This is an optimization exercise on Yosys and OpenROAD, whose aim is small area, not a production implementation.
At most, simulation tests tie the RTL to the original design; equivalence was not proved.
Not every run is shown, and edits may drop behaviour that the tests do not exercise.
Function not checked in runs 3 to 5: the RTL went through the layout flow alone.

==> design/flow/design.v <==
module Decodificador9(input sw1, sw2, sw3, sw4, output [6:0]salida);
assign salida[0] = ~((~sw1 & ~sw2 & ~sw3 & ~sw4) | (~sw1 & ~sw2 & sw3 & ~sw4) | (~sw1 & ~sw2 & sw3 & sw4) | (~sw1 & sw2 & ~sw3 & sw4) | (~sw1 & sw2 & sw3 & ~sw4) | (~sw1 & sw2 & sw3 & sw4) |(sw1 & ~sw2 & ~sw3 & ~sw4) | (sw1 & ~sw2 & ~sw3 & sw4));
assign salida[1] = ~((~sw1 & ~sw2 & ~sw3 & ~sw4) | (~sw1 & ~sw2 & ~sw3 & sw4) | (~sw1 & ~sw2 & sw3 & ~sw4) | (~sw1 & ~sw2 & sw3 & sw4) | (~sw1 & sw2 & ~sw3 & ~sw4) | (~sw1 & sw2 & sw3 & sw4) | (sw1 & ~sw2 & ~sw3 & ~sw4) | (sw1 & ~sw2 & ~sw3 & sw4));
assign salida[2] = ~((~sw1 & ~sw2 & ~sw3 & ~sw4) | (~sw1 & ~sw2 & ~sw3 & sw4) |(~sw1 & ~sw2 & sw3 & sw4) | (~sw1 & sw2 & ~sw3 & ~sw4) | (~sw1 & sw2 & ~sw3 & sw4) | (~sw1 & sw2 & sw3 & ~sw4) | (~sw1 & sw2 & sw3 & sw4) | (sw1 & ~sw2 & ~sw3 & ~sw4) | (sw1 & ~sw2 & ~sw3 & sw4));
assign salida[3] = ~((~sw1 & ~sw2 & ~sw3 & ~sw4) | (~sw1 & ~sw2 & sw3 & ~sw4) | (~sw1 & ~sw2 & sw3 & sw4)  |(~sw1 & sw2 & ~sw3 & sw4)| (~sw1 & sw2 & sw3 & ~sw4) | (sw1 & ~sw2 & ~sw3 & ~sw4));
assign salida[4] = ~((~sw1 & ~sw2 & ~sw3 & ~sw4) | (~sw1 & ~sw2 & sw3 & ~sw4) | (~sw1 & sw2 & sw3 & ~sw4) | (sw1 & ~sw2 & ~sw3 & ~sw4));
assign salida[5] = ~((~sw1 & ~sw2 & ~sw3 & ~sw4) | (~sw1 & sw2 & ~sw3 & ~sw4) | (~sw1 & sw2 & ~sw3 & sw4) | (~sw1 & sw2 & sw3 & ~sw4) | (sw1 & ~sw2 & ~sw3 & ~sw4) | (sw1 & ~sw2 & ~sw3 & sw4));
assign salida[6] =~((~sw1 & ~sw2 & sw3 & ~sw4) | (~sw1 & ~sw2 & sw3 & sw4) | (~sw1 & sw2 & ~sw3 & ~sw4) | (~sw1 & sw2 & ~sw3 & sw4) | (~sw1 & sw2 & sw3 & ~sw4) | (sw1 & ~sw2 & ~sw3 & ~sw4) | (sw1 & ~sw2 & ~sw3 & sw4));
endmodule
module Decodificador150(
    input logic [7:0] num,           
    output logic [6:0] seg_centenas,  
    output logic [6:0] seg_decenas,   
    output logic [6:0] seg_unidades   
);
    logic [3:0] centenas, decenas, unidades;
    assign centenas = (num / 100) % 10;
    assign decenas = (num / 10) % 10;
    assign unidades = num % 10;
    Decodificador9 dec_centenas (
        .sw1(centenas[3]), 
        .sw2(centenas[2]), 
        .sw3(centenas[1]), 
        .sw4(centenas[0]), 
        .salida(seg_centenas)
    );
    Decodificador9 dec_decenas (
        .sw1(decenas[3]), 
        .sw2(decenas[2]), 
        .sw3(decenas[1]), 
        .sw4(decenas[0]), 
        .salida(seg_decenas)
    );
    Decodificador9 dec_unidades (
        .sw1(unidades[3]), 
        .sw2(unidades[2]), 
        .sw3(unidades[1]), 
        .sw4(unidades[0]), 
        .salida(seg_unidades)
    );
endmodule
module LED_Animation (
    input logic clk,
    input logic reset,
    input logic count_reached,
    output logic [4:0] led  
);
    logic [1:0] toggle_counter;     
    logic animation_active;         
    logic [3:0] animation_step;     
    logic slow_tick;                
    logic [8:0] div_counter;        
    always_ff @(posedge clk or posedge reset) begin
        if (reset)
            div_counter <= 0;
        else
            div_counter <= div_counter + 1;
    end
    assign slow_tick = (div_counter == 9'h0FF);
    always_ff @(posedge clk or posedge reset) begin
        if (reset) begin
            animation_active <= 0;
            toggle_counter <= 2'd0;
            led <= 5'b00000;
            animation_step <= 4'd0;
        end else if (slow_tick) begin
            if (count_reached && !animation_active) begin
                animation_active <= 1;
                animation_step <= 4'd1;
            end else if (animation_active) begin
                case (animation_step)
                    4'd1: begin
                        led <= 5'b00001;  
                        animation_step <= 4'd2;
                    end
                    4'd2: begin
                        led <= 5'b00011;  
                        animation_step <= 4'd3;
                    end
                    4'd3: begin
                        led <= 5'b00111;  
                        animation_step <= 4'd4;
                    end
                    4'd4: begin
                        led <= 5'b01111;  
                        animation_step <= 4'd5;
                    end
                    4'd5: begin
                        led <= 5'b11111;  
                        animation_step <= 4'd6;
                    end
                    4'd6: begin
                        led <= 5'b00000;  
                        animation_step <= 4'd1;  
                        toggle_counter <= toggle_counter + 1;
                        if (toggle_counter == 2'd2) begin
                            animation_active <= 0;  
                            toggle_counter <= 2'd0;
                        end
                    end
                    default: ;
                endcase
            end
        end
    end
endmodule
module Debounce(
    input logic clk,
    input logic reset,
    input logic button_in,
    output logic button_out
);
    parameter integer DEBOUNCE_TIME = 20;  
    logic [4:0] counter;  
    logic button_reg;      
    always_ff @(posedge clk or posedge reset) begin
        if (reset) begin
            counter <= 0;
            button_reg <= 0;
            button_out <= 0;
        end else begin
            if (button_in != button_reg) begin
                counter <= 0;  
            end else if (counter < DEBOUNCE_TIME) begin
                counter <= counter + 1;  
            end else begin
                button_out <= button_in;  
            end
            button_reg <= button_in;  
        end
    end
endmodule
module Adder1Automatic (
    input logic clk,
    input logic reset,
    input logic select_button,
    output logic [6:0] seg_centenas,  
    output logic [6:0] seg_decenas,   
    output logic [6:0] seg_unidades,  
    output logic count_reached,
    output logic [4:0] led
);
    localparam CLK_FREQ = 11'd2000;
    logic [7:0] count;            
    logic slow_pulse_1hz;         
    logic [10:0] div_counter;
    always_ff @(posedge clk or posedge reset) begin
        if (reset) begin
            div_counter <= 11'd0;
            slow_pulse_1hz <= 1'b0;
        end else if (div_counter == CLK_FREQ - 1) begin
            div_counter <= 11'd0;
            slow_pulse_1hz <= 1'b1;   
        end else begin
            div_counter <= div_counter + 1;
            slow_pulse_1hz <= 1'b0;
        end
    end
    Decodificador150 decodificador (
        .num(count),
        .seg_centenas(seg_centenas),
        .seg_decenas(seg_decenas),
        .seg_unidades(seg_unidades)
    );
    always_ff @(posedge clk or posedge reset) begin
        if (reset) begin
            count <= 8'd0;
            count_reached <= 0;
        end else if (slow_pulse_1hz) begin  
            if (count == 8'd150) begin
                count <= 8'd0;
                count_reached <= 1;
            end else if (select_button) begin
                count <= count + 8'd1;
            end else if (~select_button) begin
                count <= 8'd0;
                count_reached <= 0;
            end
        end else begin
            count_reached <= (count == 8'd150) ? 1 : 0;
        end
    end
    LED_Animation led_anim (.clk(clk), .reset(reset), .count_reached(count_reached), .led(led));
endmodule
module Adder4Automatic (
    input logic clk,
    input logic reset,
    input logic select_button,
    output logic [6:0] seg_centenas,  
    output logic [6:0] seg_decenas,   
    output logic [6:0] seg_unidades,  
    output logic count_reached,
    output logic [4:0] led
);
    localparam CLK_FREQ = 11'd2000;
    logic [7:0] count;            
    logic slow_pulse_1hz;         
    logic [10:0] div_counter;
    always_ff @(posedge clk or posedge reset) begin
        if (reset) begin
            div_counter <= 11'd0;
            slow_pulse_1hz <= 1'b0;
        end else if (div_counter == CLK_FREQ - 1) begin
            div_counter <= 11'd0;
            slow_pulse_1hz <= 1'b1;   
        end else begin
            div_counter <= div_counter + 1;
            slow_pulse_1hz <= 1'b0;
        end
    end
    Decodificador150 decodificador (
        .num(count),
        .seg_centenas(seg_centenas),
        .seg_decenas(seg_decenas),
        .seg_unidades(seg_unidades)
    );
    always_ff @(posedge clk or posedge reset) begin
        if (reset) begin
            count <= 8'd0;
            count_reached <= 0;
        end else if (slow_pulse_1hz) begin  
            if (count >= 8'd150) begin
                count <= 8'd0;
                count_reached <= 1;
            end else if (select_button) begin
                count <= count + 8'd4;
            end else if (~select_button) begin
                count <= 8'd0;
                count_reached <= 0;
            end
        end else begin
            count_reached <= (count >= 8'd150) ? 1 : 0;
        end
    end
    LED_Animation led_anim (.clk(clk), .reset(reset), .count_reached(count_reached), .led(led));
endmodule
module Adder10Automatic (
    input logic clk,
    input logic reset,
    input logic select_button,
    output logic [6:0] seg_centenas,  
    output logic [6:0] seg_decenas,   
    output logic [6:0] seg_unidades,  
    output logic count_reached,
    output logic [4:0] led
);
    localparam CLK_FREQ = 11'd2000;
    logic [7:0] count;            
    logic slow_pulse_1hz;         
    logic [10:0] div_counter;
    always_ff @(posedge clk or posedge reset) begin
        if (reset) begin
            div_counter <= 11'd0;
            slow_pulse_1hz <= 1'b0;
        end else if (div_counter == CLK_FREQ - 1) begin
            div_counter <= 11'd0;
            slow_pulse_1hz <= 1'b1;   
        end else begin
            div_counter <= div_counter + 1;
            slow_pulse_1hz <= 1'b0;
        end
    end
    Decodificador150 decodificador (
        .num(count),
        .seg_centenas(seg_centenas),
        .seg_decenas(seg_decenas),
        .seg_unidades(seg_unidades)
    );
    always_ff @(posedge clk or posedge reset) begin
        if (reset) begin
            count <= 8'd0;
            count_reached <= 0;
        end else if (slow_pulse_1hz) begin  
            if (count >= 8'd150) begin
                count <= 8'd0;
                count_reached <= 1;
            end else if (select_button) begin
                count <= count + 8'd10;
            end else if (~select_button) begin
                count <= 8'd0;
                count_reached <= 0;
            end
        end else begin
            count_reached <= (count >= 8'd150) ? 1 : 0;
        end
    end
    LED_Animation led_anim (.clk(clk), .reset(reset), .count_reached(count_reached), .led(led));
endmodule
module Adder1Manual (
    input logic clk,
    input logic reset,
    input logic buttonM,
    input logic selec,
    output logic [6:0] seg_centenas,  
    output logic [6:0] seg_decenas,   
    output logic [6:0] seg_unidades,  
    output logic count_reached,
    output logic [4:0] led
);
    logic [7:0] count;        
    logic buttonM_prev;       
    Decodificador150 decodificador (count, seg_centenas, seg_decenas, seg_unidades);
    always_ff @(posedge clk or posedge reset) begin
        if (reset) begin
            buttonM_prev <= 1'b0;
            count <= 8'd0;
            count_reached <= 0;
        end else begin
            buttonM_prev <= buttonM;
            if (buttonM && ~buttonM_prev) begin
                if (~selec) begin
                    count <= 8'd0;
                    count_reached <= 0;
                end else if (count == 8'd150) begin
                    count <= 8'd0;
                    count_reached <= 1;
                end else begin
                    count_reached <= 0;
                    count <= count + 8'd1;
                end
            end
        end
    end
    LED_Animation led_anim (clk, reset, count_reached, led);
endmodule
module Adder4Manual (
    input logic clk,
    input logic reset,
    input logic buttonM,
    input logic selec,
    output logic [6:0] seg_centenas,  
    output logic [6:0] seg_decenas,   
    output logic [6:0] seg_unidades,  
    output logic count_reached,
    output logic [4:0] led
);
    logic [7:0] count;        
    logic buttonM_prev;       
    Decodificador150 decodificador (count, seg_centenas, seg_decenas, seg_unidades);
    always_ff @(posedge clk or posedge reset) begin
        if (reset) begin
            buttonM_prev <= 1'b0;
            count <= 8'd0;
            count_reached <= 0;
        end else begin
            buttonM_prev <= buttonM;
            if (buttonM && ~buttonM_prev) begin
                if (~selec) begin
                    count <= 8'd0;
                    count_reached <= 0;
                end else if (count >= 8'd150) begin
                    count <= 8'd0;
                    count_reached <= 1;
                end else begin
                    count_reached <= 0;
                    count <= count + 8'd4;
                end
            end
        end
    end
    LED_Animation led_anim (clk, reset, count_reached, led);
endmodule
module Adder10Manual (
    input logic clk,
    input logic reset,
    input logic buttonM,
    input logic selec,
    output logic [6:0] seg_centenas,  
    output logic [6:0] seg_decenas,   
    output logic [6:0] seg_unidades,  
    output logic count_reached,
    output logic [4:0] led
);
    logic [7:0] count;        
    logic buttonM_prev;       
    Decodificador150 decodificador (count, seg_centenas, seg_decenas, seg_unidades);
    always_ff @(posedge clk or posedge reset) begin
        if (reset) begin
            buttonM_prev <= 1'b0;
            count <= 8'd0;
            count_reached <= 0;
        end else begin
            buttonM_prev <= buttonM;
            if (buttonM && ~buttonM_prev) begin
                if (~selec) begin
                    count <= 8'd0;
                    count_reached <= 0;
                end else if (count == 8'd150) begin
                    count <= 8'd0;
                    count_reached <= 1;
                end else begin
                    count_reached <= 0;
                    count <= count + 8'd10;
                end
            end
        end
    end
    LED_Animation led_anim (clk, reset, count_reached, led);
endmodule
module CounterSelector(
    input  logic clk,
    input  logic reset,
    input  logic next_button,
    input  logic select_button,    
    input  logic selec_A_M,
    input  logic buttonM,
    output logic [6:0] display_7seg,
    output logic [6:0] seg_centenas,
    output logic [6:0] seg_decenas,
    output logic [6:0] seg_unidades,
    output logic [4:0] led 
);
    parameter L = 7'b1000111;  
    parameter E = 7'b0000110;  
    parameter U = 7'b1000001;  
    logic [6:0] current_display;
    logic [2:0] active_auto_idx;
    logic [2:0] active_manual_idx;
    logic count_reached1, count_reached4, count_reached10;
    logic count_reached1M, count_reached4M, count_reached10M;
    logic next_button_clean, selec_A_M_clean, buttonM_clean;
    Debounce #(.DEBOUNCE_TIME(20)) db_next (
        .clk(clk), .reset(reset),
        .button_in(next_button),
        .button_out(next_button_clean)
    );
    Debounce #(.DEBOUNCE_TIME(20)) db_mode (
        .clk(clk), .reset(reset),
        .button_in(selec_A_M),
        .button_out(selec_A_M_clean)
    );
    Debounce #(.DEBOUNCE_TIME(20)) db_btnM (
        .clk(clk), .reset(reset),
        .button_in(buttonM),
        .button_out(buttonM_clean)
    );
    logic press;
    logic next_press;
    logic prev_select_button;
    logic prev_next_button;
    always_ff @(posedge clk or posedge reset) begin
      if (reset) begin
        press <= 0;
        next_press <= 0;
        prev_select_button <= 0;
        prev_next_button <= 0;
      end else begin
        prev_select_button <= select_button;
        if (select_button && ~prev_select_button)
            press <= 1;
        else
            press <= 0;
        prev_next_button <= next_button_clean;
        if (next_button_clean && ~prev_next_button)
            next_press <= 1;
        else
            next_press <= 0;
      end
    end
    always_ff @(posedge clk or posedge reset) begin
        if (reset) begin
            current_display   <= L;
            active_auto_idx   <= 3'd0;
            active_manual_idx <= 3'd0;
        end else begin
            if (count_reached1 | count_reached4 | count_reached10)
                active_auto_idx <= 3'd0;
            if (count_reached1M | count_reached4M | count_reached10M)
                active_manual_idx <= 3'd0;
            if (next_press && active_auto_idx == 3'd0 && active_manual_idx == 3'd0) begin
                case (current_display)
                    L: current_display <= E;
                    E: current_display <= U;
                    U: current_display <= L;
                endcase
            end
            if (press && active_auto_idx == 3'd0 && active_manual_idx == 3'd0) begin
                if (~selec_A_M_clean) begin  
                    case (current_display)
                        L: active_auto_idx <= 3'd1;
                        E: active_auto_idx <= 3'd2;
                        U: active_auto_idx <= 3'd3;
                    endcase
                end else begin  
                    case (current_display)
                        L: active_manual_idx <= 3'd1;
                        E: active_manual_idx <= 3'd2;
                        U: active_manual_idx <= 3'd3;
                    endcase
                end
            end
        end
    end
    logic [6:0] seg_centenas_a1, seg_decenas_a1, seg_unidades_a1;
    logic [6:0] seg_centenas_a4, seg_decenas_a4, seg_unidades_a4;
    logic [6:0] seg_centenas_a10, seg_decenas_a10, seg_unidades_a10;
    logic [6:0] seg_centenas_a1M, seg_decenas_a1M, seg_unidades_a1M;
    logic [6:0] seg_centenas_a4M, seg_decenas_a4M, seg_unidades_a4M;
    logic [6:0] seg_centenas_a10M, seg_decenas_a10M, seg_unidades_a10M;
    logic [4:0] led_a1, led_a4, led_a10;
    logic [4:0] led_a1M, led_a4M, led_a10M;
    logic select1, select4, select10;
    logic select1M, select4M, select10M;
    assign select1  = (active_auto_idx   == 3'd1);
    assign select4  = (active_auto_idx   == 3'd2);
    assign select10 = (active_auto_idx   == 3'd3);
    assign select1M  = (active_manual_idx == 3'd1);
    assign select4M  = (active_manual_idx == 3'd2);
    assign select10M = (active_manual_idx == 3'd3);
    Adder1Automatic  adder1  (clk, reset, select1,  seg_centenas_a1,  seg_decenas_a1,  seg_unidades_a1,  count_reached1,  led_a1);
    Adder4Automatic  adder4  (clk, reset, select4,  seg_centenas_a4,  seg_decenas_a4,  seg_unidades_a4,  count_reached4,  led_a4);
    Adder10Automatic adder10 (clk, reset, select10, seg_centenas_a10, seg_decenas_a10, seg_unidades_a10, count_reached10, led_a10);
    Adder1Manual  adder1M (clk, reset, buttonM_clean, select1M,  seg_centenas_a1M,  seg_decenas_a1M,  seg_unidades_a1M,  count_reached1M,  led_a1M);
    Adder4Manual  adder4M (clk, reset, buttonM_clean, select4M,  seg_centenas_a4M,  seg_decenas_a4M,  seg_unidades_a4M,  count_reached4M,  led_a4M);
    Adder10Manual adder10M(clk, reset, buttonM_clean, select10M, seg_centenas_a10M, seg_decenas_a10M, seg_unidades_a10M, count_reached10M, led_a10M);
    assign display_7seg = current_display;
    always_comb begin
        seg_centenas = 7'b0;
        seg_decenas  = 7'b0;
        seg_unidades = 7'b0;
        led          = 5'b0;
        if (selec_A_M_clean) begin  
            case (current_display)
                L: begin 
                    seg_centenas = seg_centenas_a1M;
                    seg_decenas  = seg_decenas_a1M;
                    seg_unidades = seg_unidades_a1M;
                    led = led_a1M;
                end
                E: begin 
                    seg_centenas = seg_centenas_a4M;
                    seg_decenas  = seg_decenas_a4M;
                    seg_unidades = seg_unidades_a4M;
                    led = led_a4M;
                end
                U: begin 
                    seg_centenas = seg_centenas_a10M;
                    seg_decenas  = seg_decenas_a10M;
                    seg_unidades = seg_unidades_a10M;
                    led = led_a10M;
                end
            endcase
        end else begin  
            case (current_display)
                L: begin 
                    seg_centenas = seg_centenas_a1;
                    seg_decenas  = seg_decenas_a1;
                    seg_unidades = seg_unidades_a1;
                    led = led_a1;
                end
                E: begin 
                    seg_centenas = seg_centenas_a4;
                    seg_decenas  = seg_decenas_a4;
                    seg_unidades = seg_unidades_a4;
                    led = led_a4;
                end
                U: begin 
                    seg_centenas = seg_centenas_a10;
                    seg_decenas  = seg_decenas_a10;
                    seg_unidades = seg_unidades_a10;
                    led = led_a10;
                end
            endcase
        end
    end
endmodule
==> design/flow/run.sh <==
#!/bin/bash
# synth_recipe.tcl (not shown) runs the flow's synth.tcl, then flattens the netlist and writes it again
# the make line also repeats each setting of config.mk as NAME=value (left out here)
make -C /OpenROAD-flow-scripts/flow DESIGN_CONFIG=/design/flow/config.mk WORK_HOME=/design/flow/orfs CLKGATE_MAP_FILE= SYNTH_SCRIPT=/design/flow/synth_recipe.tcl finish
==> design/flow/config.mk <==
export PLATFORM = sky130hd
export DESIGN_NAME = CounterSelector
export DESIGN_NICKNAME = CounterSelector
export VERILOG_FILES = /design/flow/design.v
export SDC_FILE = /design/flow/constraint.sdc
export NUM_CORES = 4
export LEC_CHECK = 0
export CAP_MARGIN = 20
export CORE_MARGIN = 2
export CORE_UTILIZATION = 40
export SLEW_MARGIN = 20
==> design/flow/constraint.sdc <==
create_clock -name core_clock -period 150.0 [get_ports {clk}]
set_input_delay 30.0000 -clock core_clock [delete_from_list [all_inputs] [get_ports {clk}]]
set_output_delay 30.0000 -clock core_clock [all_outputs]
set_load 0.01 [all_outputs]
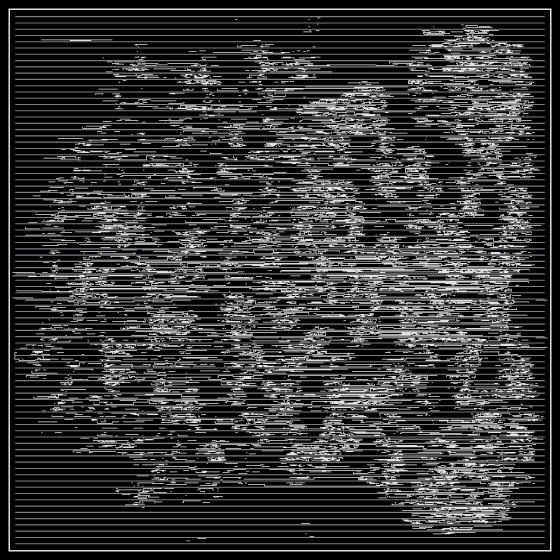
Fig. 1. Signal wires on met1 (run 1).
Supply wires on this layer in grey.
share of all routed wire = 47%
main direction = horizontal
wire length on this layer = 26.5 mm
longest straight run = 58.9 um

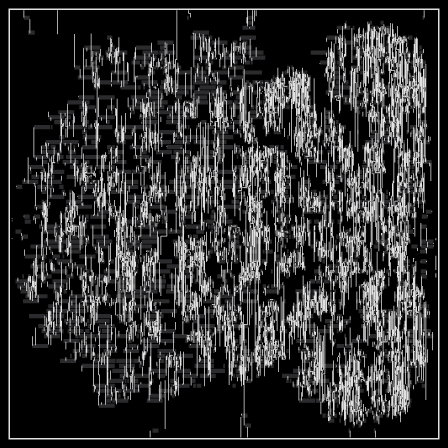
Fig. 2. Metal 2 (run 1).
Cells faint in the background.
main direction = vertical
share of all routed wire = 45%

==> impl_table.tex, run 1 <==
\begin{tabular}{lr}
\hline
Metric & Value \\
\hline
\multicolumn{2}{l}{\textbf{Status}} \\
\quad Outcome & no timing/DRC/antenna violations \\
\multicolumn{2}{l}{\textbf{Timing}} \\
\quad Final cycle utilization of the critical path & about a quarter \\
\quad Clock period minus final worst setup slack & 39.28 ns \\
\quad Final setup viols & 0 \\
\quad Worst-margin pin slew & $\sim$1.1 ns \\
\quad Worst clock skew & between 0.01 and 0.015 ns \\
\quad Maximum clock frequency & approximately 0.025 GHz \\
\multicolumn{2}{l}{\textbf{Clocking}} \\
\quad Hold buffers post-CTS & 0 \\
\quad Worst-skew pair later-pin latency & approximately 0.56 ns \\
\quad Reg clk slew, reported paths & approximately 0.07 ns \\
\quad Root buffer cell & sky130\_fd\_sc\_hd\_\_clkbuf\_16 \\
\quad Resized cells post-CTS & 0 \\
\quad Number of clock buffers inserted by TritonCTS & 28 \\
\multicolumn{2}{l}{\textbf{Layout}} \\
\quad Registers with the most flip-flops & adder1.div\_counter: 11 flops, adder10.div\_counter: 11 flops, adder4.div\_counter: 11 flops \\
\quad Layout Area Growth over Synthesis & 8.15\% \\
\quad Fraction of final layout cells with drive strength greater than 1 & 7.13\% \\
\quad Final \#Nets & between 2k and 3k \\
\quad Count of non-filler cells in the finished layout & 3,297 \\
\quad Most frequent cells in the layout & sky130\_fd\_sc\_hd\_\_nand2\_1 (237), sky130\_fd\_sc\_hd\_\_dfrtp\_1 (236), sky130\_fd\_sc\_hd\_\_nor2\_1 (218) \\
\multicolumn{2}{l}{\textbf{Setup path}} \\
\quad CP Capture Type & output port \\
\quad Cell with the most instances on the worst path & sky130\_fd\_sc\_hd\_\_ha\_1 \\
\quad Slowest stage cell on the critical path & sky130\_fd\_sc\_hd\_\_dfrtp\_1 \\
\quad Data arrival time of the critical path & 9.28 ns \\
\multicolumn{2}{l}{\textbf{Routing}} \\
\quad Antenna Nets Post-Route & 0 \\
\quad Starting DRC count in detailed routing & 1,757 \\
\quad Drt first pass iters & 6 \\
\multicolumn{2}{l}{\textbf{Yosys}} \\
\quad Top FF cell, synth & sky130\_fd\_sc\_hd\_\_dfrtp\_1 \\
\quad Post-synthesis cell area & about 21,000 um\^{}2 \\
\quad Count of flip-flops with a built-in enable after synthesis & 0 \\
\quad Sequential share of the synthesized area & 28.1\% \\
\multicolumn{2}{l}{\textbf{Min path}} \\
\quad Worst Hold Class & flip-flop to flip-flop \\
\multicolumn{2}{l}{\textbf{Floorplan}} \\
\quad Number of I/O pins & 39 \\
\quad Core Rows & 84 \\
\quad Die Span X & 234 um \\
\multicolumn{2}{l}{\textbf{Flow run}} \\
\quad Max-cap viol count & 0 \\
\multicolumn{2}{l}{\textbf{Placement}} \\
\quad Placed instance count & roughly 3.2k \\
\hline
\end{tabular}
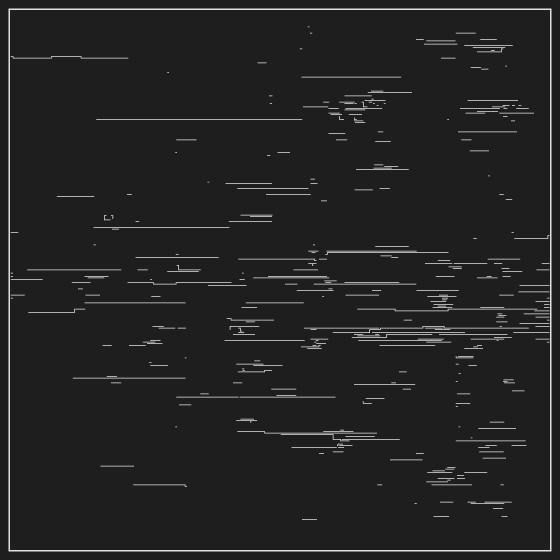
Fig. 3. Met3 routing (run 1).
share of all routed wire = 5.7%
main direction = horizontal
longest straight run = 89.0 um
wire length on this layer = 3,220 um

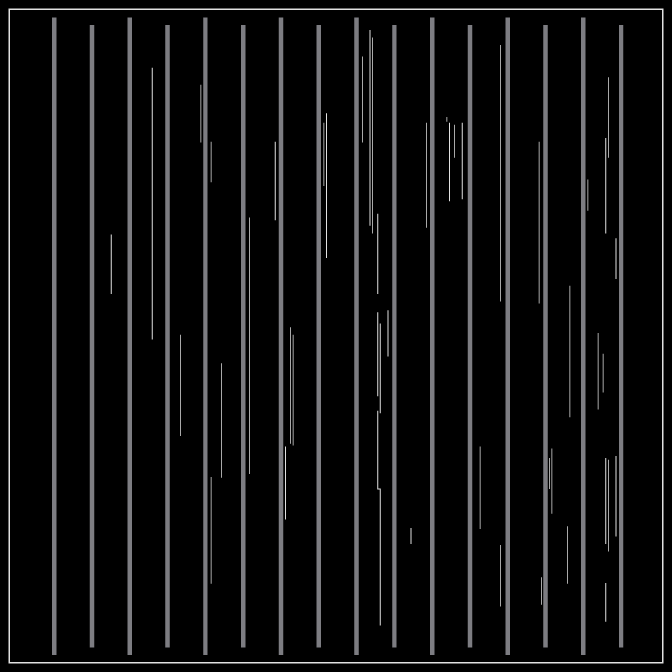
Fig. 4. Met4 routing (run 1).
Supply wires on this layer in grey.
share of all routed wire = 2.8%
nets with wire on the layer = 40
main direction = vertical
wire length on this layer = 1,580 um

-- run 1: worst max-delay path, delay by kind of cell (launching register included) --
family / cells / cell delay (ns)
AOI/OAI and AO/OA: 11 / 3.06
adders and majority gates: 3 / 1.03
buffers and inverters: 4 / 1.28
DFF: 1 / 0.63
muxes: 2 / 0.39
and+or+nand+nor: 8 / 2.30
-- run 1: cell usage after synthesis, types with 29 or more instances --
master / count / share of area (%)
sky130_fd_sc_hd__a211oi_1: 34 / 1.2
sky130_fd_sc_hd__a31oi_1: 44 / 1.3
sky130_fd_sc_hd__a21o_1: 29 / 1.0
sky130_fd_sc_hd__ha_1: 101 / 6.0
sky130_fd_sc_hd__clkbuf_1: 89 / 1.6
sky130_fd_sc_hd__o211ai_1: 44 / 1.6
sky130_fd_sc_hd__xor2_1: 42 / 1.7
sky130_fd_sc_hd__nand2_1: 237 / 4.2
sky130_fd_sc_hd__mux2i_1: 41 / 1.9
sky130_fd_sc_hd__inv_1: 124 / 2.2
sky130_fd_sc_hd__o21ai_0: 195 / 4.6
sky130_fd_sc_hd__nor3_1: 62 / 1.5
sky130_fd_sc_hd__nand2b_1: 51 / 1.5
sky130_fd_sc_hd__xnor2_1: 77 / 3.2
sky130_fd_sc_hd__nor2_1: 218 / 3.9
sky130_fd_sc_hd__o22ai_1: 43 / 1.3
sky130_fd_sc_hd__and3_1: 35 / 1.0
sky130_fd_sc_hd__a21oi_1: 180 / 4.3
sky130_fd_sc_hd__dfrtp_1: 236 / 28
sky130_fd_sc_hd__nand4_1: 34 / 1.0
sky130_fd_sc_hd__nand3_1: 92 / 2.2
sky130_fd_sc_hd__nor2b_1: 33 / 0.97
-- run 1: cell families (layout without fill, tap and decap cells) --
family                     count (synthesis)  after routing  share of synthesized area [%]
buffers and inverters                    279            238                           5.44
muxes                                     56             56                           2.81
AOI/OAI and AO/OA                        912            912                           29.8
adders and majority gates                109            109                           6.35
DFF                                      238            238                           28.1
xor gates and xnor gates                 120            120                           5.00
other                                      1              4                         0.0177
and+or+nand+nor                          932            932                           22.4
-- run 1: layer usage --
metal,global-route usage (%),share of wire (%),routed length [um],vias up
met5,0,0,0,-
li1,-,-,-,9764
met1,28.2,47,26500,9659
met4,6.70,2.8,1580,0
met2,32.4,45,25400,609
met3,2.80,5.7,3220,102
-- run 1: path summary, 6_finish.rpt --
path,start,endpoint,slack [ns],cells after the start
worst max-delay path,adder10M.count[1],seg_decenas[0],110.73,28
worst max register to register,adder10.count[5],adder10.count[5],147.25,7
max in group asynchronous,reset,adder4M.count[5],118.03,5
worst min register to register,prev_next_button,next_press,0.41,1
worst min-delay path,prev_next_button,next_press,0.41,1
min in group asynchronous,reset,db_next.counter[1],30.00,2
-- run 1: through the flow --
stage	area (um^2)	hold WS (ns)	setup WS [ns]
global route	22900	0.431	109.93
CTS	22900	0.423	110.75
detailed placement	21900	0.415	111.35
global placement	21900	0.405	111.59
finish	22900	0.410	110.73
floorplan	21200	0.376	113.28
-- run 1: cell type report --
cell class / count / area, um^2
Clock buffer: 36 / 782
Clock inverter: 15 / 215
Fill cell: 5128 / 29500
Inverter: 138 / 532
Multi-Input combinational cell: 2133 / 14100
Sequential cell: 238 / 5960
Tap cell: 688 / 861
Timing Repair Buffer: 49 / 465
## Run 2: files that changed since run 1, shown whole
==> design/flow/design.v <==
module Debounce(
    input logic clk,
    input logic reset,
    input logic button_in,
    output logic button_out
);
    parameter integer DEBOUNCE_TIME = 20;  
    logic [4:0] counter;  
    logic button_reg;      
    logic settled;
    assign settled = counter[4] & counter[2];
    always_ff @(posedge clk or posedge reset) begin
        if (reset) begin
            counter <= 0;
            button_reg <= 0;
            button_out <= 0;
        end else begin
            if (button_in != button_reg) begin
                counter <= 0;  
            end else if (!settled) begin
                counter <= counter + 1;  
            end else begin
                button_out <= button_in;  
            end
            button_reg <= button_in;  
        end
    end
endmodule
module CounterSelector(
    input  logic clk,
    input  logic reset,
    input  logic next_button,
    input  logic select_button,    
    input  logic selec_A_M,
    input  logic buttonM,
    output logic [6:0] display_7seg,
    output logic [6:0] seg_centenas,
    output logic [6:0] seg_decenas,
    output logic [6:0] seg_unidades,
    output logic [4:0] led
);
    function automatic [7:0] step_add(input logic [7:0] b, input logic [1:0] k);
        logic [3:0] q, u;
        q = b[7:4];
        u = b[3:0];
        case (k)
            2'b01: if (u[3] & u[0]) begin q = q + 4'd1; u = 4'd0; end
                   else u = u + 4'd1;
            2'b10: if (u[3] | (u[2] & u[1])) begin q = q + 4'd1; u = u - 4'd6; end
                   else u = u + 4'd4;
            default: q = q + 4'd1;
        endcase
        step_add = {q, u};
    endfunction
    function automatic [6:0] seg7(input logic [3:0] d);
        case (d)
            4'd1: seg7 = 7'b1111001;
            4'd2: seg7 = 7'b0100100;
            4'd3: seg7 = 7'b0110000;
            4'd4: seg7 = 7'b0011001;
            4'd5: seg7 = 7'b0010010;
            4'd6: seg7 = 7'b0000010;
            4'd7: seg7 = 7'b1111000;
            4'd8: seg7 = 7'b0000000;
            4'd9: seg7 = 7'b0011000;
            default: seg7 = 7'b1000000;
        endcase
    endfunction
    logic [3:0] tb_lo;     
    logic [6:0] tb_sec;    
    logic [4:0] tb_led;    
    logic pulse, tick;
    always_ff @(posedge clk or posedge reset) begin
        if (reset) begin
            tb_lo  <= 4'd0;
            tb_sec <= 7'd0;
            tb_led <= 5'd0;
        end else begin
            tb_lo <= tb_lo + 4'd1;
            if (&tb_lo) begin
                tb_led <= tb_led + 5'd1;
                tb_sec <= (tb_sec[6:2] == 5'b11111 && tb_sec[0]) ? 7'd1 : tb_sec + 7'd1;
            end
        end
    end
    assign pulse = (tb_lo == 4'd0) && (tb_sec[6:2] == 5'b11111) && tb_sec[0];
    assign tick  = (&tb_lo) && (tb_led == 5'd15);
    logic next_button_clean, selec_A_M_clean, buttonM_clean;
    Debounce #(.DEBOUNCE_TIME(20)) db_next (
        .clk(clk), .reset(reset), .button_in(next_button), .button_out(next_button_clean));
    Debounce #(.DEBOUNCE_TIME(20)) db_mode (
        .clk(clk), .reset(reset), .button_in(selec_A_M), .button_out(selec_A_M_clean));
    Debounce #(.DEBOUNCE_TIME(20)) db_btnM (
        .clk(clk), .reset(reset), .button_in(buttonM), .button_out(buttonM_clean));
    logic press, next_press, prev_select_button, prev_next_button, buttonM_prev;
    logic bedge;
    always_ff @(posedge clk or posedge reset) begin
        if (reset) begin
            press <= 1'b0;
            next_press <= 1'b0;
            prev_select_button <= 1'b0;
            prev_next_button <= 1'b0;
            buttonM_prev <= 1'b0;
        end else begin
            prev_select_button <= select_button;
            press <= select_button & ~prev_select_button;
            prev_next_button <= next_button_clean;
            next_press <= next_button_clean & ~prev_next_button;
            buttonM_prev <= buttonM_clean;
        end
    end
    assign bedge = buttonM_clean & ~buttonM_prev;
    logic pE, pU;             
    logic [1:0] didx;         
    logic sm;                 
    logic [1:0] si;           
    logic aclr, mclr;
    assign didx = {pE | pU, ~pE};
    always_ff @(posedge clk or posedge reset) begin
        if (reset) begin
            pE <= 1'b0;
            pU <= 1'b0;
            sm <= 1'b0;
            si <= 2'd0;
        end else begin
            if (si == 2'd0) begin
                if (next_press) begin
                    pE <= ~pE & ~pU;
                    pU <= pE;
                end
                if (press) begin
                    sm <= selec_A_M_clean;
                    si <= didx;
                end
            end else if (sm ? mclr : aclr) begin
                si <= 2'd0;
            end
        end
    end
    assign display_7seg = {~pE, 3'b000, ~pU, ~pU, ~pE};
    logic [1:0] aw, ar;       
    logic [7:0] av;
    logic a_lim;
    assign a_lim = &av[7:4];
    always_ff @(posedge clk or posedge reset) begin
        if (reset) begin
            aw <= 2'd0;
            av <= 8'd0;
            ar <= 2'd0;
        end else begin
            ar <= a_lim ? aw : 2'd0;
            if (pulse) begin
                if (!sm && si != 2'd0) begin
                    if (aw == si && a_lim) begin
                        av <= 8'd0;
                    end else begin
                        av <= step_add((aw == si) ? av : 8'd0, si);
                        aw <= si;
                    end
                end else begin
                    av <= 8'd0;
                end
            end
        end
    end
    assign aclr = (ar != 2'd0);
    logic [1:0] mw;
    logic [7:0] mv;
    logic m_lim, m_z;
    assign m_lim = &mv[7:4];
    assign m_z   = mv[3] & mv[1];
    assign mclr  = m_z;
    always_ff @(posedge clk or posedge reset) begin
        if (reset) begin
            mw <= 2'd0;
            mv <= 8'd0;
        end else if (bedge) begin
            if (sm && si != 2'd0) begin
                if (mw == si && m_lim) begin
                    mv <= 8'h0A;
                end else begin
                    mv <= step_add((mw == si && !m_z) ? mv : 8'd0, si);
                    mw <= si;
                end
            end else begin
                mv <= 8'd0;
            end
        end
    end
    logic [1:0] aar;  logic [2:0] aas;  logic [1:0] aaw;    
    logic [1:0] r1, r4, r10;
    logic [2:0] s1, s4, s10;
    function automatic [4:0] anim_next(input logic [1:0] r, input logic [2:0] s, input logic go);
        if (r == 2'd3) begin
            if (go) r = 2'd0;
        end else if (s[2] & s[0]) begin
            s = 3'd0;
            r = r + 2'd1;
        end else begin
            s = s + 3'd1;
        end
        anim_next = {r, s};
    endfunction
    always_ff @(posedge clk or posedge reset) begin
        if (reset) begin
            aar <= 2'd3; aas <= 3'd0; aaw <= 2'd0;
            r1 <= 2'd3;  s1 <= 3'd0;
            r4 <= 2'd3;  s4 <= 3'd0;
            r10 <= 2'd3; s10 <= 3'd0;
        end else if (tick) begin
            {aar, aas} <= anim_next(aar, aas, aclr);
            if (aar == 2'd3) aaw <= ar;
            {r1, s1}   <= anim_next(r1, s1, m_z && mw == 2'd1);
            {r4, s4}   <= anim_next(r4, s4, m_z && mw == 2'd2);
            {r10, s10} <= anim_next(r10, s10, m_z && mw == 2'd3);
        end
    end
    logic [7:0] dv;
    logic [3:0] dq, dt;
    logic [2:0] ds;
    always_comb begin
        if (selec_A_M_clean) begin
            dv = (mw == didx) ? mv : 8'd0;
            case (didx)
                2'b01:   ds = s1;
                2'b10:   ds = s4;
                default: ds = s10;
            endcase
        end else begin
            dv = (aw == didx) ? av : 8'd0;
            ds = (aaw == didx) ? aas : 3'd0;
        end
    end
    assign dq = dv[7:4];
    assign dt = (dq >= 4'd10) ? dq - 4'd10 : dq;
    assign seg_centenas = (dq >= 4'd10) ? 7'b1111001 : 7'b1000000;
    assign seg_decenas  = seg7(dt);
    assign seg_unidades = seg7(dv[3:0]);
    assign led = {ds[2] & ds[0], ds[2], ds[2] | (ds[1] & ds[0]), ds[2] | ds[1], |ds};
endmodule
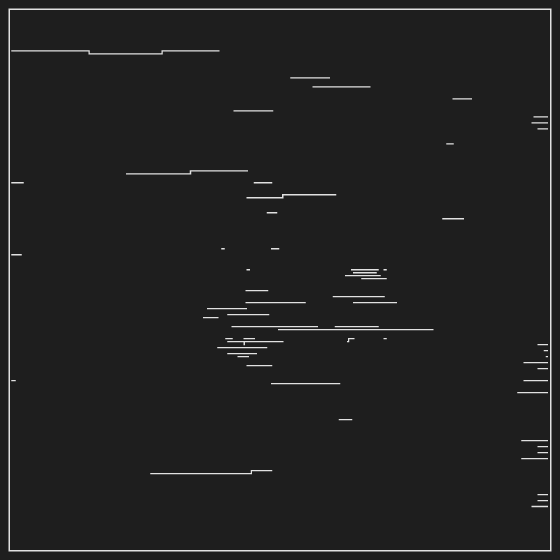
Fig. 5. Met3 routing (run 2).
longest straight run = 35.0 um
wire length on this layer = 445 um

==> impl_table.tex, run 2 <==
\begin{tabular}{lr}
\hline
Metric & Value \\
\hline
\multicolumn{2}{l}{\textbf{Status}} \\
\quad Outcome & no timing/DRC/antenna violations \\
\multicolumn{2}{l}{\textbf{Layout}} \\
\quad Final \#Nets & $\sim$670 \\
\quad Fraction of final layout cells with drive strength greater than 1 & under 10\% \\
\quad Filler instances & approximately 1.3k \\
\quad Layout Area Growth over Synthesis & 12.1\% \\
\quad Registers with the most flip-flops & av: 8 flops, mv: 8 flops, tb\_sec: 7 flops \\
\quad Most frequent cells in the layout & sky130\_fd\_sc\_hd\_\_nand2\_1 (84), sky130\_fd\_sc\_hd\_\_dfrtp\_1 (83), sky130\_fd\_sc\_hd\_\_o21ai\_0 (60) \\
\multicolumn{2}{l}{\textbf{Clocking}} \\
\quad Reg clk slew, reported paths & around 0.07 ns \\
\quad Worst-skew pair later-pin latency & approximately 0.35 ns \\
\quad Resized cells post-CTS & 0 \\
\quad Number of clock buffers inserted by TritonCTS & 9 \\
\quad Hold buffers post-CTS & 0 \\
\multicolumn{2}{l}{\textbf{Yosys}} \\
\quad Area share of the largest cell type after synthesis & between 30\% and 40\% \\
\quad Count of flip-flops with a built-in enable after synthesis & 0 \\
\quad Most repeated cell in the gate-level netlist after synthesis & sky130\_fd\_sc\_hd\_\_nand2\_1 \\
\quad Post-synthesis cell area & around 5600 um\^{}2 \\
\quad Most used standard cells in the synthesized netlist & sky130\_fd\_sc\_hd\_\_nand2\_1 (84), sky130\_fd\_sc\_hd\_\_dfrtp\_1 (83), sky130\_fd\_sc\_hd\_\_o21ai\_0 (60) \\
\quad Top FF cell, synth & sky130\_fd\_sc\_hd\_\_dfrtp\_1 \\
\quad Biggest area consumer among synthesized cells & sky130\_fd\_sc\_hd\_\_dfrtp\_1 \\
\quad Ranking of synthesized cells by area & sky130\_fd\_sc\_hd\_\_dfrtp\_1 (37\%), sky130\_fd\_sc\_hd\_\_ha\_1 (8.0\%), sky130\_fd\_sc\_hd\_\_nand2\_1 (5.6\%), sky130\_fd\_sc\_hd\_\_o21ai\_0 (5.3\%), sky130\_fd\_sc\_hd\_\_dfstp\_2 (3.7\%) \\
\multicolumn{2}{l}{\textbf{Setup path}} \\
\quad Worst r2r path cells & 9 \\
\quad Reg-to-reg startpoint & si[0] \\
\quad CP Capture Type & output port \\
\quad End of the worst register-to-register path & mv[6] \\
\quad Data arrival time of the critical path & roughly 3.7 ns \\
\quad R2R setup slack & 147.31 ns \\
\multicolumn{2}{l}{\textbf{Timing}} \\
\quad Final cycle utilization of the critical path & about 22\% \\
\quad Worst clock skew & approximately 0.0098 ns \\
\quad Final worst-path setup slack & roughly 120 ns \\
\quad Worst-margin pin slew & 0.824 ns \\
\quad Maximum clock frequency & 0.0297 GHz \\
\quad Clock period minus final worst setup slack & between 30 and 40 ns \\
\quad Final setup viols & 0 \\
\multicolumn{2}{l}{\textbf{Floorplan}} \\
\quad Die Span X & around 120 um \\
\quad Core Rows & 43 \\
\quad Area of the die & about 15,000 um\^{}2 \\
\quad Number of I/O pins & 39 \\
\quad Chip height & about 120 um \\
\multicolumn{2}{l}{\textbf{Min path}} \\
\quad Hold wc startpoint & prev\_next\_button \\
\quad End of the worst hold path & next\_press \\
\quad Worst Hold Class & flip-flop to flip-flop \\
\quad Instance count along the most critical hold path & 1 \\
\multicolumn{2}{l}{\textbf{Placement}} \\
\quad Pre-CTS setup slack & around 120 ns \\
\multicolumn{2}{l}{\textbf{Routing}} \\
\quad Total wire length after detailed routing & $\sim$12 mm \\
\quad Drt first pass iters & 7 \\
\quad Antenna Nets Post-Route & 0 \\
\quad Vias & roughly 4.5k \\
\quad Residual DRC count & 0 \\
\quad Starting DRC count in detailed routing & between 300 and 400 \\
\multicolumn{2}{l}{\textbf{Flow run}} \\
\quad Max-cap viol count & 0 \\
\hline
\end{tabular}
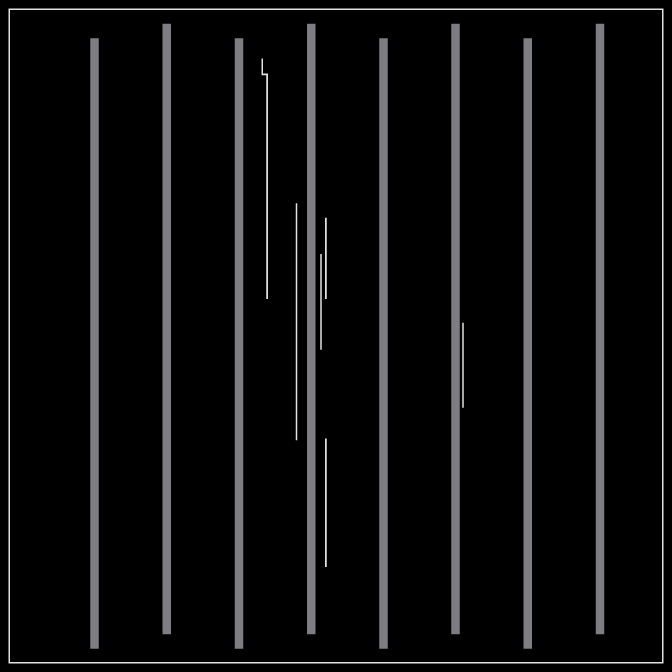
Fig. 6. Met4 routing (run 2).
Supply wires on this layer in grey.
longest straight run = 44.2 um
share of all routed wire = 1.3%
wire length on this layer = 162 um
main direction = vertical
nets with wire on the layer = 5

run 2: cell types whose count changed in the layout (fill, tap and decap cells not counted), sizes merged, moves of 105 or more:
cell / before / now
nor2: 218 / 47
a21oi: 185 / 16
nand2: 240 / 85
dfrtp: 236 / 83
o21ai: 211 / 60
inv: 133 / 28
run 2: routing by layer:
layer	vias to the layer above	part of all wire, %	track usage [%]	routed length, um
met4	0	1.3	6.03	162
met1	2138	48	24.1	5880
li1	2208	-	-	-
met3	15	3.7	3.81	444
met2	92	46	26.1	5640
met5	-	0	0	0
run 2: worst max path at each step:
stage                     startpoint              to  slack [ns]  cells past startpoint
after floorplan                mw[1]  seg_decenas[3]      117.61                      9
after global placement            pE  seg_decenas[3]      116.77                      9
after detailed placement          pE  seg_decenas[3]      116.69                      9
after CTS                         pE  seg_decenas[3]      116.29                      9
after global routing              pE  seg_decenas[4]      116.16                     10
final                             pE  seg_decenas[3]      116.33                      9
run 2: area by class of cell:
class / count / area [um^2] / share of cell area, %
clock buffer: 11 / 243 / 3.86
clock inverter: 5 / 37.5 / 0.596
inverter: 28 / 106 / 1.69
multi-input combinational: 467 / 3070 / 48.7
sequential: 91 / 2290 / 36.3
tap: 180 / 225 / 3.58
timing repair buffer: 33 / 328 / 5.21
run 2: worst max-delay path, stage by stage, from the launching register on:
cell and delay, ns:
sky130_fd_sc_hd__dfrtp_1 0.52, sky130_fd_sc_hd__or4b_4 0.59, sky130_fd_sc_hd__a31oi_4 0.44, sky130_fd_sc_hd__a32o_2 0.23
sky130_fd_sc_hd__nand2_4 0.08, sky130_fd_sc_hd__o21ai_0 0.33, sky130_fd_sc_hd__inv_1 0.14, sky130_fd_sc_hd__ha_1 0.24
sky130_fd_sc_hd__mux2_4 0.27, sky130_fd_sc_hd__clkdlybuf4s50_1 0.47
run 2: kinds of logic (layout without fill, tap and decap cells):
family	Yosys count	count (layout)	synth area share, %
xor+xnor	25	25	3.90
compound gates	154	154	18.8
fa+ha+maj	36	36	8.02
buf+inv	56	77	4.90
flops	91	91	40.7
simple gates	230	230	20.3
mux	16	16	3.21
other cells	2	6	0.134
run 2: metrics by stage:
stage	hold slack [ns]	area, um^2	utilization [%]	std cells
2_1_floorplan	0.376	5630	-	614
3_3_place_gp	0.382	6020	43.7	799
3_5_place_dp	0.387	6020	43.7	799
4_1_cts	0.397	6300	45.7	815
5_1_grt	0.419	6300	45.7	815
6_report	0.393	6300	45.7	815
Fig. 7: run 2, metal 2
Cells faint in the background.
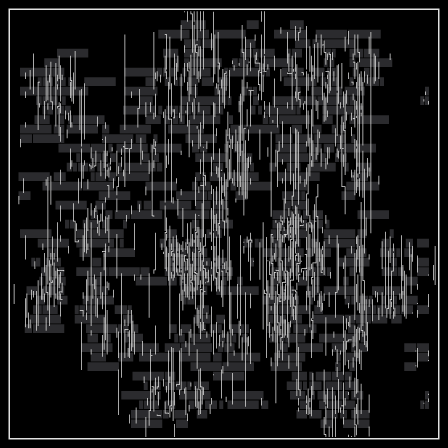

--- run 3 (changed files replaced; the others as in run 2) ---
==> design/flow/design.v <==
module Decodificador9(input logic [3:0] d, output logic [6:0] salida);
    always_comb begin
        case (d)
            4'd1: salida = 7'b1111001;
            4'd2: salida = 7'b0100100;
            4'd3: salida = 7'b0110000;
            4'd4: salida = 7'b0011001;
            4'd5: salida = 7'b0010010;
            4'd6: salida = 7'b0000010;
            4'd7: salida = 7'b1111000;
            4'd8: salida = 7'b0000000;
            4'd9: salida = 7'b0011000;
            default: salida = 7'b1000000;
        endcase
    end
endmodule
module LED_Animation (
    input  logic clk,
    input  logic reset,
    input  logic tick,
    input  logic count_reached,
    output logic [2:0] s
);
    logic [1:0] r;
    always_ff @(posedge clk or posedge reset) begin
        if (reset) begin
            r <= 2'd3;
            s <= 3'd0;
        end else if (tick) begin
            if (r == 2'd3) begin
                if (count_reached) r <= 2'd0;
            end else if (s[2] & s[0]) begin
                s <= 3'd0;
                r <= r + 2'd1;
            end else begin
                s <= s + 3'd1;
            end
        end
    end
endmodule
module Debounce(
    input logic clk,
    input logic reset,
    input logic button_in,
    output logic button_out
);
    parameter integer DEBOUNCE_TIME = 20;  
    logic [4:0] counter;  
    logic button_reg;      
    logic settled;
    assign settled = counter[4] & counter[2];
    always_ff @(posedge clk or posedge reset) begin
        if (reset) begin
            counter <= 0;
            button_reg <= 0;
            button_out <= 0;
        end else begin
            if (button_in != button_reg) begin
                counter <= 0;  
            end else if (!settled) begin
                counter <= counter + 1;  
            end else begin
                button_out <= button_in;  
            end
            button_reg <= button_in;  
        end
    end
endmodule
module TimeBase (
    input  logic clk,
    input  logic reset,
    output logic pulse,
    output logic tick
);
    logic [3:0] tb_lo;     
    logic [6:0] tb_sec;    
    logic [4:0] tb_led;    
    logic sec_end;
    assign sec_end = (tb_sec[6:2] == 5'b11111) && tb_sec[0];
    always_ff @(posedge clk or posedge reset) begin
        if (reset) begin
            tb_lo  <= 4'd0;
            tb_sec <= 7'd0;
            tb_led <= 5'd0;
        end else begin
            tb_lo <= tb_lo + 4'd1;
            if (&tb_lo) begin
                tb_led <= tb_led + 5'd1;
                tb_sec <= sec_end ? 7'd1 : tb_sec + 7'd1;
            end
        end
    end
    assign pulse = (tb_lo == 4'd0) && sec_end;
    assign tick  = (&tb_lo) && (tb_led == 5'd15);
endmodule
module CounterSelector(
    input  logic clk,
    input  logic reset,
    input  logic next_button,
    input  logic select_button,    
    input  logic selec_A_M,
    input  logic buttonM,
    output logic [6:0] display_7seg,
    output logic [6:0] seg_centenas,
    output logic [6:0] seg_decenas,
    output logic [6:0] seg_unidades,
    output logic [4:0] led
);
    function automatic [7:0] step_add(input logic [7:0] b, input logic [1:0] k);
        logic [3:0] q, u;
        q = b[7:4];
        u = b[3:0];
        case (k)
            2'b01: if (u[3] & u[0]) begin q = q + 4'd1; u = 4'd0; end
                   else u = u + 4'd1;
            2'b10: if (u[3] | (u[2] & u[1])) begin q = q + 4'd1; u = u - 4'd6; end
                   else u = u + 4'd4;
            default: q = q + 4'd1;
        endcase
        step_add = {q, u};
    endfunction
    logic pulse, tick;
    TimeBase timebase (.clk(clk), .reset(reset), .pulse(pulse), .tick(tick));
    logic next_button_clean, selec_A_M_clean, buttonM_clean;
    Debounce #(.DEBOUNCE_TIME(20)) db_next (
        .clk(clk), .reset(reset), .button_in(next_button), .button_out(next_button_clean));
    Debounce #(.DEBOUNCE_TIME(20)) db_mode (
        .clk(clk), .reset(reset), .button_in(selec_A_M), .button_out(selec_A_M_clean));
    Debounce #(.DEBOUNCE_TIME(20)) db_btnM (
        .clk(clk), .reset(reset), .button_in(buttonM), .button_out(buttonM_clean));
    logic press, next_press, prev_select_button, prev_next_button, buttonM_prev;
    logic bedge;
    always_ff @(posedge clk or posedge reset) begin
        if (reset) begin
            press <= 1'b0;
            next_press <= 1'b0;
            prev_select_button <= 1'b0;
            prev_next_button <= 1'b0;
            buttonM_prev <= 1'b0;
        end else begin
            prev_select_button <= select_button;
            press <= select_button & ~prev_select_button;
            prev_next_button <= next_button_clean;
            next_press <= next_button_clean & ~prev_next_button;
            buttonM_prev <= buttonM_clean;
        end
    end
    assign bedge = buttonM_clean & ~buttonM_prev;
    logic pE, pU;             
    logic [1:0] didx;         
    logic sm;                 
    logic [1:0] si;           
    logic aclr, mclr;
    assign didx = {pE | pU, ~pE};
    always_ff @(posedge clk or posedge reset) begin
        if (reset) begin
            pE <= 1'b0;
            pU <= 1'b0;
            sm <= 1'b0;
            si <= 2'd0;
        end else begin
            if (si == 2'd0) begin
                if (next_press) begin
                    pE <= ~pE & ~pU;
                    pU <= pE;
                end
                if (press) begin
                    sm <= selec_A_M_clean;
                    si <= didx;
                end
            end else if (sm ? mclr : aclr) begin
                si <= 2'd0;
            end
        end
    end
    assign display_7seg = {~pE, 3'b000, ~pU, ~pU, ~pE};
    logic [1:0] aw, ar, aaw;       
    logic [7:0] av;
    logic a_lim;
    logic [1:0] mw;
    logic [7:0] mv;
    logic m_lim, m_z;
    logic [7:0] sum;          
    assign a_lim = &av[7:4];
    assign m_lim = &mv[7:4];
    assign m_z   = mv[3] & mv[1];
    assign mclr  = m_z;
    assign sum = step_add(sm ? ((mw == si && !m_z) ? mv : 8'd0)
                             : ((aw == si) ? av : 8'd0), si);
    always_ff @(posedge clk) begin
        if (pulse && !sm && si != 2'd0 && !(aw == si && a_lim))
            aw <= si;
        if (bedge && sm && si != 2'd0 && !(mw == si && m_lim))
            mw <= si;
    end
    always_ff @(posedge clk or posedge reset) begin
        if (reset) begin
            av <= 8'd0;
            ar <= 2'd0;
        end else begin
            ar <= a_lim ? aw : 2'd0;
            if (pulse) begin
                if (!sm && si != 2'd0 && !(aw == si && a_lim))
                    av <= sum;
                else
                    av <= 8'd0;
            end
        end
    end
    assign aclr = (ar != 2'd0);
    always_ff @(posedge clk or posedge reset) begin
        if (reset) begin
            mv <= 8'd0;
        end else if (bedge) begin
            if (sm && si != 2'd0) begin
                if (mw == si && m_lim) mv <= 8'h0A;
                else mv <= sum;
            end else begin
                mv <= 8'd0;
            end
        end
    end
    logic [2:0] aas, s1, s4, s10;
    LED_Animation anim_a   (.clk(clk), .reset(reset), .tick(tick), .count_reached(aclr), .s(aas));
    LED_Animation anim_1M  (.clk(clk), .reset(reset), .tick(tick), .count_reached(m_z && mw == 2'd1), .s(s1));
    LED_Animation anim_4M  (.clk(clk), .reset(reset), .tick(tick), .count_reached(m_z && mw == 2'd2), .s(s4));
    LED_Animation anim_10M (.clk(clk), .reset(reset), .tick(tick), .count_reached(m_z && mw == 2'd3), .s(s10));
    always_ff @(posedge clk)
        if (aclr) aaw <= ar;
    logic [7:0] dv;
    logic [3:0] dq, dt;
    logic [2:0] ds;
    always_comb begin
        if (selec_A_M_clean) begin
            dv = (mw == didx) ? mv : 8'd0;
            case (didx)
                2'b01:   ds = s1;
                2'b10:   ds = s4;
                default: ds = s10;
            endcase
        end else begin
            dv = (aw == didx) ? av : 8'd0;
            ds = (aaw == didx) ? aas : 3'd0;
        end
    end
    assign dq = dv[7:4];
    assign dt = (dq >= 4'd10) ? dq - 4'd10 : dq;
    assign seg_centenas = (dq >= 4'd10) ? 7'b1111001 : 7'b1000000;
    Decodificador9 dec_decenas  (.d(dt), .salida(seg_decenas));
    Decodificador9 dec_unidades (.d(dv[3:0]), .salida(seg_unidades));
    assign led = {ds[2] & ds[0], ds[2], ds[2] | (ds[1] & ds[0]), ds[2] | ds[1], |ds};
endmodule
==> design/flow/config.mk <==
export PLATFORM = sky130hd
export DESIGN_NAME = CounterSelector
export DESIGN_NICKNAME = CounterSelector
export VERILOG_FILES = /design/flow/design.v
export SDC_FILE = /design/flow/constraint.sdc
export NUM_CORES = 4
export LEC_CHECK = 0
export CAP_MARGIN = 20
export CORE_MARGIN = 2
export CORE_UTILIZATION = 40
export CTS_BUF_LIST = sky130_fd_sc_hd__clkbuf_8
export SLEW_MARGIN = 20
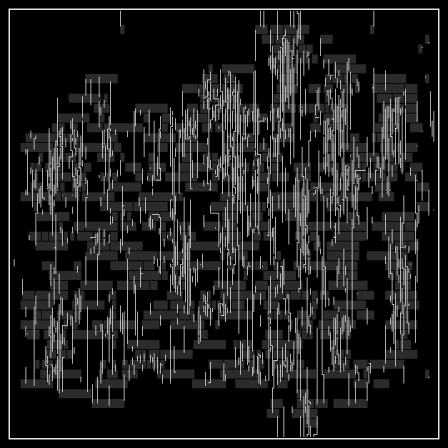
Fig. 8. Metal 2 (run 3).
Cells faint in the background.
wire length on this layer = 5,140 um
longest straight run = 36.4 um
nets with wire on the layer = 486
main direction = vertical
share of all routed wire = 48%

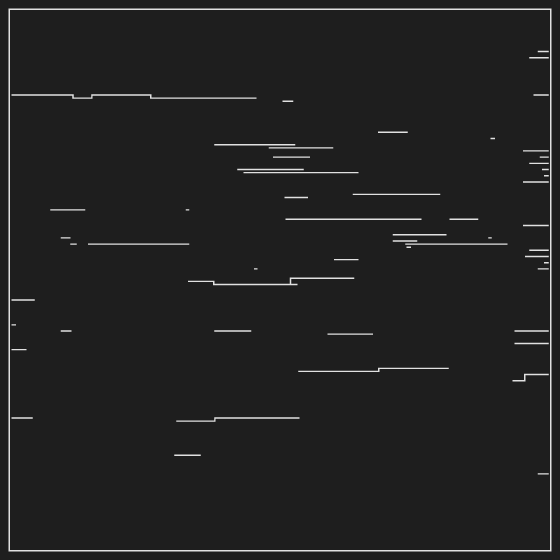
Fig. 9. Met3 routing (run 3).
share of all routed wire = 4.5%
wire length on this layer = 487 um

==> impl_table.tex, run 3 <==
\begin{tabular}{lr}
\hline
Metric & Value \\
\hline
\multicolumn{2}{l}{\textbf{Status}} \\
\quad Outcome & no timing/DRC/antenna violations \\
\multicolumn{2}{l}{\textbf{Routing}} \\
\quad Starting DRC count in detailed routing & 217 \\
\quad Total wire length after detailed routing & 10.8 mm \\
\quad Vias & 3,946 \\
\multicolumn{2}{l}{\textbf{Yosys}} \\
\quad Count of flip-flops with a built-in enable after synthesis & 6 \\
\quad Mux share of post-synthesis cell area & under 10\% \\
\quad Most used standard cells in the synthesized netlist & sky130\_fd\_sc\_hd\_\_dfrtp\_1 (77), sky130\_fd\_sc\_hd\_\_nand2\_1 (70), sky130\_fd\_sc\_hd\_\_nor2\_1 (43) \\
\quad Biggest area consumer among synthesized cells & sky130\_fd\_sc\_hd\_\_dfrtp\_1 \\
\quad Post-synthesis simple-gate area fraction & a little under a fifth \\
\quad Top FF cell, synth & sky130\_fd\_sc\_hd\_\_dfrtp\_1 \\
\quad Sequential share of the synthesized area & between 40\% and 50\% \\
\quad Most repeated cell in the gate-level netlist after synthesis & sky130\_fd\_sc\_hd\_\_dfrtp\_1 \\
\quad Post-synthesis cell area & 5220 um\^{}2 \\
\quad Combinational family with the most area after synthesis & simple AND/OR/NAND/NOR gates \\
\multicolumn{2}{l}{\textbf{Flow run}} \\
\quad Max-cap viol count & 0 \\
\multicolumn{2}{l}{\textbf{Floorplan}} \\
\quad Number of I/O pins & 39 \\
\quad Die Span X & 118 um \\
\quad Core Rows & just over 40 \\
\multicolumn{2}{l}{\textbf{Timing}} \\
\quad Clock period minus final worst setup slack & between 30 and 40 ns \\
\quad Worst-margin pin slew & 0.772 ns \\
\quad Final setup viols & 0 \\
\quad Final cycle utilization of the critical path & 22.3\% \\
\quad Worst clock skew & 0.0112 ns \\
\multicolumn{2}{l}{\textbf{Layout}} \\
\quad Final \#Nets & between 600 and 700 \\
\quad Most frequent cells in the layout & sky130\_fd\_sc\_hd\_\_dfrtp\_1 (77), sky130\_fd\_sc\_hd\_\_nand2\_1 (70), sky130\_fd\_sc\_hd\_\_nor2\_1 (43) \\
\quad Layout Area Growth over Synthesis & 11.6\% \\
\quad Fraction of final layout cells with drive strength greater than 1 & 6.93\% \\
\multicolumn{2}{l}{\textbf{Min path}} \\
\quad End of the worst hold path & next\_press \\
\quad Worst Hold Class & flip-flop to flip-flop \\
\quad Hold wc startpoint & prev\_next\_button \\
\quad Instance count along the most critical hold path & 1 \\
\multicolumn{2}{l}{\textbf{Setup path}} \\
\quad CP Capture Type & output port \\
\quad Largest incremental delay on the critical path & 0.50 ns \\
\quad R2R setup slack & 146.92 ns \\
\quad Slowest stage cell on the critical path & sky130\_fd\_sc\_hd\_\_edfxtp\_1 \\
\multicolumn{2}{l}{\textbf{Clocking}} \\
\quad Resized cells post-CTS & 0 \\
\quad Number of clock buffers inserted by TritonCTS & 9 \\
\quad Reg clk slew, reported paths & about 0.090 ns \\
\quad Root buffer cell & sky130\_fd\_sc\_hd\_\_clkbuf\_8 \\
\quad Hold buffers post-CTS & 0 \\
\multicolumn{2}{l}{\textbf{Placement}} \\
\quad Placed instance count & $\sim$730 \\
\hline
\end{tabular}
==> run 3: cell families after synthesis <==
kind of cell	after synthesis
compound gates	131
other cells	2
mux	18
buf+inv	48
fa+ha+maj	33
simple gates	199
xor+xnor	26
flops	91
==> run 3: how the worst max path moves through the flow <==
stage          start              to  slack (ns)  cells after the start
6_report       mw[1]  seg_decenas[3]      116.52                      9
5_1_grt           pE  seg_decenas[3]      116.34                      9
4_1_cts        mw[1]  seg_decenas[3]      116.51                      9
3_5_place_dp   mw[1]  seg_decenas[3]      116.95                      9
3_3_place_gp   mw[1]  seg_decenas[3]      117.06                      9
2_1_floorplan  mw[1]  seg_decenas[3]      117.58                      9
==> run 3: stage by stage <==
stage,setup WS [ns],hold WS (ns)
6_report,116.52,0.397
5_1_grt,116.34,0.422
4_1_cts,116.51,0.403
3_5_place_dp,116.95,0.390
3_3_place_gp,117.06,0.382
2_1_floorplan,117.58,0.376
==> run 3: layout make-up <==
type | instances | area [um^2] | area share, %
inverter | 23 | 87.6 | 1.50
timing repair buffer | 34 | 339 | 5.82
clock buffer | 11 | 151 | 2.60
clock inverter | 5 | 27.5 | 0.473
sequential | 91 | 2320 | 39.8
tap | 172 | 215 | 3.69
multi-input combinational | 413 | 2690 | 46.1
==> run 3: worst max-delay path, delay by kind of cell (launching register included) <==
kind                       cells  cell delay (ns)
DFF                            1             0.50
AOI/OAI and AO/OA              2             0.63
adders and majority gates      1             0.32
and+or+nand+nor                4             0.85
buffers and inverters          1             0.49
muxes                          1             0.31
==> run 3: per-layer routing <==
layer	GRT usage [%]	routed length [um]	vias to the layer above
met5	0	0	-
met4	5.35	140	0
met3	4.01	487	13
met2	25.7	5140	79
met1	21.7	5030	1876
li1	-	-	1978
Fig. 10: run 3, signal wires on met1
Supply wires on this layer in grey.
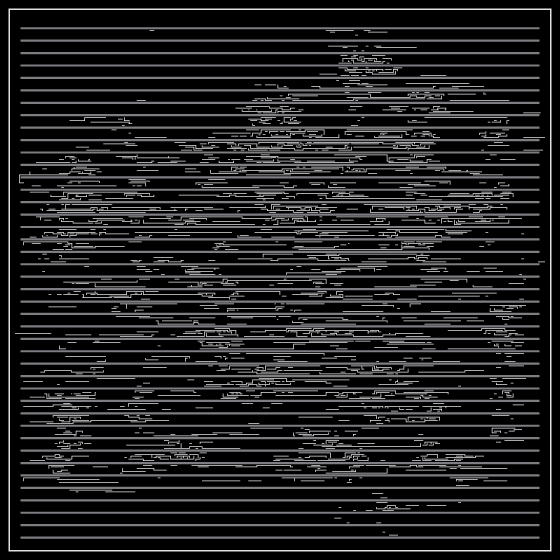

## Run 4: what changed since run 3
--- a/design/flow/config.mk
+++ b/design/flow/config.mk
@@ -7,6 +7,6 @@
 export LEC_CHECK = 0
 export CAP_MARGIN = 20
 export CORE_MARGIN = 2
-export CORE_UTILIZATION = 40
-export CTS_BUF_LIST = sky130_fd_sc_hd__clkbuf_8
+export CORE_UTILIZATION = 70
+export CTS_BUF_LIST = sky130_fd_sc_hd__clkbuf_4 sky130_fd_sc_hd__clkbuf_8
 export SLEW_MARGIN = 20
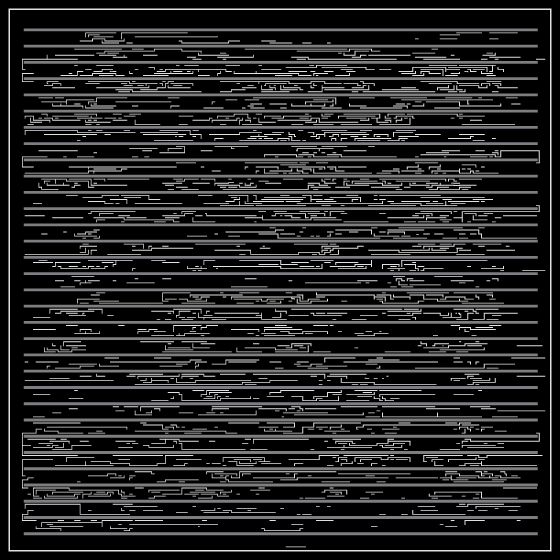
Fig. 11. Signal wires on met1 (run 4).
Supply wires on this layer in grey.
longest straight run = 18.4 um
nets with wire on the layer = 558
share of all routed wire = 44%
wire length on this layer = 4,660 um
main direction = horizontal

==> impl_table.tex, run 4 <==
\begin{tabular}{lr}
\hline
Metric & Value \\
\hline
\multicolumn{2}{l}{\textbf{Status}} \\
\quad Outcome & no timing/DRC/antenna violations \\
\multicolumn{2}{l}{\textbf{Setup path}} \\
\quad End of the worst register-to-register path & mv[6] \\
\quad Worst setup path start & mw[1] \\
\quad R2R setup slack & about 150 ns \\
\quad Worst r2r path cells & 10 \\
\quad Buffering stage count on the worst path with inverters included & 1 \\
\quad Reg-to-reg startpoint & si[1] \\
\quad Data arrival time of the critical path & approximately 3.4 ns \\
\multicolumn{2}{l}{\textbf{Timing}} \\
\quad Final setup viols & 0 \\
\quad Clock period minus final worst setup slack & about 33 ns \\
\quad Final worst-path setup slack & between 100 and 150 ns \\
\quad Worst-margin pin slew & about 0.76 ns \\
\multicolumn{2}{l}{\textbf{Layout}} \\
\quad Fraction of final layout cells with drive strength greater than 1 & under 10\% \\
\quad Registers with the most flip-flops & av: 8 flops, mv: 8 flops, timebase.tb\_sec: 7 flops \\
\quad Layout Area Growth over Synthesis & 10.2\% \\
\quad Most frequent cells in the layout & sky130\_fd\_sc\_hd\_\_dfrtp\_1 (77), sky130\_fd\_sc\_hd\_\_nand2\_1 (70), sky130\_fd\_sc\_hd\_\_nor2\_1 (43) \\
\multicolumn{2}{l}{\textbf{Yosys}} \\
\quad Most used standard cells in the synthesized netlist & sky130\_fd\_sc\_hd\_\_dfrtp\_1 (77), sky130\_fd\_sc\_hd\_\_nand2\_1 (70), sky130\_fd\_sc\_hd\_\_nor2\_1 (43) \\
\quad Ranking of synthesized cells by area & sky130\_fd\_sc\_hd\_\_dfrtp\_1 (37\%), sky130\_fd\_sc\_hd\_\_ha\_1 (7.9\%), sky130\_fd\_sc\_hd\_\_nand2\_1 (5.0\%), sky130\_fd\_sc\_hd\_\_dfstp\_2 (4.0\%), sky130\_fd\_sc\_hd\_\_edfxtp\_1 (3.5\%) \\
\quad Count of flip-flops with a built-in enable after synthesis & 6 \\
\quad Post-synthesis cell area & between 5000 and 6000 um\^{}2 \\
\quad Biggest area consumer among synthesized cells & sky130\_fd\_sc\_hd\_\_dfrtp\_1 \\
\quad Top FF cell, synth & sky130\_fd\_sc\_hd\_\_dfrtp\_1 \\
\multicolumn{2}{l}{\textbf{Clocking}} \\
\quad Hold buffers post-CTS & 0 \\
\quad Reg clk slew, reported paths & around 0.09 ns \\
\quad Worst-skew pair later-pin latency & roughly 0.36 ns \\
\multicolumn{2}{l}{\textbf{Floorplan}} \\
\quad Area of the die & 8160 um\^{}2 \\
\quad Die Span X & approximately 90 um \\
\multicolumn{2}{l}{\textbf{Routing}} \\
\quad Drt first pass iters & 5 \\
\quad Starting DRC count in detailed routing & about 320 \\
\quad Vias & approximately 4.2k \\
\multicolumn{2}{l}{\textbf{Min path}} \\
\quad Worst Hold Class & flip-flop to flip-flop \\
\quad Hold wc startpoint & prev\_select\_button \\
\quad Instance count along the most critical hold path & 1 \\
\multicolumn{2}{l}{\textbf{Placement}} \\
\quad Placed instance count & 660 \\
\hline
\end{tabular}
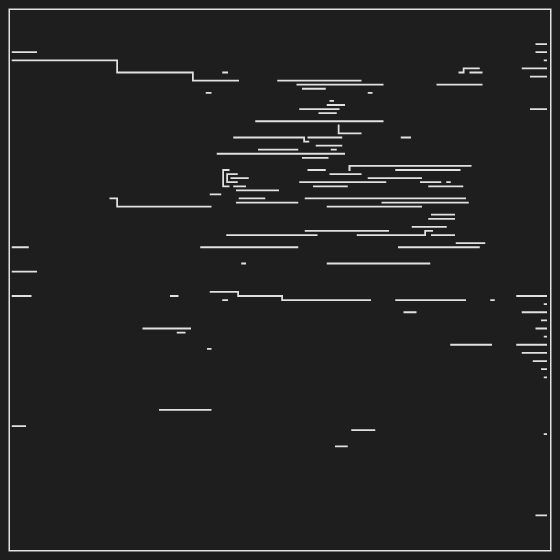
Fig. 12. Met3 routing (run 4).
share of all routed wire = 5.7%
longest straight run = 26.7 um
nets with wire on the layer = 73
wire length on this layer = 607 um
main direction = horizontal

[run 4: cell counts after synthesis]
Identical to the previous run, type by type.
[run 4: metrics by stage]
stage	area, um^2	util [%]
after floorplan	5240	-
after global placement	5550	76.5
after detailed placement	5550	76.5
after CTS	5750	79.3
after global routing	5750	79.3
final	5750	79.3
[run 4: layout make-up]
type | instances | area (um^2)
flip-flops and latches | 91 | 2320
well taps | 99 | 124
repair buffers | 34 | 339
multi-input cells | 413 | 2690
fillers | 484 | 1500
clock inverters | 6 | 66.3
clock buffers | 10 | 131
inverters | 23 | 87.6
[run 4: logic make-up after synthesis]
kind of cell	share of synthesized area, %
AO/OA/AOI/OAI	16.6
XOR/XNOR	4.51
adder cells (fa/ha/maj)	7.91
buffers and inverters	4.41
flip-flops	44.4
multiplexers	3.69
other	0.144
AND/OR/NAND/NOR	18.3
[run 4: routing by layer]
| layer | track usage, % | up-vias | wire [um] |
|---|---|---|---|
| met5 | 0 | - | 0 |
| met4 | 8.72 | 0 | 183 |
| met3 | 4.51 | 21 | 606 |
| met2 | 44.7 | 161 | 5140 |
| met1 | 36.9 | 1996 | 4660 |
| li1 | - | 1984 | - |
[run 4: worst max-delay path by stage]
| stage | end | slack [ns] | cells after the start |
|---|---|---|---|
| 2_1_floorplan | seg_decenas[3] | 117.58 | 9 |
| 3_3_place_gp | seg_decenas[3] | 117.07 | 9 |
| 3_5_place_dp | seg_decenas[3] | 116.99 | 9 |
| 4_1_cts | seg_decenas[3] | 116.56 | 9 |
| 5_1_grt | seg_decenas[3] | 116.41 | 9 |
| 6_report | seg_decenas[3] | 116.56 | 9 |
Fig. 13: run 4, met4 routing
Supply wires on this layer in grey.
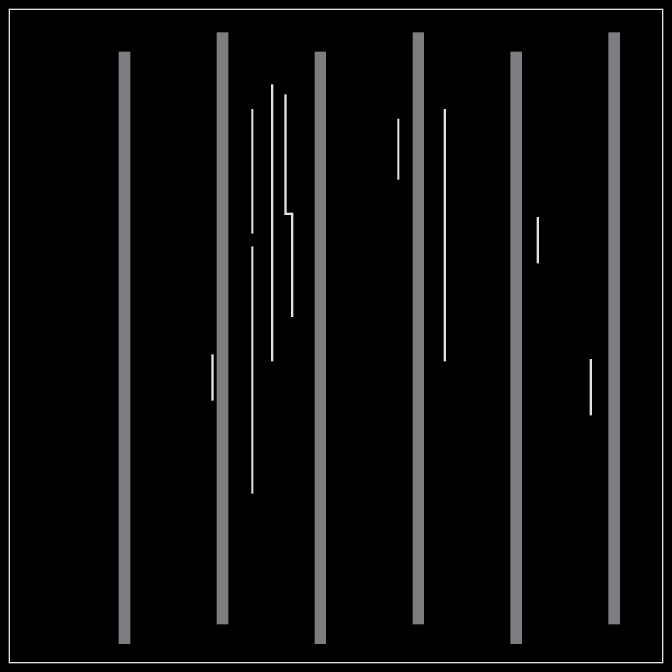

## Run 5: what changed since run 4
--- a/design/flow/design.v
+++ b/design/flow/design.v
@@ -44,23 +44,19 @@
     input logic button_in,
     output logic button_out
 );
-    parameter integer DEBOUNCE_TIME = 20;  
-    logic [4:0] counter;  
+    logic [4:0] counter;
     logic button_reg;      
-    logic settled;
-    assign settled = counter[4] & counter[2];
-    always_ff @(posedge clk or posedge reset) begin
-        if (reset) begin
-            counter <= 0;
+    always_ff @(posedge clk or posedge reset) begin
+        if (reset) begin
+            counter <= 5'd11;
             button_reg <= 0;
             button_out <= 0;
         end else begin
             if (button_in != button_reg) begin
-                counter <= 0;  
-            end else if (!settled) begin
-                counter <= counter + 1;  
+                counter <= 5'd11;  
             end else begin
-                button_out <= button_in;  
+                counter <= counter + 5'd1;
+                if (&counter) button_out <= button_in;
             end
             button_reg <= button_in;  
         end
@@ -122,11 +118,11 @@
     logic pulse, tick;
     TimeBase timebase (.clk(clk), .reset(reset), .pulse(pulse), .tick(tick));
     logic next_button_clean, selec_A_M_clean, buttonM_clean;
-    Debounce #(.DEBOUNCE_TIME(20)) db_next (
+    Debounce db_next (
         .clk(clk), .reset(reset), .button_in(next_button), .button_out(next_button_clean));
-    Debounce #(.DEBOUNCE_TIME(20)) db_mode (
+    Debounce db_mode (
         .clk(clk), .reset(reset), .button_in(selec_A_M), .button_out(selec_A_M_clean));
-    Debounce #(.DEBOUNCE_TIME(20)) db_btnM (
+    Debounce db_btnM (
         .clk(clk), .reset(reset), .button_in(buttonM), .button_out(buttonM_clean));
     logic press, next_press, prev_select_button, prev_next_button, buttonM_prev;
     logic bedge;
==> design/flow/flow/run.sh (new file) <==
#!/bin/bash
# Own layout flow: the standard ORFS flow (standard.sh) with two changes:
#  - synthesis maps the logic with an area-oriented ABC script (flow/abc_area.script)
#    in place of ORFS's speed script; everything else in synthesis is unchanged;
#  - port buffers use the smallest buffer, sky130_fd_sc_hd__buf_1.
# Each tool's full output goes to a log of its own in this folder and in orfs/logs/.
set -euo pipefail
W=$PWD
rm -rf "$W/scripts_area"
cp -r "$FLOW_HOME/scripts" "$W/scripts_area"
cp "$W/flow/abc_area.script" "$W/scripts_area/abc_speed.script"
SCRIPTS_DIR="$W/scripts_area" bash standard.sh synth > "$W/synth.log" 2>&1
BUFFER_PORTS_ARGS="-buffer_cell sky130_fd_sc_hd__buf_1" bash standard.sh finish > "$W/layout.log" 2>&1
rm -rf "$W/scripts_area"
==> design/flow/flow/abc_area.script (new file) <==
strash
&get -n
&deepsyn -T 30
&dch
&nf -a
&put
==> design/flow/standard.sh (new file) <==
#!/bin/bash
# synth_recipe.tcl (not shown) runs the flow's synth.tcl, then flattens the netlist and writes it again
# the make line also repeats each setting of config.mk as NAME=value (left out here)
make -C /OpenROAD-flow-scripts/flow DESIGN_CONFIG=/design/flow/config.mk WORK_HOME=/design/flow/orfs CLKGATE_MAP_FILE= SYNTH_SCRIPT=/design/flow/synth_recipe.tcl "${@:-finish}"
--- a/design/flow/config.mk
+++ b/design/flow/config.mk
@@ -7,6 +7,6 @@
 export LEC_CHECK = 0
 export CAP_MARGIN = 20
 export CORE_MARGIN = 2
-export CORE_UTILIZATION = 70
-export CTS_BUF_LIST = sky130_fd_sc_hd__clkbuf_4 sky130_fd_sc_hd__clkbuf_8
+export CORE_UTILIZATION = 40
+export CTS_BUF_LIST = sky130_fd_sc_hd__clkbuf_8
 export SLEW_MARGIN = 20
removed: design/flow/run.sh
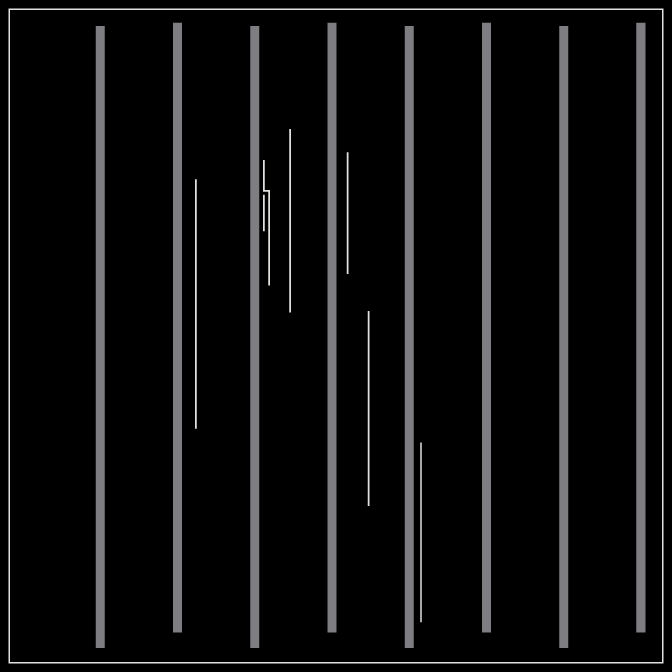
Fig. 14. Met4 routing (run 5).
Supply wires on this layer in grey.
longest straight run = 43.5 um
nets with wire on the layer = 6
main direction = vertical
wire length on this layer = 191 um

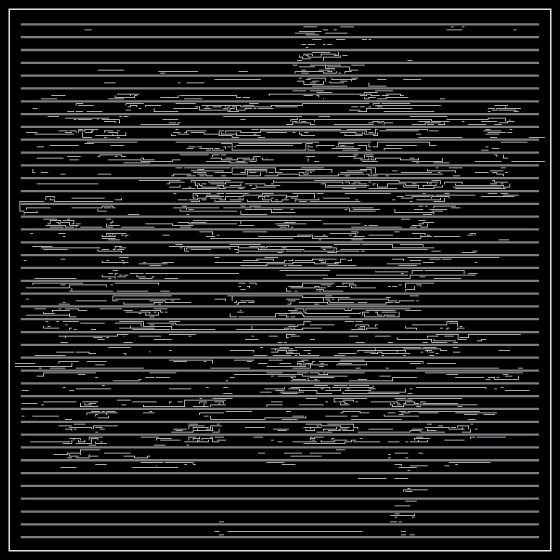
Fig. 15. Signal wires on met1 (run 5).
Supply wires on this layer in grey.
wire length on this layer = 4,660 um
share of all routed wire = 47%

==> impl_table.tex, run 5 <==
\begin{tabular}{lr}
\hline
Metric & Value \\
\hline
\multicolumn{2}{l}{\textbf{Yosys}} \\
\quad Ranking of synthesized cells by area & sky130\_fd\_sc\_hd\_\_dfrtp\_1 (35\%), sky130\_fd\_sc\_hd\_\_dfstp\_2 (9.1\%), sky130\_fd\_sc\_hd\_\_ha\_1 (8.2\%), sky130\_fd\_sc\_hd\_\_nand2\_1 (4.1\%), sky130\_fd\_sc\_hd\_\_a22o\_1 (3.9\%) \\
\quad Count of flip-flops with a built-in enable after synthesis & 6 \\
\quad Synthesized-area fraction occupied by adder cells & 8.19\% \\
\quad Complex-gate fraction of the synthesized area & between 10\% and 20\% \\
\quad Most used standard cells in the synthesized netlist & sky130\_fd\_sc\_hd\_\_dfrtp\_1 (68), sky130\_fd\_sc\_hd\_\_nand2\_1 (53), sky130\_fd\_sc\_hd\_\_nor2\_1 (35) \\
\quad Area share of the largest cell type after synthesis & between 30\% and 40\% \\
\quad Post-synthesis cell area & between 4000 and 5000 um\^{}2 \\
\multicolumn{2}{l}{\textbf{Setup path}} \\
\quad Slowest stage cell on the critical path & sky130\_fd\_sc\_hd\_\_a2111oi\_0 \\
\quad Kind of cell adding the most delay to the critical path & compound AO/OA/AOI/OAI gates \\
\quad CP Capture Type & output port \\
\quad Data arrival time of the critical path & 3.48 ns \\
\quad Worst r2r path cells & 10 \\
\quad Ordered cell list for the critical path & nor2\_1 > o22ai\_1 > a2111oi\_0 > nor2\_1 > o221a\_1 > clkinv\_1 > ha\_1 > nor2b\_1 > a211oi\_1 > buf\_1 \\
\multicolumn{2}{l}{\textbf{Routing}} \\
\quad Vias & 3,671 \\
\quad Drt first pass iters & 5 \\
\quad Total wire length after detailed routing & approximately 9.8 mm \\
\multicolumn{2}{l}{\textbf{Clocking}} \\
\quad Hold buffers post-CTS & 0 \\
\quad Reg clk slew, reported paths & around 0.1 ns \\
\quad Number of clock buffers inserted by TritonCTS & 9 \\
\quad Resized cells post-CTS & 0 \\
\quad Worst-skew pair later-pin latency & between 0.3 and 0.4 ns \\
\multicolumn{2}{l}{\textbf{Layout}} \\
\quad Fraction of final layout cells with drive strength greater than 1 & under 10\% \\
\quad Fraction of the core area covered by cells at the end of the flow & between 40 and 50\% \\
\quad Most frequent cells in the layout & sky130\_fd\_sc\_hd\_\_dfrtp\_1 (68), sky130\_fd\_sc\_hd\_\_nand2\_1 (53), sky130\_fd\_sc\_hd\_\_nor2\_1 (35) \\
\multicolumn{2}{l}{\textbf{Floorplan}} \\
\quad Number of I/O pins & 39 \\
\quad Area of the die & roughly 13,000 um\^{}2 \\
\multicolumn{2}{l}{\textbf{Placement}} \\
\quad Pre-CTS setup slack & 116.95 ns \\
\multicolumn{2}{l}{\textbf{Min path}} \\
\quad Instance count along the most critical hold path & 0 \\
\multicolumn{2}{l}{\textbf{Timing}} \\
\quad Final worst-path setup slack & 116.52 ns \\
\quad Final setup viols & 0 \\
\quad Worst clock skew & between 0.01 and 0.015 ns \\
\multicolumn{2}{l}{\textbf{Status}} \\
\quad Outcome & no timing/DRC/antenna violations \\
\hline
\end{tabular}
[run 5: cell types whose count changed after synthesis, sizes merged, moves of 17 or more]
| cell | before | now |
|---|---|---|
| o21ai | 51 | 20 |
| clkinv | 1 | 27 |
| inv | 22 | 0 |
| nand2 | 70 | 53 |
[run 5: per-layer routing]
metal / GRT usage [%] / part of all wire [%] / vias up
li1: - / - / 1822
met1: 21.6 / 47 / 1771
met2: 25.4 / 47 / 59
met3: 3.65 / 3.7 / 19
met4: 6.50 / 1.9 / 0
met5: 0 / 0 / -
[run 5: cell families after synthesis]
logic type,count (synthesis)
and+or+nand+nor,166
AOI/OAI and AO/OA,120
DFF,91
buffers and inverters,38
adders and majority gates,32
xor gates and xnor gates,26
muxes,10
other,2
[run 5: area by class of cell]
class                           instances  area (um^2)  share of cell area (%)
Multi-Input combinational cell        360         2390                    44.8
Sequential cell                        91         2330                    43.5
Tap cell                              147          184                    3.44
Timing Repair Buffer                   34          139                    2.60
Clock buffer                           10          138                    2.57
Inverter                               27          103                    1.92
Clock inverter                          6         62.6                    1.17
[run 5: final timing paths]
kind | start | to
setup / recovery | pE | seg_decenas[3]
hold / removal | db_next.button_out | prev_next_button
setup reg to reg | si[1] | av[4]
hold reg to reg | db_next.button_out | prev_next_button
max in group asynchronous | reset | ar[1]
min in group asynchronous | reset | timebase.tb_led[0]
Fig. 16: run 5, met3 routing
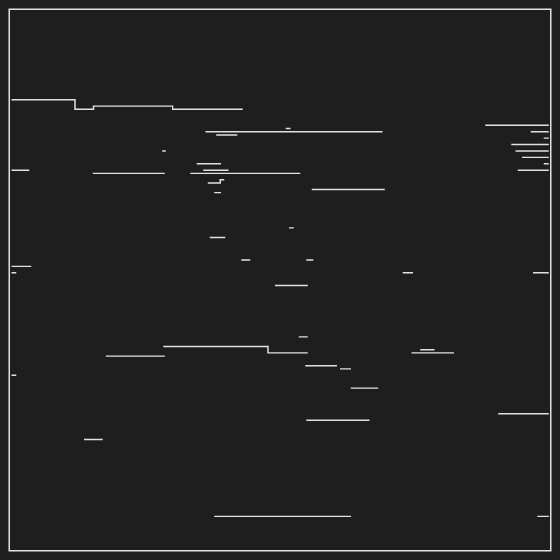

## Run 6: what changed since run 5
--- a/design/flow/design.v
+++ b/design/flow/design.v
@@ -44,19 +44,19 @@
     input logic button_in,
     output logic button_out
 );
-    logic [4:0] counter;
+    logic [4:0] lfsr;
     logic button_reg;      
     always_ff @(posedge clk or posedge reset) begin
         if (reset) begin
-            counter <= 5'd11;
+            lfsr <= 5'b11101;
             button_reg <= 0;
             button_out <= 0;
         end else begin
             if (button_in != button_reg) begin
-                counter <= 5'd11;  
+                lfsr <= 5'b11101;  
             end else begin
-                counter <= counter + 5'd1;
-                if (&counter) button_out <= button_in;
+                lfsr <= {lfsr[3:0], lfsr[4] ^ lfsr[2]};
+                if (&lfsr) button_out <= button_in;
             end
             button_reg <= button_in;  
         end
@@ -228,7 +228,7 @@
     logic [2:0] ds;
     always_comb begin
         if (selec_A_M_clean) begin
-            dv = (mw == didx) ? mv : 8'd0;
+            dv = (mw == didx && !m_z) ? mv : 8'd0;
             case (didx)
                 2'b01:   ds = s1;
                 2'b10:   ds = s4;
@@ -243,6 +243,12 @@
     assign dt = (dq >= 4'd10) ? dq - 4'd10 : dq;
     assign seg_centenas = (dq >= 4'd10) ? 7'b1111001 : 7'b1000000;
     Decodificador9 dec_decenas  (.d(dt), .salida(seg_decenas));
-    Decodificador9 dec_unidades (.d(dv[3:0]), .salida(seg_unidades));
+    assign seg_unidades[0] = (~dv[3] & ~dv[2] & ~dv[1] & dv[0]) | (dv[2] & ~dv[1] & ~dv[0]);
+    assign seg_unidades[1] = dv[2] & (dv[1] ^ dv[0]);
+    assign seg_unidades[2] = ~dv[2] & dv[1] & ~dv[0];
+    assign seg_unidades[3] = (~dv[2] & ~dv[1] & dv[0]) | (dv[2] & ~dv[1] & ~dv[0]) | (dv[2] & dv[1] & dv[0]);
+    assign seg_unidades[4] = dv[0] | (dv[2] & ~dv[1]);
+    assign seg_unidades[5] = (~dv[2] & dv[1]) | (~dv[3] & ~dv[2] & dv[0]) | (dv[1] & dv[0]);
+    assign seg_unidades[6] = (~dv[3] & ~dv[2] & ~dv[1]) | (dv[2] & dv[1] & dv[0]);
     assign led = {ds[2] & ds[0], ds[2], ds[2] | (ds[1] & ds[0]), ds[2] | ds[1], |ds};
 endmodule
==> design/flow/flow/run.sh (replaced) <==
#!/bin/bash
# Own layout flow: the standard ORFS flow (standard.sh) with two changes:
#  - synthesis maps the logic with an area-oriented ABC script (flow/abc_area.script)
#    in place of ORFS's speed script, and leaves adders to ABC instead of mapping
#    them to half/full adder cells first (ADDER_MAP_FILE empty); registers, their
#    names and everything else in synthesis are unchanged;
#  - port buffers use the smallest buffer, sky130_fd_sc_hd__buf_1.
# Each tool's full output goes to a log of its own in this folder and in orfs/logs/.
set -euo pipefail
W=$PWD
rm -rf "$W/scripts_area"
cp -r "$FLOW_HOME/scripts" "$W/scripts_area"
cp "$W/flow/abc_area.script" "$W/scripts_area/abc_speed.script"
ADDER_MAP_FILE= SCRIPTS_DIR="$W/scripts_area" bash standard.sh synth > "$W/synth.log" 2>&1
BUFFER_PORTS_ARGS="-buffer_cell sky130_fd_sc_hd__buf_1" bash standard.sh finish > "$W/layout.log" 2>&1
rm -rf "$W/scripts_area"
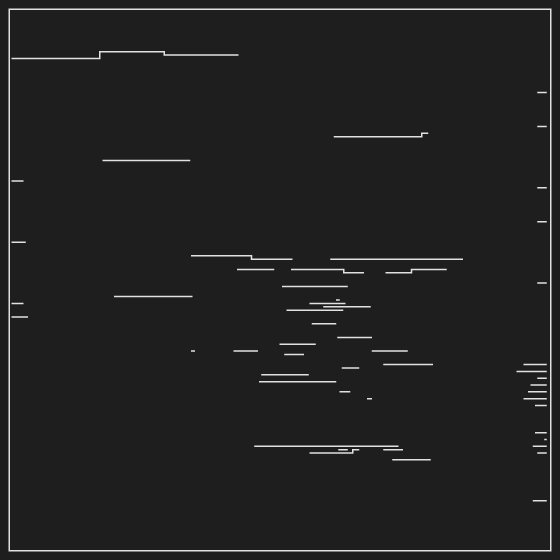
Fig. 17. Met3 routing (run 6).
share of all routed wire = 4.6%
main direction = horizontal
wire length on this layer = 397 um

==> impl_table.tex, run 6 <==
\begin{tabular}{lr}
\hline
Metric & Value \\
\hline
\multicolumn{2}{l}{\textbf{Flow run}} \\
\quad Max-cap viol count & 0 \\
\multicolumn{2}{l}{\textbf{Setup path}} \\
\quad Data arrival time of the critical path & approximately 3.4 ns \\
\quad CP Capture Type & output port \\
\multicolumn{2}{l}{\textbf{Floorplan}} \\
\quad Core Rows & 37 \\
\quad Area of the die & around 12,000 um\^{}2 \\
\multicolumn{2}{l}{\textbf{Yosys}} \\
\quad Area share of the largest cell type after synthesis & between 30 and 40\% \\
\quad Count of flip-flops with a built-in enable after synthesis & 6 \\
\quad Synthesized-area fraction occupied by adder cells & 0\% \\
\quad Mux share of post-synthesis cell area & around 1.5\% \\
\quad Post-synthesis share of cell area spent on xor and xnor gates & about 4.3\% \\
\quad Post-synthesis simple-gate area fraction & around a fifth \\
\quad Top FF cell, synth & sky130\_fd\_sc\_hd\_\_dfrtp\_1 \\
\multicolumn{2}{l}{\textbf{Layout}} \\
\quad Final \#Nets & roughly 480 \\
\quad Most frequent cells in the layout & sky130\_fd\_sc\_hd\_\_dfrtp\_1 (65), sky130\_fd\_sc\_hd\_\_nand2\_1 (47), sky130\_fd\_sc\_hd\_\_nor2\_1 (36) \\
\multicolumn{2}{l}{\textbf{Routing}} \\
\quad Residual DRC count & 0 \\
\multicolumn{2}{l}{\textbf{Placement}} \\
\quad Area after detailed placement & around 4600 um\^{}2 \\
\multicolumn{2}{l}{\textbf{Timing}} \\
\quad Worst-margin pin slew & about 0.97 ns \\
\multicolumn{2}{l}{\textbf{Status}} \\
\quad Outcome & no timing/DRC/antenna violations \\
\multicolumn{2}{l}{\textbf{Clocking}} \\
\quad Resized cells post-CTS & 0 \\
\hline
\end{tabular}
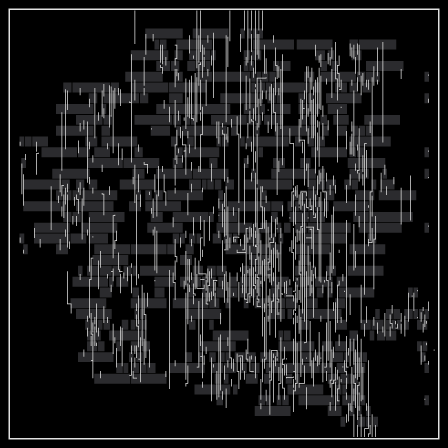
Fig. 18. Metal 2 (run 6).
Cells faint in the background.
share of all routed wire = 45%
main direction = vertical
wire length on this layer = 3,870 um
longest straight run = 38.1 um
nets with wire on the layer = 408

## run 6: changes by cell type after synthesis, sizes merged, moves of 4 or more
cell    previous run  this run
nand2             53        47
nand2b             6        13
ha                32         0
and3              14         7
nand4             10        15
nand3             17        22
a32oi              4         0
o21a               2         6
a22o              22         7
mux2               9         3
xor2              11         6
o21ai             20        30
and2               5        10
clkinv            27        15
## run 6: path summary, 6_finish.rpt
path / startpoint / to / slack, ns / cells after the start
worst max-delay path: pE / seg_decenas[2] / 116.63 / 8
worst min-delay path: prev_next_button / next_press / 0.39 / 1
worst max register to register: si[0] / mv[7] / 147.19 / 7
worst min register to register: prev_next_button / next_press / 0.39 / 1
max in group asynchronous: reset / anim_a.s[0] / 119.66 / 3
min in group asynchronous: reset / db_next.lfsr[1] / 29.79 / 3
## run 6: area by class of cell
type / instances / area share, %
inverter: 15 / 1.21
multi-input combinational: 325 / 39.3
timing repair buffer: 33 / 2.77
sequential: 91 / 49.1
tap: 136 / 3.58
clock buffer: 9 / 2.61
clock inverter: 7 / 1.37
## run 6: per-layer routing
| metal | wire length (um) | share of wire [%] | GRT usage, % | vias up |
|---|---|---|---|---|
| met2 | 3870 | 45 | 23.8 | 78 |
| met3 | 396 | 4.6 | 4.16 | 12 |
| met1 | 4260 | 49 | 23.1 | 1595 |
| met5 | 0 | 0 | 0 | - |
| met4 | 150 | 1.7 | 5.13 | 0 |
| li1 | - | - | - | 1639 |
## run 6: cell families after synthesis
| kind of cell | Yosys count |
|---|---|
| muxes | 6 |
| other | 2 |
| and+or+nand+nor | 182 |
| buffers and inverters | 26 |
| AOI/OAI and AO/OA | 110 |
| DFF | 91 |
| xor gates and xnor gates | 21 |
## run 6: worst max-delay path: stages, from the launching register on
cell and delay [ns]:
sky130_fd_sc_hd__dfrtp_1 0.50, sky130_fd_sc_hd__nor2_1 0.45, sky130_fd_sc_hd__o22ai_1 0.14, sky130_fd_sc_hd__a21oi_1 0.62, sky130_fd_sc_hd__a22oi_1 0.32, sky130_fd_sc_hd__or2_0 0.37
sky130_fd_sc_hd__a31oi_1 0.29, sky130_fd_sc_hd__and2_0 0.16, sky130_fd_sc_hd__buf_1 0.14
## run 6: metrics by stage
step           utilization (%)  worst slack (ns)  hold slack (ns)
6_report                  45.6            116.63            0.393
5_1_grt                   45.6            116.28            0.404
4_1_cts                   45.5            116.63            0.394
3_5_place_dp              43.7            117.05            0.384
3_3_place_gp              43.7            117.26            0.373
2_1_floorplan                -            117.55            0.363
Fig. 19: run 6, signal wires on met1
Supply wires on this layer in grey.
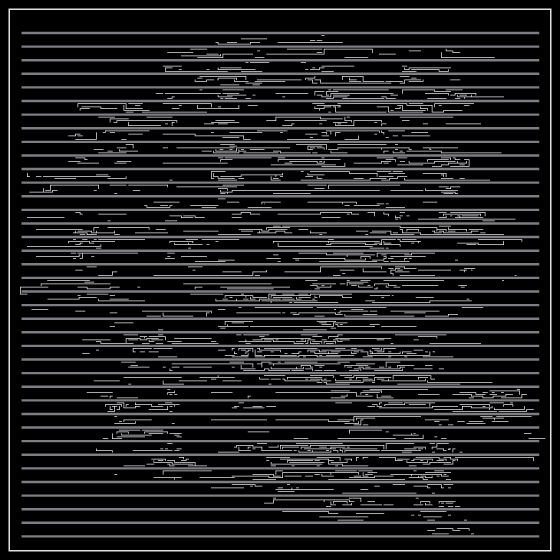

## Run 7: what changed since run 6
--- a/design/flow/design.v
+++ b/design/flow/design.v
@@ -129,17 +129,16 @@
     always_ff @(posedge clk or posedge reset) begin
         if (reset) begin
             press <= 1'b0;
-            next_press <= 1'b0;
             prev_select_button <= 1'b0;
-            prev_next_button <= 1'b0;
-            buttonM_prev <= 1'b0;
         end else begin
             prev_select_button <= select_button;
             press <= select_button & ~prev_select_button;
-            prev_next_button <= next_button_clean;
-            next_press <= next_button_clean & ~prev_next_button;
-            buttonM_prev <= buttonM_clean;
-        end
+        end
+    end
+    always_ff @(posedge clk) begin
+        prev_next_button <= next_button_clean;
+        next_press <= next_button_clean & ~prev_next_button;
+        buttonM_prev <= buttonM_clean;
     end
     assign bedge = buttonM_clean & ~buttonM_prev;
     logic pE, pU;             
@@ -152,7 +151,6 @@
         if (reset) begin
             pE <= 1'b0;
             pU <= 1'b0;
-            sm <= 1'b0;
             si <= 2'd0;
         end else begin
             if (si == 2'd0) begin
@@ -160,15 +158,14 @@
                     pE <= ~pE & ~pU;
                     pU <= pE;
                 end
-                if (press) begin
-                    sm <= selec_A_M_clean;
-                    si <= didx;
-                end
+                if (press) si <= didx;
             end else if (sm ? mclr : aclr) begin
                 si <= 2'd0;
             end
         end
     end
+    always_ff @(posedge clk)
+        if (si == 2'd0 && press) sm <= selec_A_M_clean;
     assign display_7seg = {~pE, 3'b000, ~pU, ~pU, ~pE};
     logic [1:0] aw, ar, aaw;       
     logic [7:0] av;
@@ -189,12 +186,12 @@
         if (bedge && sm && si != 2'd0 && !(mw == si && m_lim))
             mw <= si;
     end
+    always_ff @(posedge clk)
+        ar <= a_lim ? aw : 2'd0;
     always_ff @(posedge clk or posedge reset) begin
         if (reset) begin
             av <= 8'd0;
-            ar <= 2'd0;
-        end else begin
-            ar <= a_lim ? aw : 2'd0;
+        end else begin
             if (pulse) begin
                 if (!sm && si != 2'd0 && !(aw == si && a_lim))
                     av <= sum;
==> design/flow/flow/abc_area.script (replaced) <==
strash
&get -n
&deepsyn -I 1 -J 500
&dch -f
&nf -a -R 1000
&put
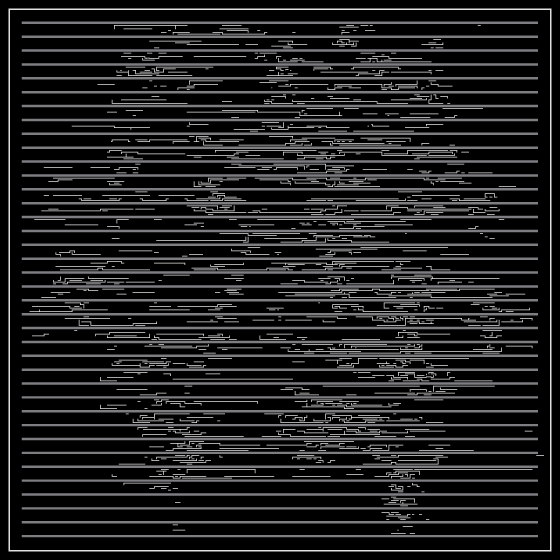
Fig. 20. Signal wires on met1 (run 7).
Supply wires on this layer in grey.
wire length on this layer = 3,890 um
share of all routed wire = 48%
longest straight run = 23.5 um
main direction = horizontal

==> impl_table.tex, run 7 <==
\begin{tabular}{lr}
\hline
Metric & Value \\
\hline
\multicolumn{2}{l}{\textbf{Layout}} \\
\quad Registers with the most flip-flops & av: 8 flops, mv: 8 flops, timebase.tb\_sec: 7 flops \\
\quad Area of all placed cells without fillers & around 4600 um\^{}2 \\
\quad Storage element area & about 2300 um\^{}2 \\
\quad Count of non-filler cells in the finished layout & between 500 and 600 \\
\quad Most frequent cells in the layout & sky130\_fd\_sc\_hd\_\_dfrtp\_1 (59), sky130\_fd\_sc\_hd\_\_nand2\_1 (47), sky130\_fd\_sc\_hd\_\_nor2\_1 (41) \\
\quad Fraction of final layout cells with drive strength greater than 1 & slightly above 8\% \\
\multicolumn{2}{l}{\textbf{Yosys}} \\
\quad Biggest area consumer among synthesized cells & sky130\_fd\_sc\_hd\_\_dfrtp\_1 \\
\quad Area share of the largest cell type after synthesis & 35.6\% \\
\quad Post-synthesis cell area & between 4000 and 5000 um\^{}2 \\
\quad Top FF cell, synth & sky130\_fd\_sc\_hd\_\_dfrtp\_1 \\
\quad Ranking of synthesized cells by area & sky130\_fd\_sc\_hd\_\_dfrtp\_1 (36\%), sky130\_fd\_sc\_hd\_\_dfstp\_2 (13\%), sky130\_fd\_sc\_hd\_\_edfxtp\_1 (5.1\%), sky130\_fd\_sc\_hd\_\_nand2\_1 (4.2\%), sky130\_fd\_sc\_hd\_\_a21oi\_1 (3.7\%) \\
\quad Sequential share of the synthesized area & 55.7\% \\
\quad Most used standard cells in the synthesized netlist & sky130\_fd\_sc\_hd\_\_dfrtp\_1 (59), sky130\_fd\_sc\_hd\_\_nand2\_1 (47), sky130\_fd\_sc\_hd\_\_nor2\_1 (41) \\
\quad Most repeated cell in the gate-level netlist after synthesis & sky130\_fd\_sc\_hd\_\_dfrtp\_1 \\
\multicolumn{2}{l}{\textbf{Timing}} \\
\quad Worst clock skew & around 0.016 ns \\
\quad Maximum clock frequency & 0.0299 GHz \\
\quad Worst-margin pin slew & around 1 ns \\
\quad Clock period minus final worst setup slack & roughly 33 ns \\
\quad Final setup viols & 0 \\
\quad Final cycle utilization of the critical path & around 22\% \\
\quad Final Hold Slack & between 0.3 and 0.4 ns \\
\multicolumn{2}{l}{\textbf{Clocking}} \\
\quad Root buffer cell & sky130\_fd\_sc\_hd\_\_clkbuf\_8 \\
\quad Hold buffers post-CTS & 0 \\
\quad Worst-skew pair later-pin latency & $\sim$0.37 ns \\
\quad Reg clk slew, reported paths & around 0.10 ns \\
\multicolumn{2}{l}{\textbf{Status}} \\
\quad Outcome & no timing/DRC/antenna violations \\
\multicolumn{2}{l}{\textbf{Min path}} \\
\quad Worst Hold Class & flip-flop to flip-flop \\
\multicolumn{2}{l}{\textbf{Setup path}} \\
\quad CP Capture Type & output port \\
\quad Ordered cell list for the critical path & nor2\_1 > o21ai\_0 > a21oi\_1 > a31oi\_1 > nor2\_1 > a22o\_1 > xor2\_1 > o21ai\_0 > nand2b\_1 > nand2\_1 > nor2\_1 > o32ai\_1 > buf\_1 \\
\quad Largest incremental delay on the critical path & about 0.46 ns \\
\multicolumn{2}{l}{\textbf{Floorplan}} \\
\quad Number of I/O pins & 39 \\
\quad Chip height & 106 um \\
\quad Area of the die & about 11,000 um\^{}2 \\
\multicolumn{2}{l}{\textbf{Routing}} \\
\quad Total wire length after detailed routing & about 8.0 mm \\
\quad Residual DRC count & 0 \\
\hline
\end{tabular}
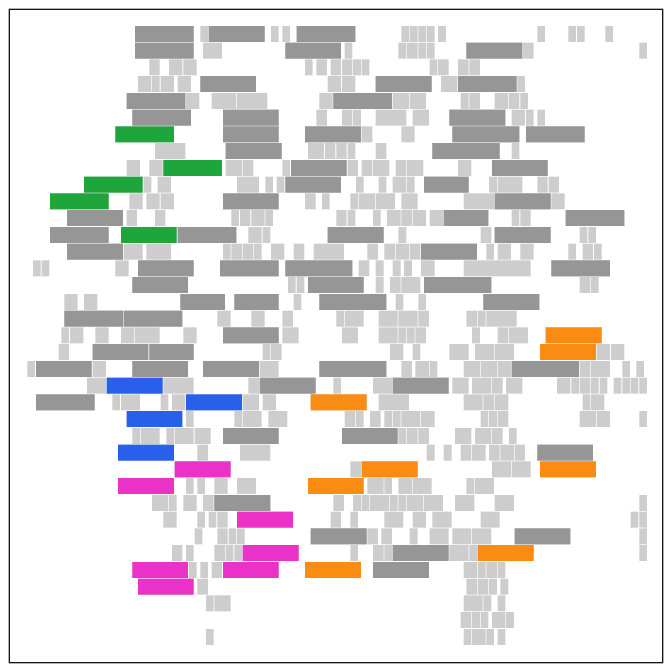
Fig. 21. Sequential cells coloured by netlist name (run 7).
db_btnM.lfsr -> green  # placed flops 5, where upper left
av -> orange  # placed flops 8
timebase.tb_lo -> blue  # placed flops 4, where middle left
timebase.tb_sec -> magenta  # placed flops 7

run 7: cell count changes after synthesis, moves of 6 or more:
| cell | delta |
|---|---|
| sky130_fd_sc_hd__dfrtp_1 | -6 |
| sky130_fd_sc_hd__nand3_1 | -14 |
| sky130_fd_sc_hd__a21oi_1 | +7 |
| sky130_fd_sc_hd__a22o_1 | +8 |
run 7: worst paths after layout:
kind	start	to	depth (start not counted)	slack [ns]
max	pE	seg_decenas[5]	13	116.60
min	prev_next_button	next_press	1	0.38
max reg2reg	si[0]	mv[7]	12	146.52
min reg2reg	prev_next_button	next_press	1	0.38
max in group asynchronous	reset	mv[1]	3	119.45
min in group asynchronous	reset	timebase.tb_sec[2]	3	29.91
run 7: cells by family after synthesis:
| family | synth area share (%) |
|---|---|
| flops | 55.7 |
| mux | 1.33 |
| other cells | 0.181 |
| compound gates | 16.0 |
| xor+xnor | 3.59 |
| simple gates | 19.5 |
| buf+inv | 3.71 |
run 7: area by class of cell:
class                      instances  area share (%)
clock inverter                     7            1.58
clock buffer                       9            2.70
timing repair buffer              34            2.95
sequential                        91            50.4
tap                              136            3.71
multi-input combinational        302            37.1
inverter                          19            1.56
run 7: metal layers:
layer  vias to the layer above  GRT usage [%]  part of all wire [%]
li1                       1532              -                     -
met1                      1472           20.0                    48
met2                        59           24.3                    46
met3                         9           4.27                   4.1
met4                         0           5.45                   1.3
met5                         -              0                     0
run 7: worst max-delay path, delay by kind of cell, from the launching register on:
kind            cells  cell delay, ns
flops               1            0.45
buf+inv             1            0.15
compound gates      6            0.95
xor+xnor            1            0.27
simple gates        5            1.22
run 7: through the flow:
stage | setup slack [ns] | util, %
final | 116.60 | 45.0
after global routing | 116.24 | 45.0
after CTS | 116.59 | 45.0
after detailed placement | 117.01 | 43.1
after global placement | 117.15 | 43.1
after floorplan | 117.36 | -
Fig. 22: run 7, metal 2
Cells faint in the background.
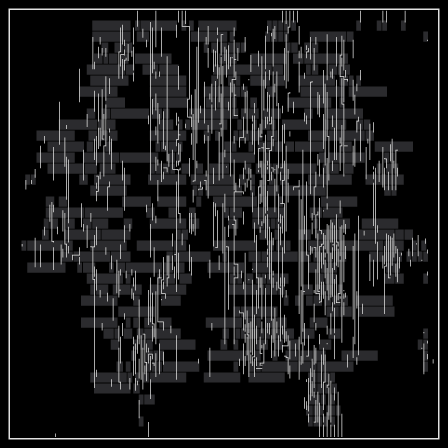

## Run 8: what changed since run 7
--- a/design/flow/design.v
+++ b/design/flow/design.v
@@ -68,26 +68,22 @@
     output logic pulse,
     output logic tick
 );
-    logic [3:0] tb_lo;     
-    logic [6:0] tb_sec;    
-    logic [4:0] tb_led;    
-    logic sec_end;
-    assign sec_end = (tb_sec[6:2] == 5'b11111) && tb_sec[0];
-    always_ff @(posedge clk or posedge reset) begin
-        if (reset) begin
-            tb_lo  <= 4'd0;
-            tb_sec <= 7'd0;
-            tb_led <= 5'd0;
-        end else begin
-            tb_lo <= tb_lo + 4'd1;
-            if (&tb_lo) begin
-                tb_led <= tb_led + 5'd1;
-                tb_sec <= sec_end ? 7'd1 : tb_sec + 7'd1;
-            end
-        end
-    end
-    assign pulse = (tb_lo == 4'd0) && sec_end;
-    assign tick  = (&tb_lo) && (tb_led == 5'd15);
+    logic [10:0] sec;
+    logic [8:0]  led;
+    logic sec_p, led_z;
+    assign sec_p = (sec == 11'b10011111111);
+    assign led_z = (led[7:0] == 8'd0);
+    always_ff @(posedge clk or posedge reset) begin
+        if (reset) begin
+            sec <= 11'b00011111111;
+            led <= 9'b010100000;
+        end else begin
+            sec <= {sec[9:0], (sec[10] ^ sec[8]) & ~sec_p};
+            led <= {led[7:0], led[8] ^ led[4] ^ led_z};
+        end
+    end
+    assign pulse = sec_p;
+    assign tick  = led_z & ~led[8];
 endmodule
 module CounterSelector(
     input  logic clk,
@@ -167,7 +163,7 @@
     always_ff @(posedge clk)
         if (si == 2'd0 && press) sm <= selec_A_M_clean;
     assign display_7seg = {~pE, 3'b000, ~pU, ~pU, ~pE};
-    logic [1:0] aw, ar, aaw;       
+    logic [1:0] aw, aaw;      
     logic [7:0] av;
     logic a_lim;
     logic [1:0] mw;
@@ -186,8 +182,10 @@
         if (bedge && sm && si != 2'd0 && !(mw == si && m_lim))
             mw <= si;
     end
-    always_ff @(posedge clk)
-        ar <= a_lim ? aw : 2'd0;
+    always_ff @(posedge clk) begin
+        aclr <= a_lim;
+        if (a_lim) aaw <= aw;
+    end
     always_ff @(posedge clk or posedge reset) begin
         if (reset) begin
             av <= 8'd0;
@@ -200,7 +198,6 @@
             end
         end
     end
-    assign aclr = (ar != 2'd0);
     always_ff @(posedge clk or posedge reset) begin
         if (reset) begin
             mv <= 8'd0;
@@ -218,8 +215,6 @@
     LED_Animation anim_1M  (.clk(clk), .reset(reset), .tick(tick), .count_reached(m_z && mw == 2'd1), .s(s1));
     LED_Animation anim_4M  (.clk(clk), .reset(reset), .tick(tick), .count_reached(m_z && mw == 2'd2), .s(s4));
     LED_Animation anim_10M (.clk(clk), .reset(reset), .tick(tick), .count_reached(m_z && mw == 2'd3), .s(s10));
-    always_ff @(posedge clk)
-        if (aclr) aaw <= ar;
     logic [7:0] dv;
     logic [3:0] dq, dt;
     logic [2:0] ds;
--- a/design/flow/flow/run.sh
+++ b/design/flow/flow/run.sh
@@ -4,7 +4,8 @@
 #    in place of ORFS's speed script, and leaves adders to ABC instead of mapping
 #    them to half/full adder cells first (ADDER_MAP_FILE empty); registers, their
 #    names and everything else in synthesis are unchanged;
-#  - port buffers use the smallest buffer, sky130_fd_sc_hd__buf_1.
+#  - port buffers use the smallest buffer, sky130_fd_sc_hd__buf_1;
+#  - clock tree synthesis uses clkbuf_8 buffers and inserts no dummy loads.
 # Each tool's full output goes to a log of its own in this folder and in orfs/logs/.
 set -euo pipefail
 W=$PWD
@@ -12,5 +13,6 @@
 cp -r "$FLOW_HOME/scripts" "$W/scripts_area"
 cp "$W/flow/abc_area.script" "$W/scripts_area/abc_speed.script"
 ADDER_MAP_FILE= SCRIPTS_DIR="$W/scripts_area" bash standard.sh synth > "$W/synth.log" 2>&1
+CTS_ARGS="-sink_clustering_enable -repair_clock_nets -dont_use_dummy_load -buf_list sky130_fd_sc_hd__clkbuf_8" \
 BUFFER_PORTS_ARGS="-buffer_cell sky130_fd_sc_hd__buf_1" bash standard.sh finish > "$W/layout.log" 2>&1
 rm -rf "$W/scripts_area"
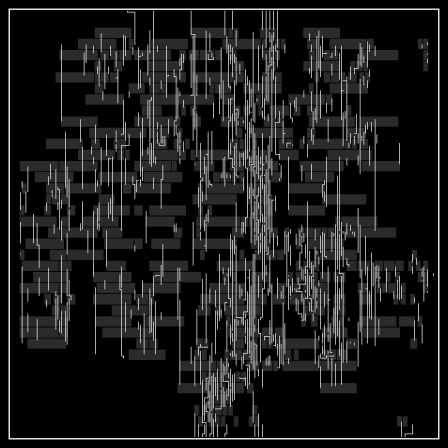
Fig. 23. Metal 2 (run 8).
Cells faint in the background.
wire length on this layer = 3,570 um
share of all routed wire = 45%
nets with wire on the layer = 365

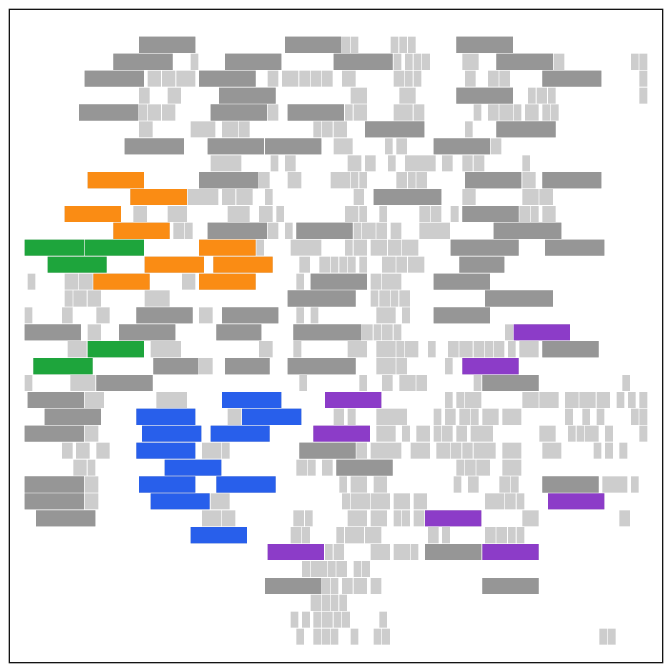
Fig. 24. Sequential cells coloured by netlist name (run 8).
av -> purple  # placed flops 8
timebase.sec -> blue  # placed flops 11
db_btnM.lfsr -> green  # placed flops 5, where middle left
timebase.led -> orange  # placed flops 9
not coloured = 61

==> impl_table.tex, run 8 <==
\begin{tabular}{lr}
\hline
Metric & Value \\
\hline
\multicolumn{2}{l}{\textbf{Setup path}} \\
\quad R2R setup slack & about 150 ns \\
\quad Worst r2r path cells & 14 \\
\quad Kind of cell adding the most delay to the critical path & compound AO/OA/AOI/OAI gates \\
\quad Reg-to-reg startpoint & si[1] \\
\multicolumn{2}{l}{\textbf{Yosys}} \\
\quad Biggest area consumer among synthesized cells & sky130\_fd\_sc\_hd\_\_dfrtp\_1 \\
\quad Post-synthesis share of cell area spent on xor and xnor gates & about 2.4\% \\
\quad Synthesized-area fraction occupied by adder cells & 0\% \\
\quad Ranking of synthesized cells by area & sky130\_fd\_sc\_hd\_\_dfrtp\_1 (33\%), sky130\_fd\_sc\_hd\_\_dfstp\_2 (19\%), sky130\_fd\_sc\_hd\_\_edfxtp\_1 (5.2\%), sky130\_fd\_sc\_hd\_\_nand2\_1 (5.1\%), sky130\_fd\_sc\_hd\_\_a21oi\_1 (3.7\%) \\
\quad Combinational family with the most area after synthesis & simple AND/OR/NAND/NOR gates \\
\multicolumn{2}{l}{\textbf{Layout}} \\
\quad Most frequent cells in the layout & sky130\_fd\_sc\_hd\_\_nand2\_1 (55), sky130\_fd\_sc\_hd\_\_dfrtp\_1 (53), sky130\_fd\_sc\_hd\_\_nor2\_1 (34) \\
\quad Layout Area Growth over Synthesis & 8.91\% \\
\multicolumn{2}{l}{\textbf{Global route}} \\
\quad Most congested layer reported by global routing & met1 \\
\multicolumn{2}{l}{\textbf{Flow run}} \\
\quad Max-cap viol count & 0 \\
\multicolumn{2}{l}{\textbf{Routing}} \\
\quad Antenna Nets Post-Route & 0 \\
\quad Residual DRC count & 0 \\
\quad Total wire length after detailed routing & about 7.9 mm \\
\quad Vias & roughly 3.0k \\
\multicolumn{2}{l}{\textbf{Status}} \\
\quad Outcome & no timing/DRC/antenna violations \\
\multicolumn{2}{l}{\textbf{Min path}} \\
\quad Instance count along the most critical hold path & 0 \\
\multicolumn{2}{l}{\textbf{Floorplan}} \\
\quad Die Span X & between 100 and 150 um \\
\quad Chip height & 105 um \\
\quad Number of I/O pins & 39 \\
\multicolumn{2}{l}{\textbf{Clocking}} \\
\quad Root buffer cell & sky130\_fd\_sc\_hd\_\_clkbuf\_8 \\
\quad Resized cells post-CTS & 0 \\
\quad Number of clock buffers inserted by TritonCTS & 9 \\
\quad Worst-skew pair later-pin latency & 0.35 ns \\
\multicolumn{2}{l}{\textbf{Placement}} \\
\quad Pre-CTS setup slack & 116.96 ns \\
\hline
\end{tabular}
-- run 8: cell types whose count changed after synthesis, sizes merged, moves of 4 or more --
cell,before,now
xnor2,11,7
dfstp,20,30
nor2,41,34
clkinv,19,11
a22o,15,8
nand2,47,55
dfrtp,59,53
-- run 8: cell type report --
class,count,area (um^2)
clock buffers,9,124
flip-flops and latches,94,2400
repair buffers,34,139
well taps,133,166
fillers,949,5390
multi-input cells,282,1560
inverters,11,42.5
-- run 8: worst register-to-register path, cell delays in order (launching register included) --
cell and delay [ns]:
sky130_fd_sc_hd__dfrtp_1 0.55, sky130_fd_sc_hd__xnor2_1 0.29, sky130_fd_sc_hd__nand2_1 0.07, sky130_fd_sc_hd__nor2_1 0.48, sky130_fd_sc_hd__a22o_1 0.32, sky130_fd_sc_hd__nor2b_1 0.24
sky130_fd_sc_hd__mux2i_1 0.15, sky130_fd_sc_hd__nor2_1 0.12, sky130_fd_sc_hd__nand2_1 0.07, sky130_fd_sc_hd__or3_1 0.41, sky130_fd_sc_hd__nand4_1 0.16, sky130_fd_sc_hd__or2_0 0.22
sky130_fd_sc_hd__nor2_1 0.07, sky130_fd_sc_hd__a221oi_1 0.27, sky130_fd_sc_hd__o21ai_0 0.13
-- run 8: kinds of logic after synthesis --
group,count (synthesis)
compound gates,107
xor+xnor,11
buf+inv,22
flops,94
mux,4
other cells,2
simple gates,154
-- run 8: stage by stage --
step | instance area, um^2 | std cells | utilization, %
floorplan | 4090 | 398 | -
global placement | 4310 | 554 | 43.9
detailed placement | 4310 | 554 | 43.9
CTS | 4430 | 563 | 45.1
global route | 4430 | 563 | 45.2
finish | 4430 | 563 | 45.2
-- run 8: worst max-delay path by stage --
stage	start	end	slack, ns
after global routing	pE	seg_decenas[1]	116.25
final	pE	seg_decenas[1]	116.51
after global placement	pE	seg_decenas[1]	117.15
after CTS	pE	seg_decenas[1]	116.57
after detailed placement	pE	seg_decenas[1]	116.96
after floorplan	pE	seg_decenas[1]	117.49
-- run 8: layer usage --
metal / routed length [um] / vias up
met1: 3910 / 1420
met2: 3570 / 72
met3: 365 / 6
li1: - / 1462
met4: 61 / 0
met5: 0 / -

what the ideal ports hide:
No port has a modelled driver above. Below, the same layouts with a new extraction and two added sets of constraints. Step 1: set_driving_cell puts a clkbuf_16 on clk and a buf_2 on each other input, an assumption about the parent block. Step 2, shift: input delay + t, output delay - t, t = (earliest + latest rising clock arrival at the registers) / 2. This alone moves slack from input paths to output paths. a / b / c = ideal ports / drivers / drivers and shift; a / b = the first two.
run | t (ns) | setup WS [ns] | worst setup path at the end | worst slew at a driven data input, ns
run 1 | 0.599 | 110.725 / 110.672 / 111.271 | register to output | 0.05
run 2 | 0.380 | 116.332 / 116.294 / 116.674 | register to output | 0.05
run 3 | 0.398 | 116.523 / 116.492 / 116.890 | register to output | 0.03
run 4 | 0.389 | 116.563 / 116.531 / 116.920 | register to output | 0.03
run 5 | 0.397 | 116.523 / 116.490 / 116.886 | register to output | 0.03
run 6 | 0.393 | 116.634 / 116.600 / 116.993 | register to output | 0.03
run 7 | 0.393 | 116.601 / 116.569 / 116.962 | register to output | 0.03
run 8 | 0.369 | 116.509 / 116.479 / 116.848 | register to output | 0.03
After both steps setup and hold are still met in every run listed.
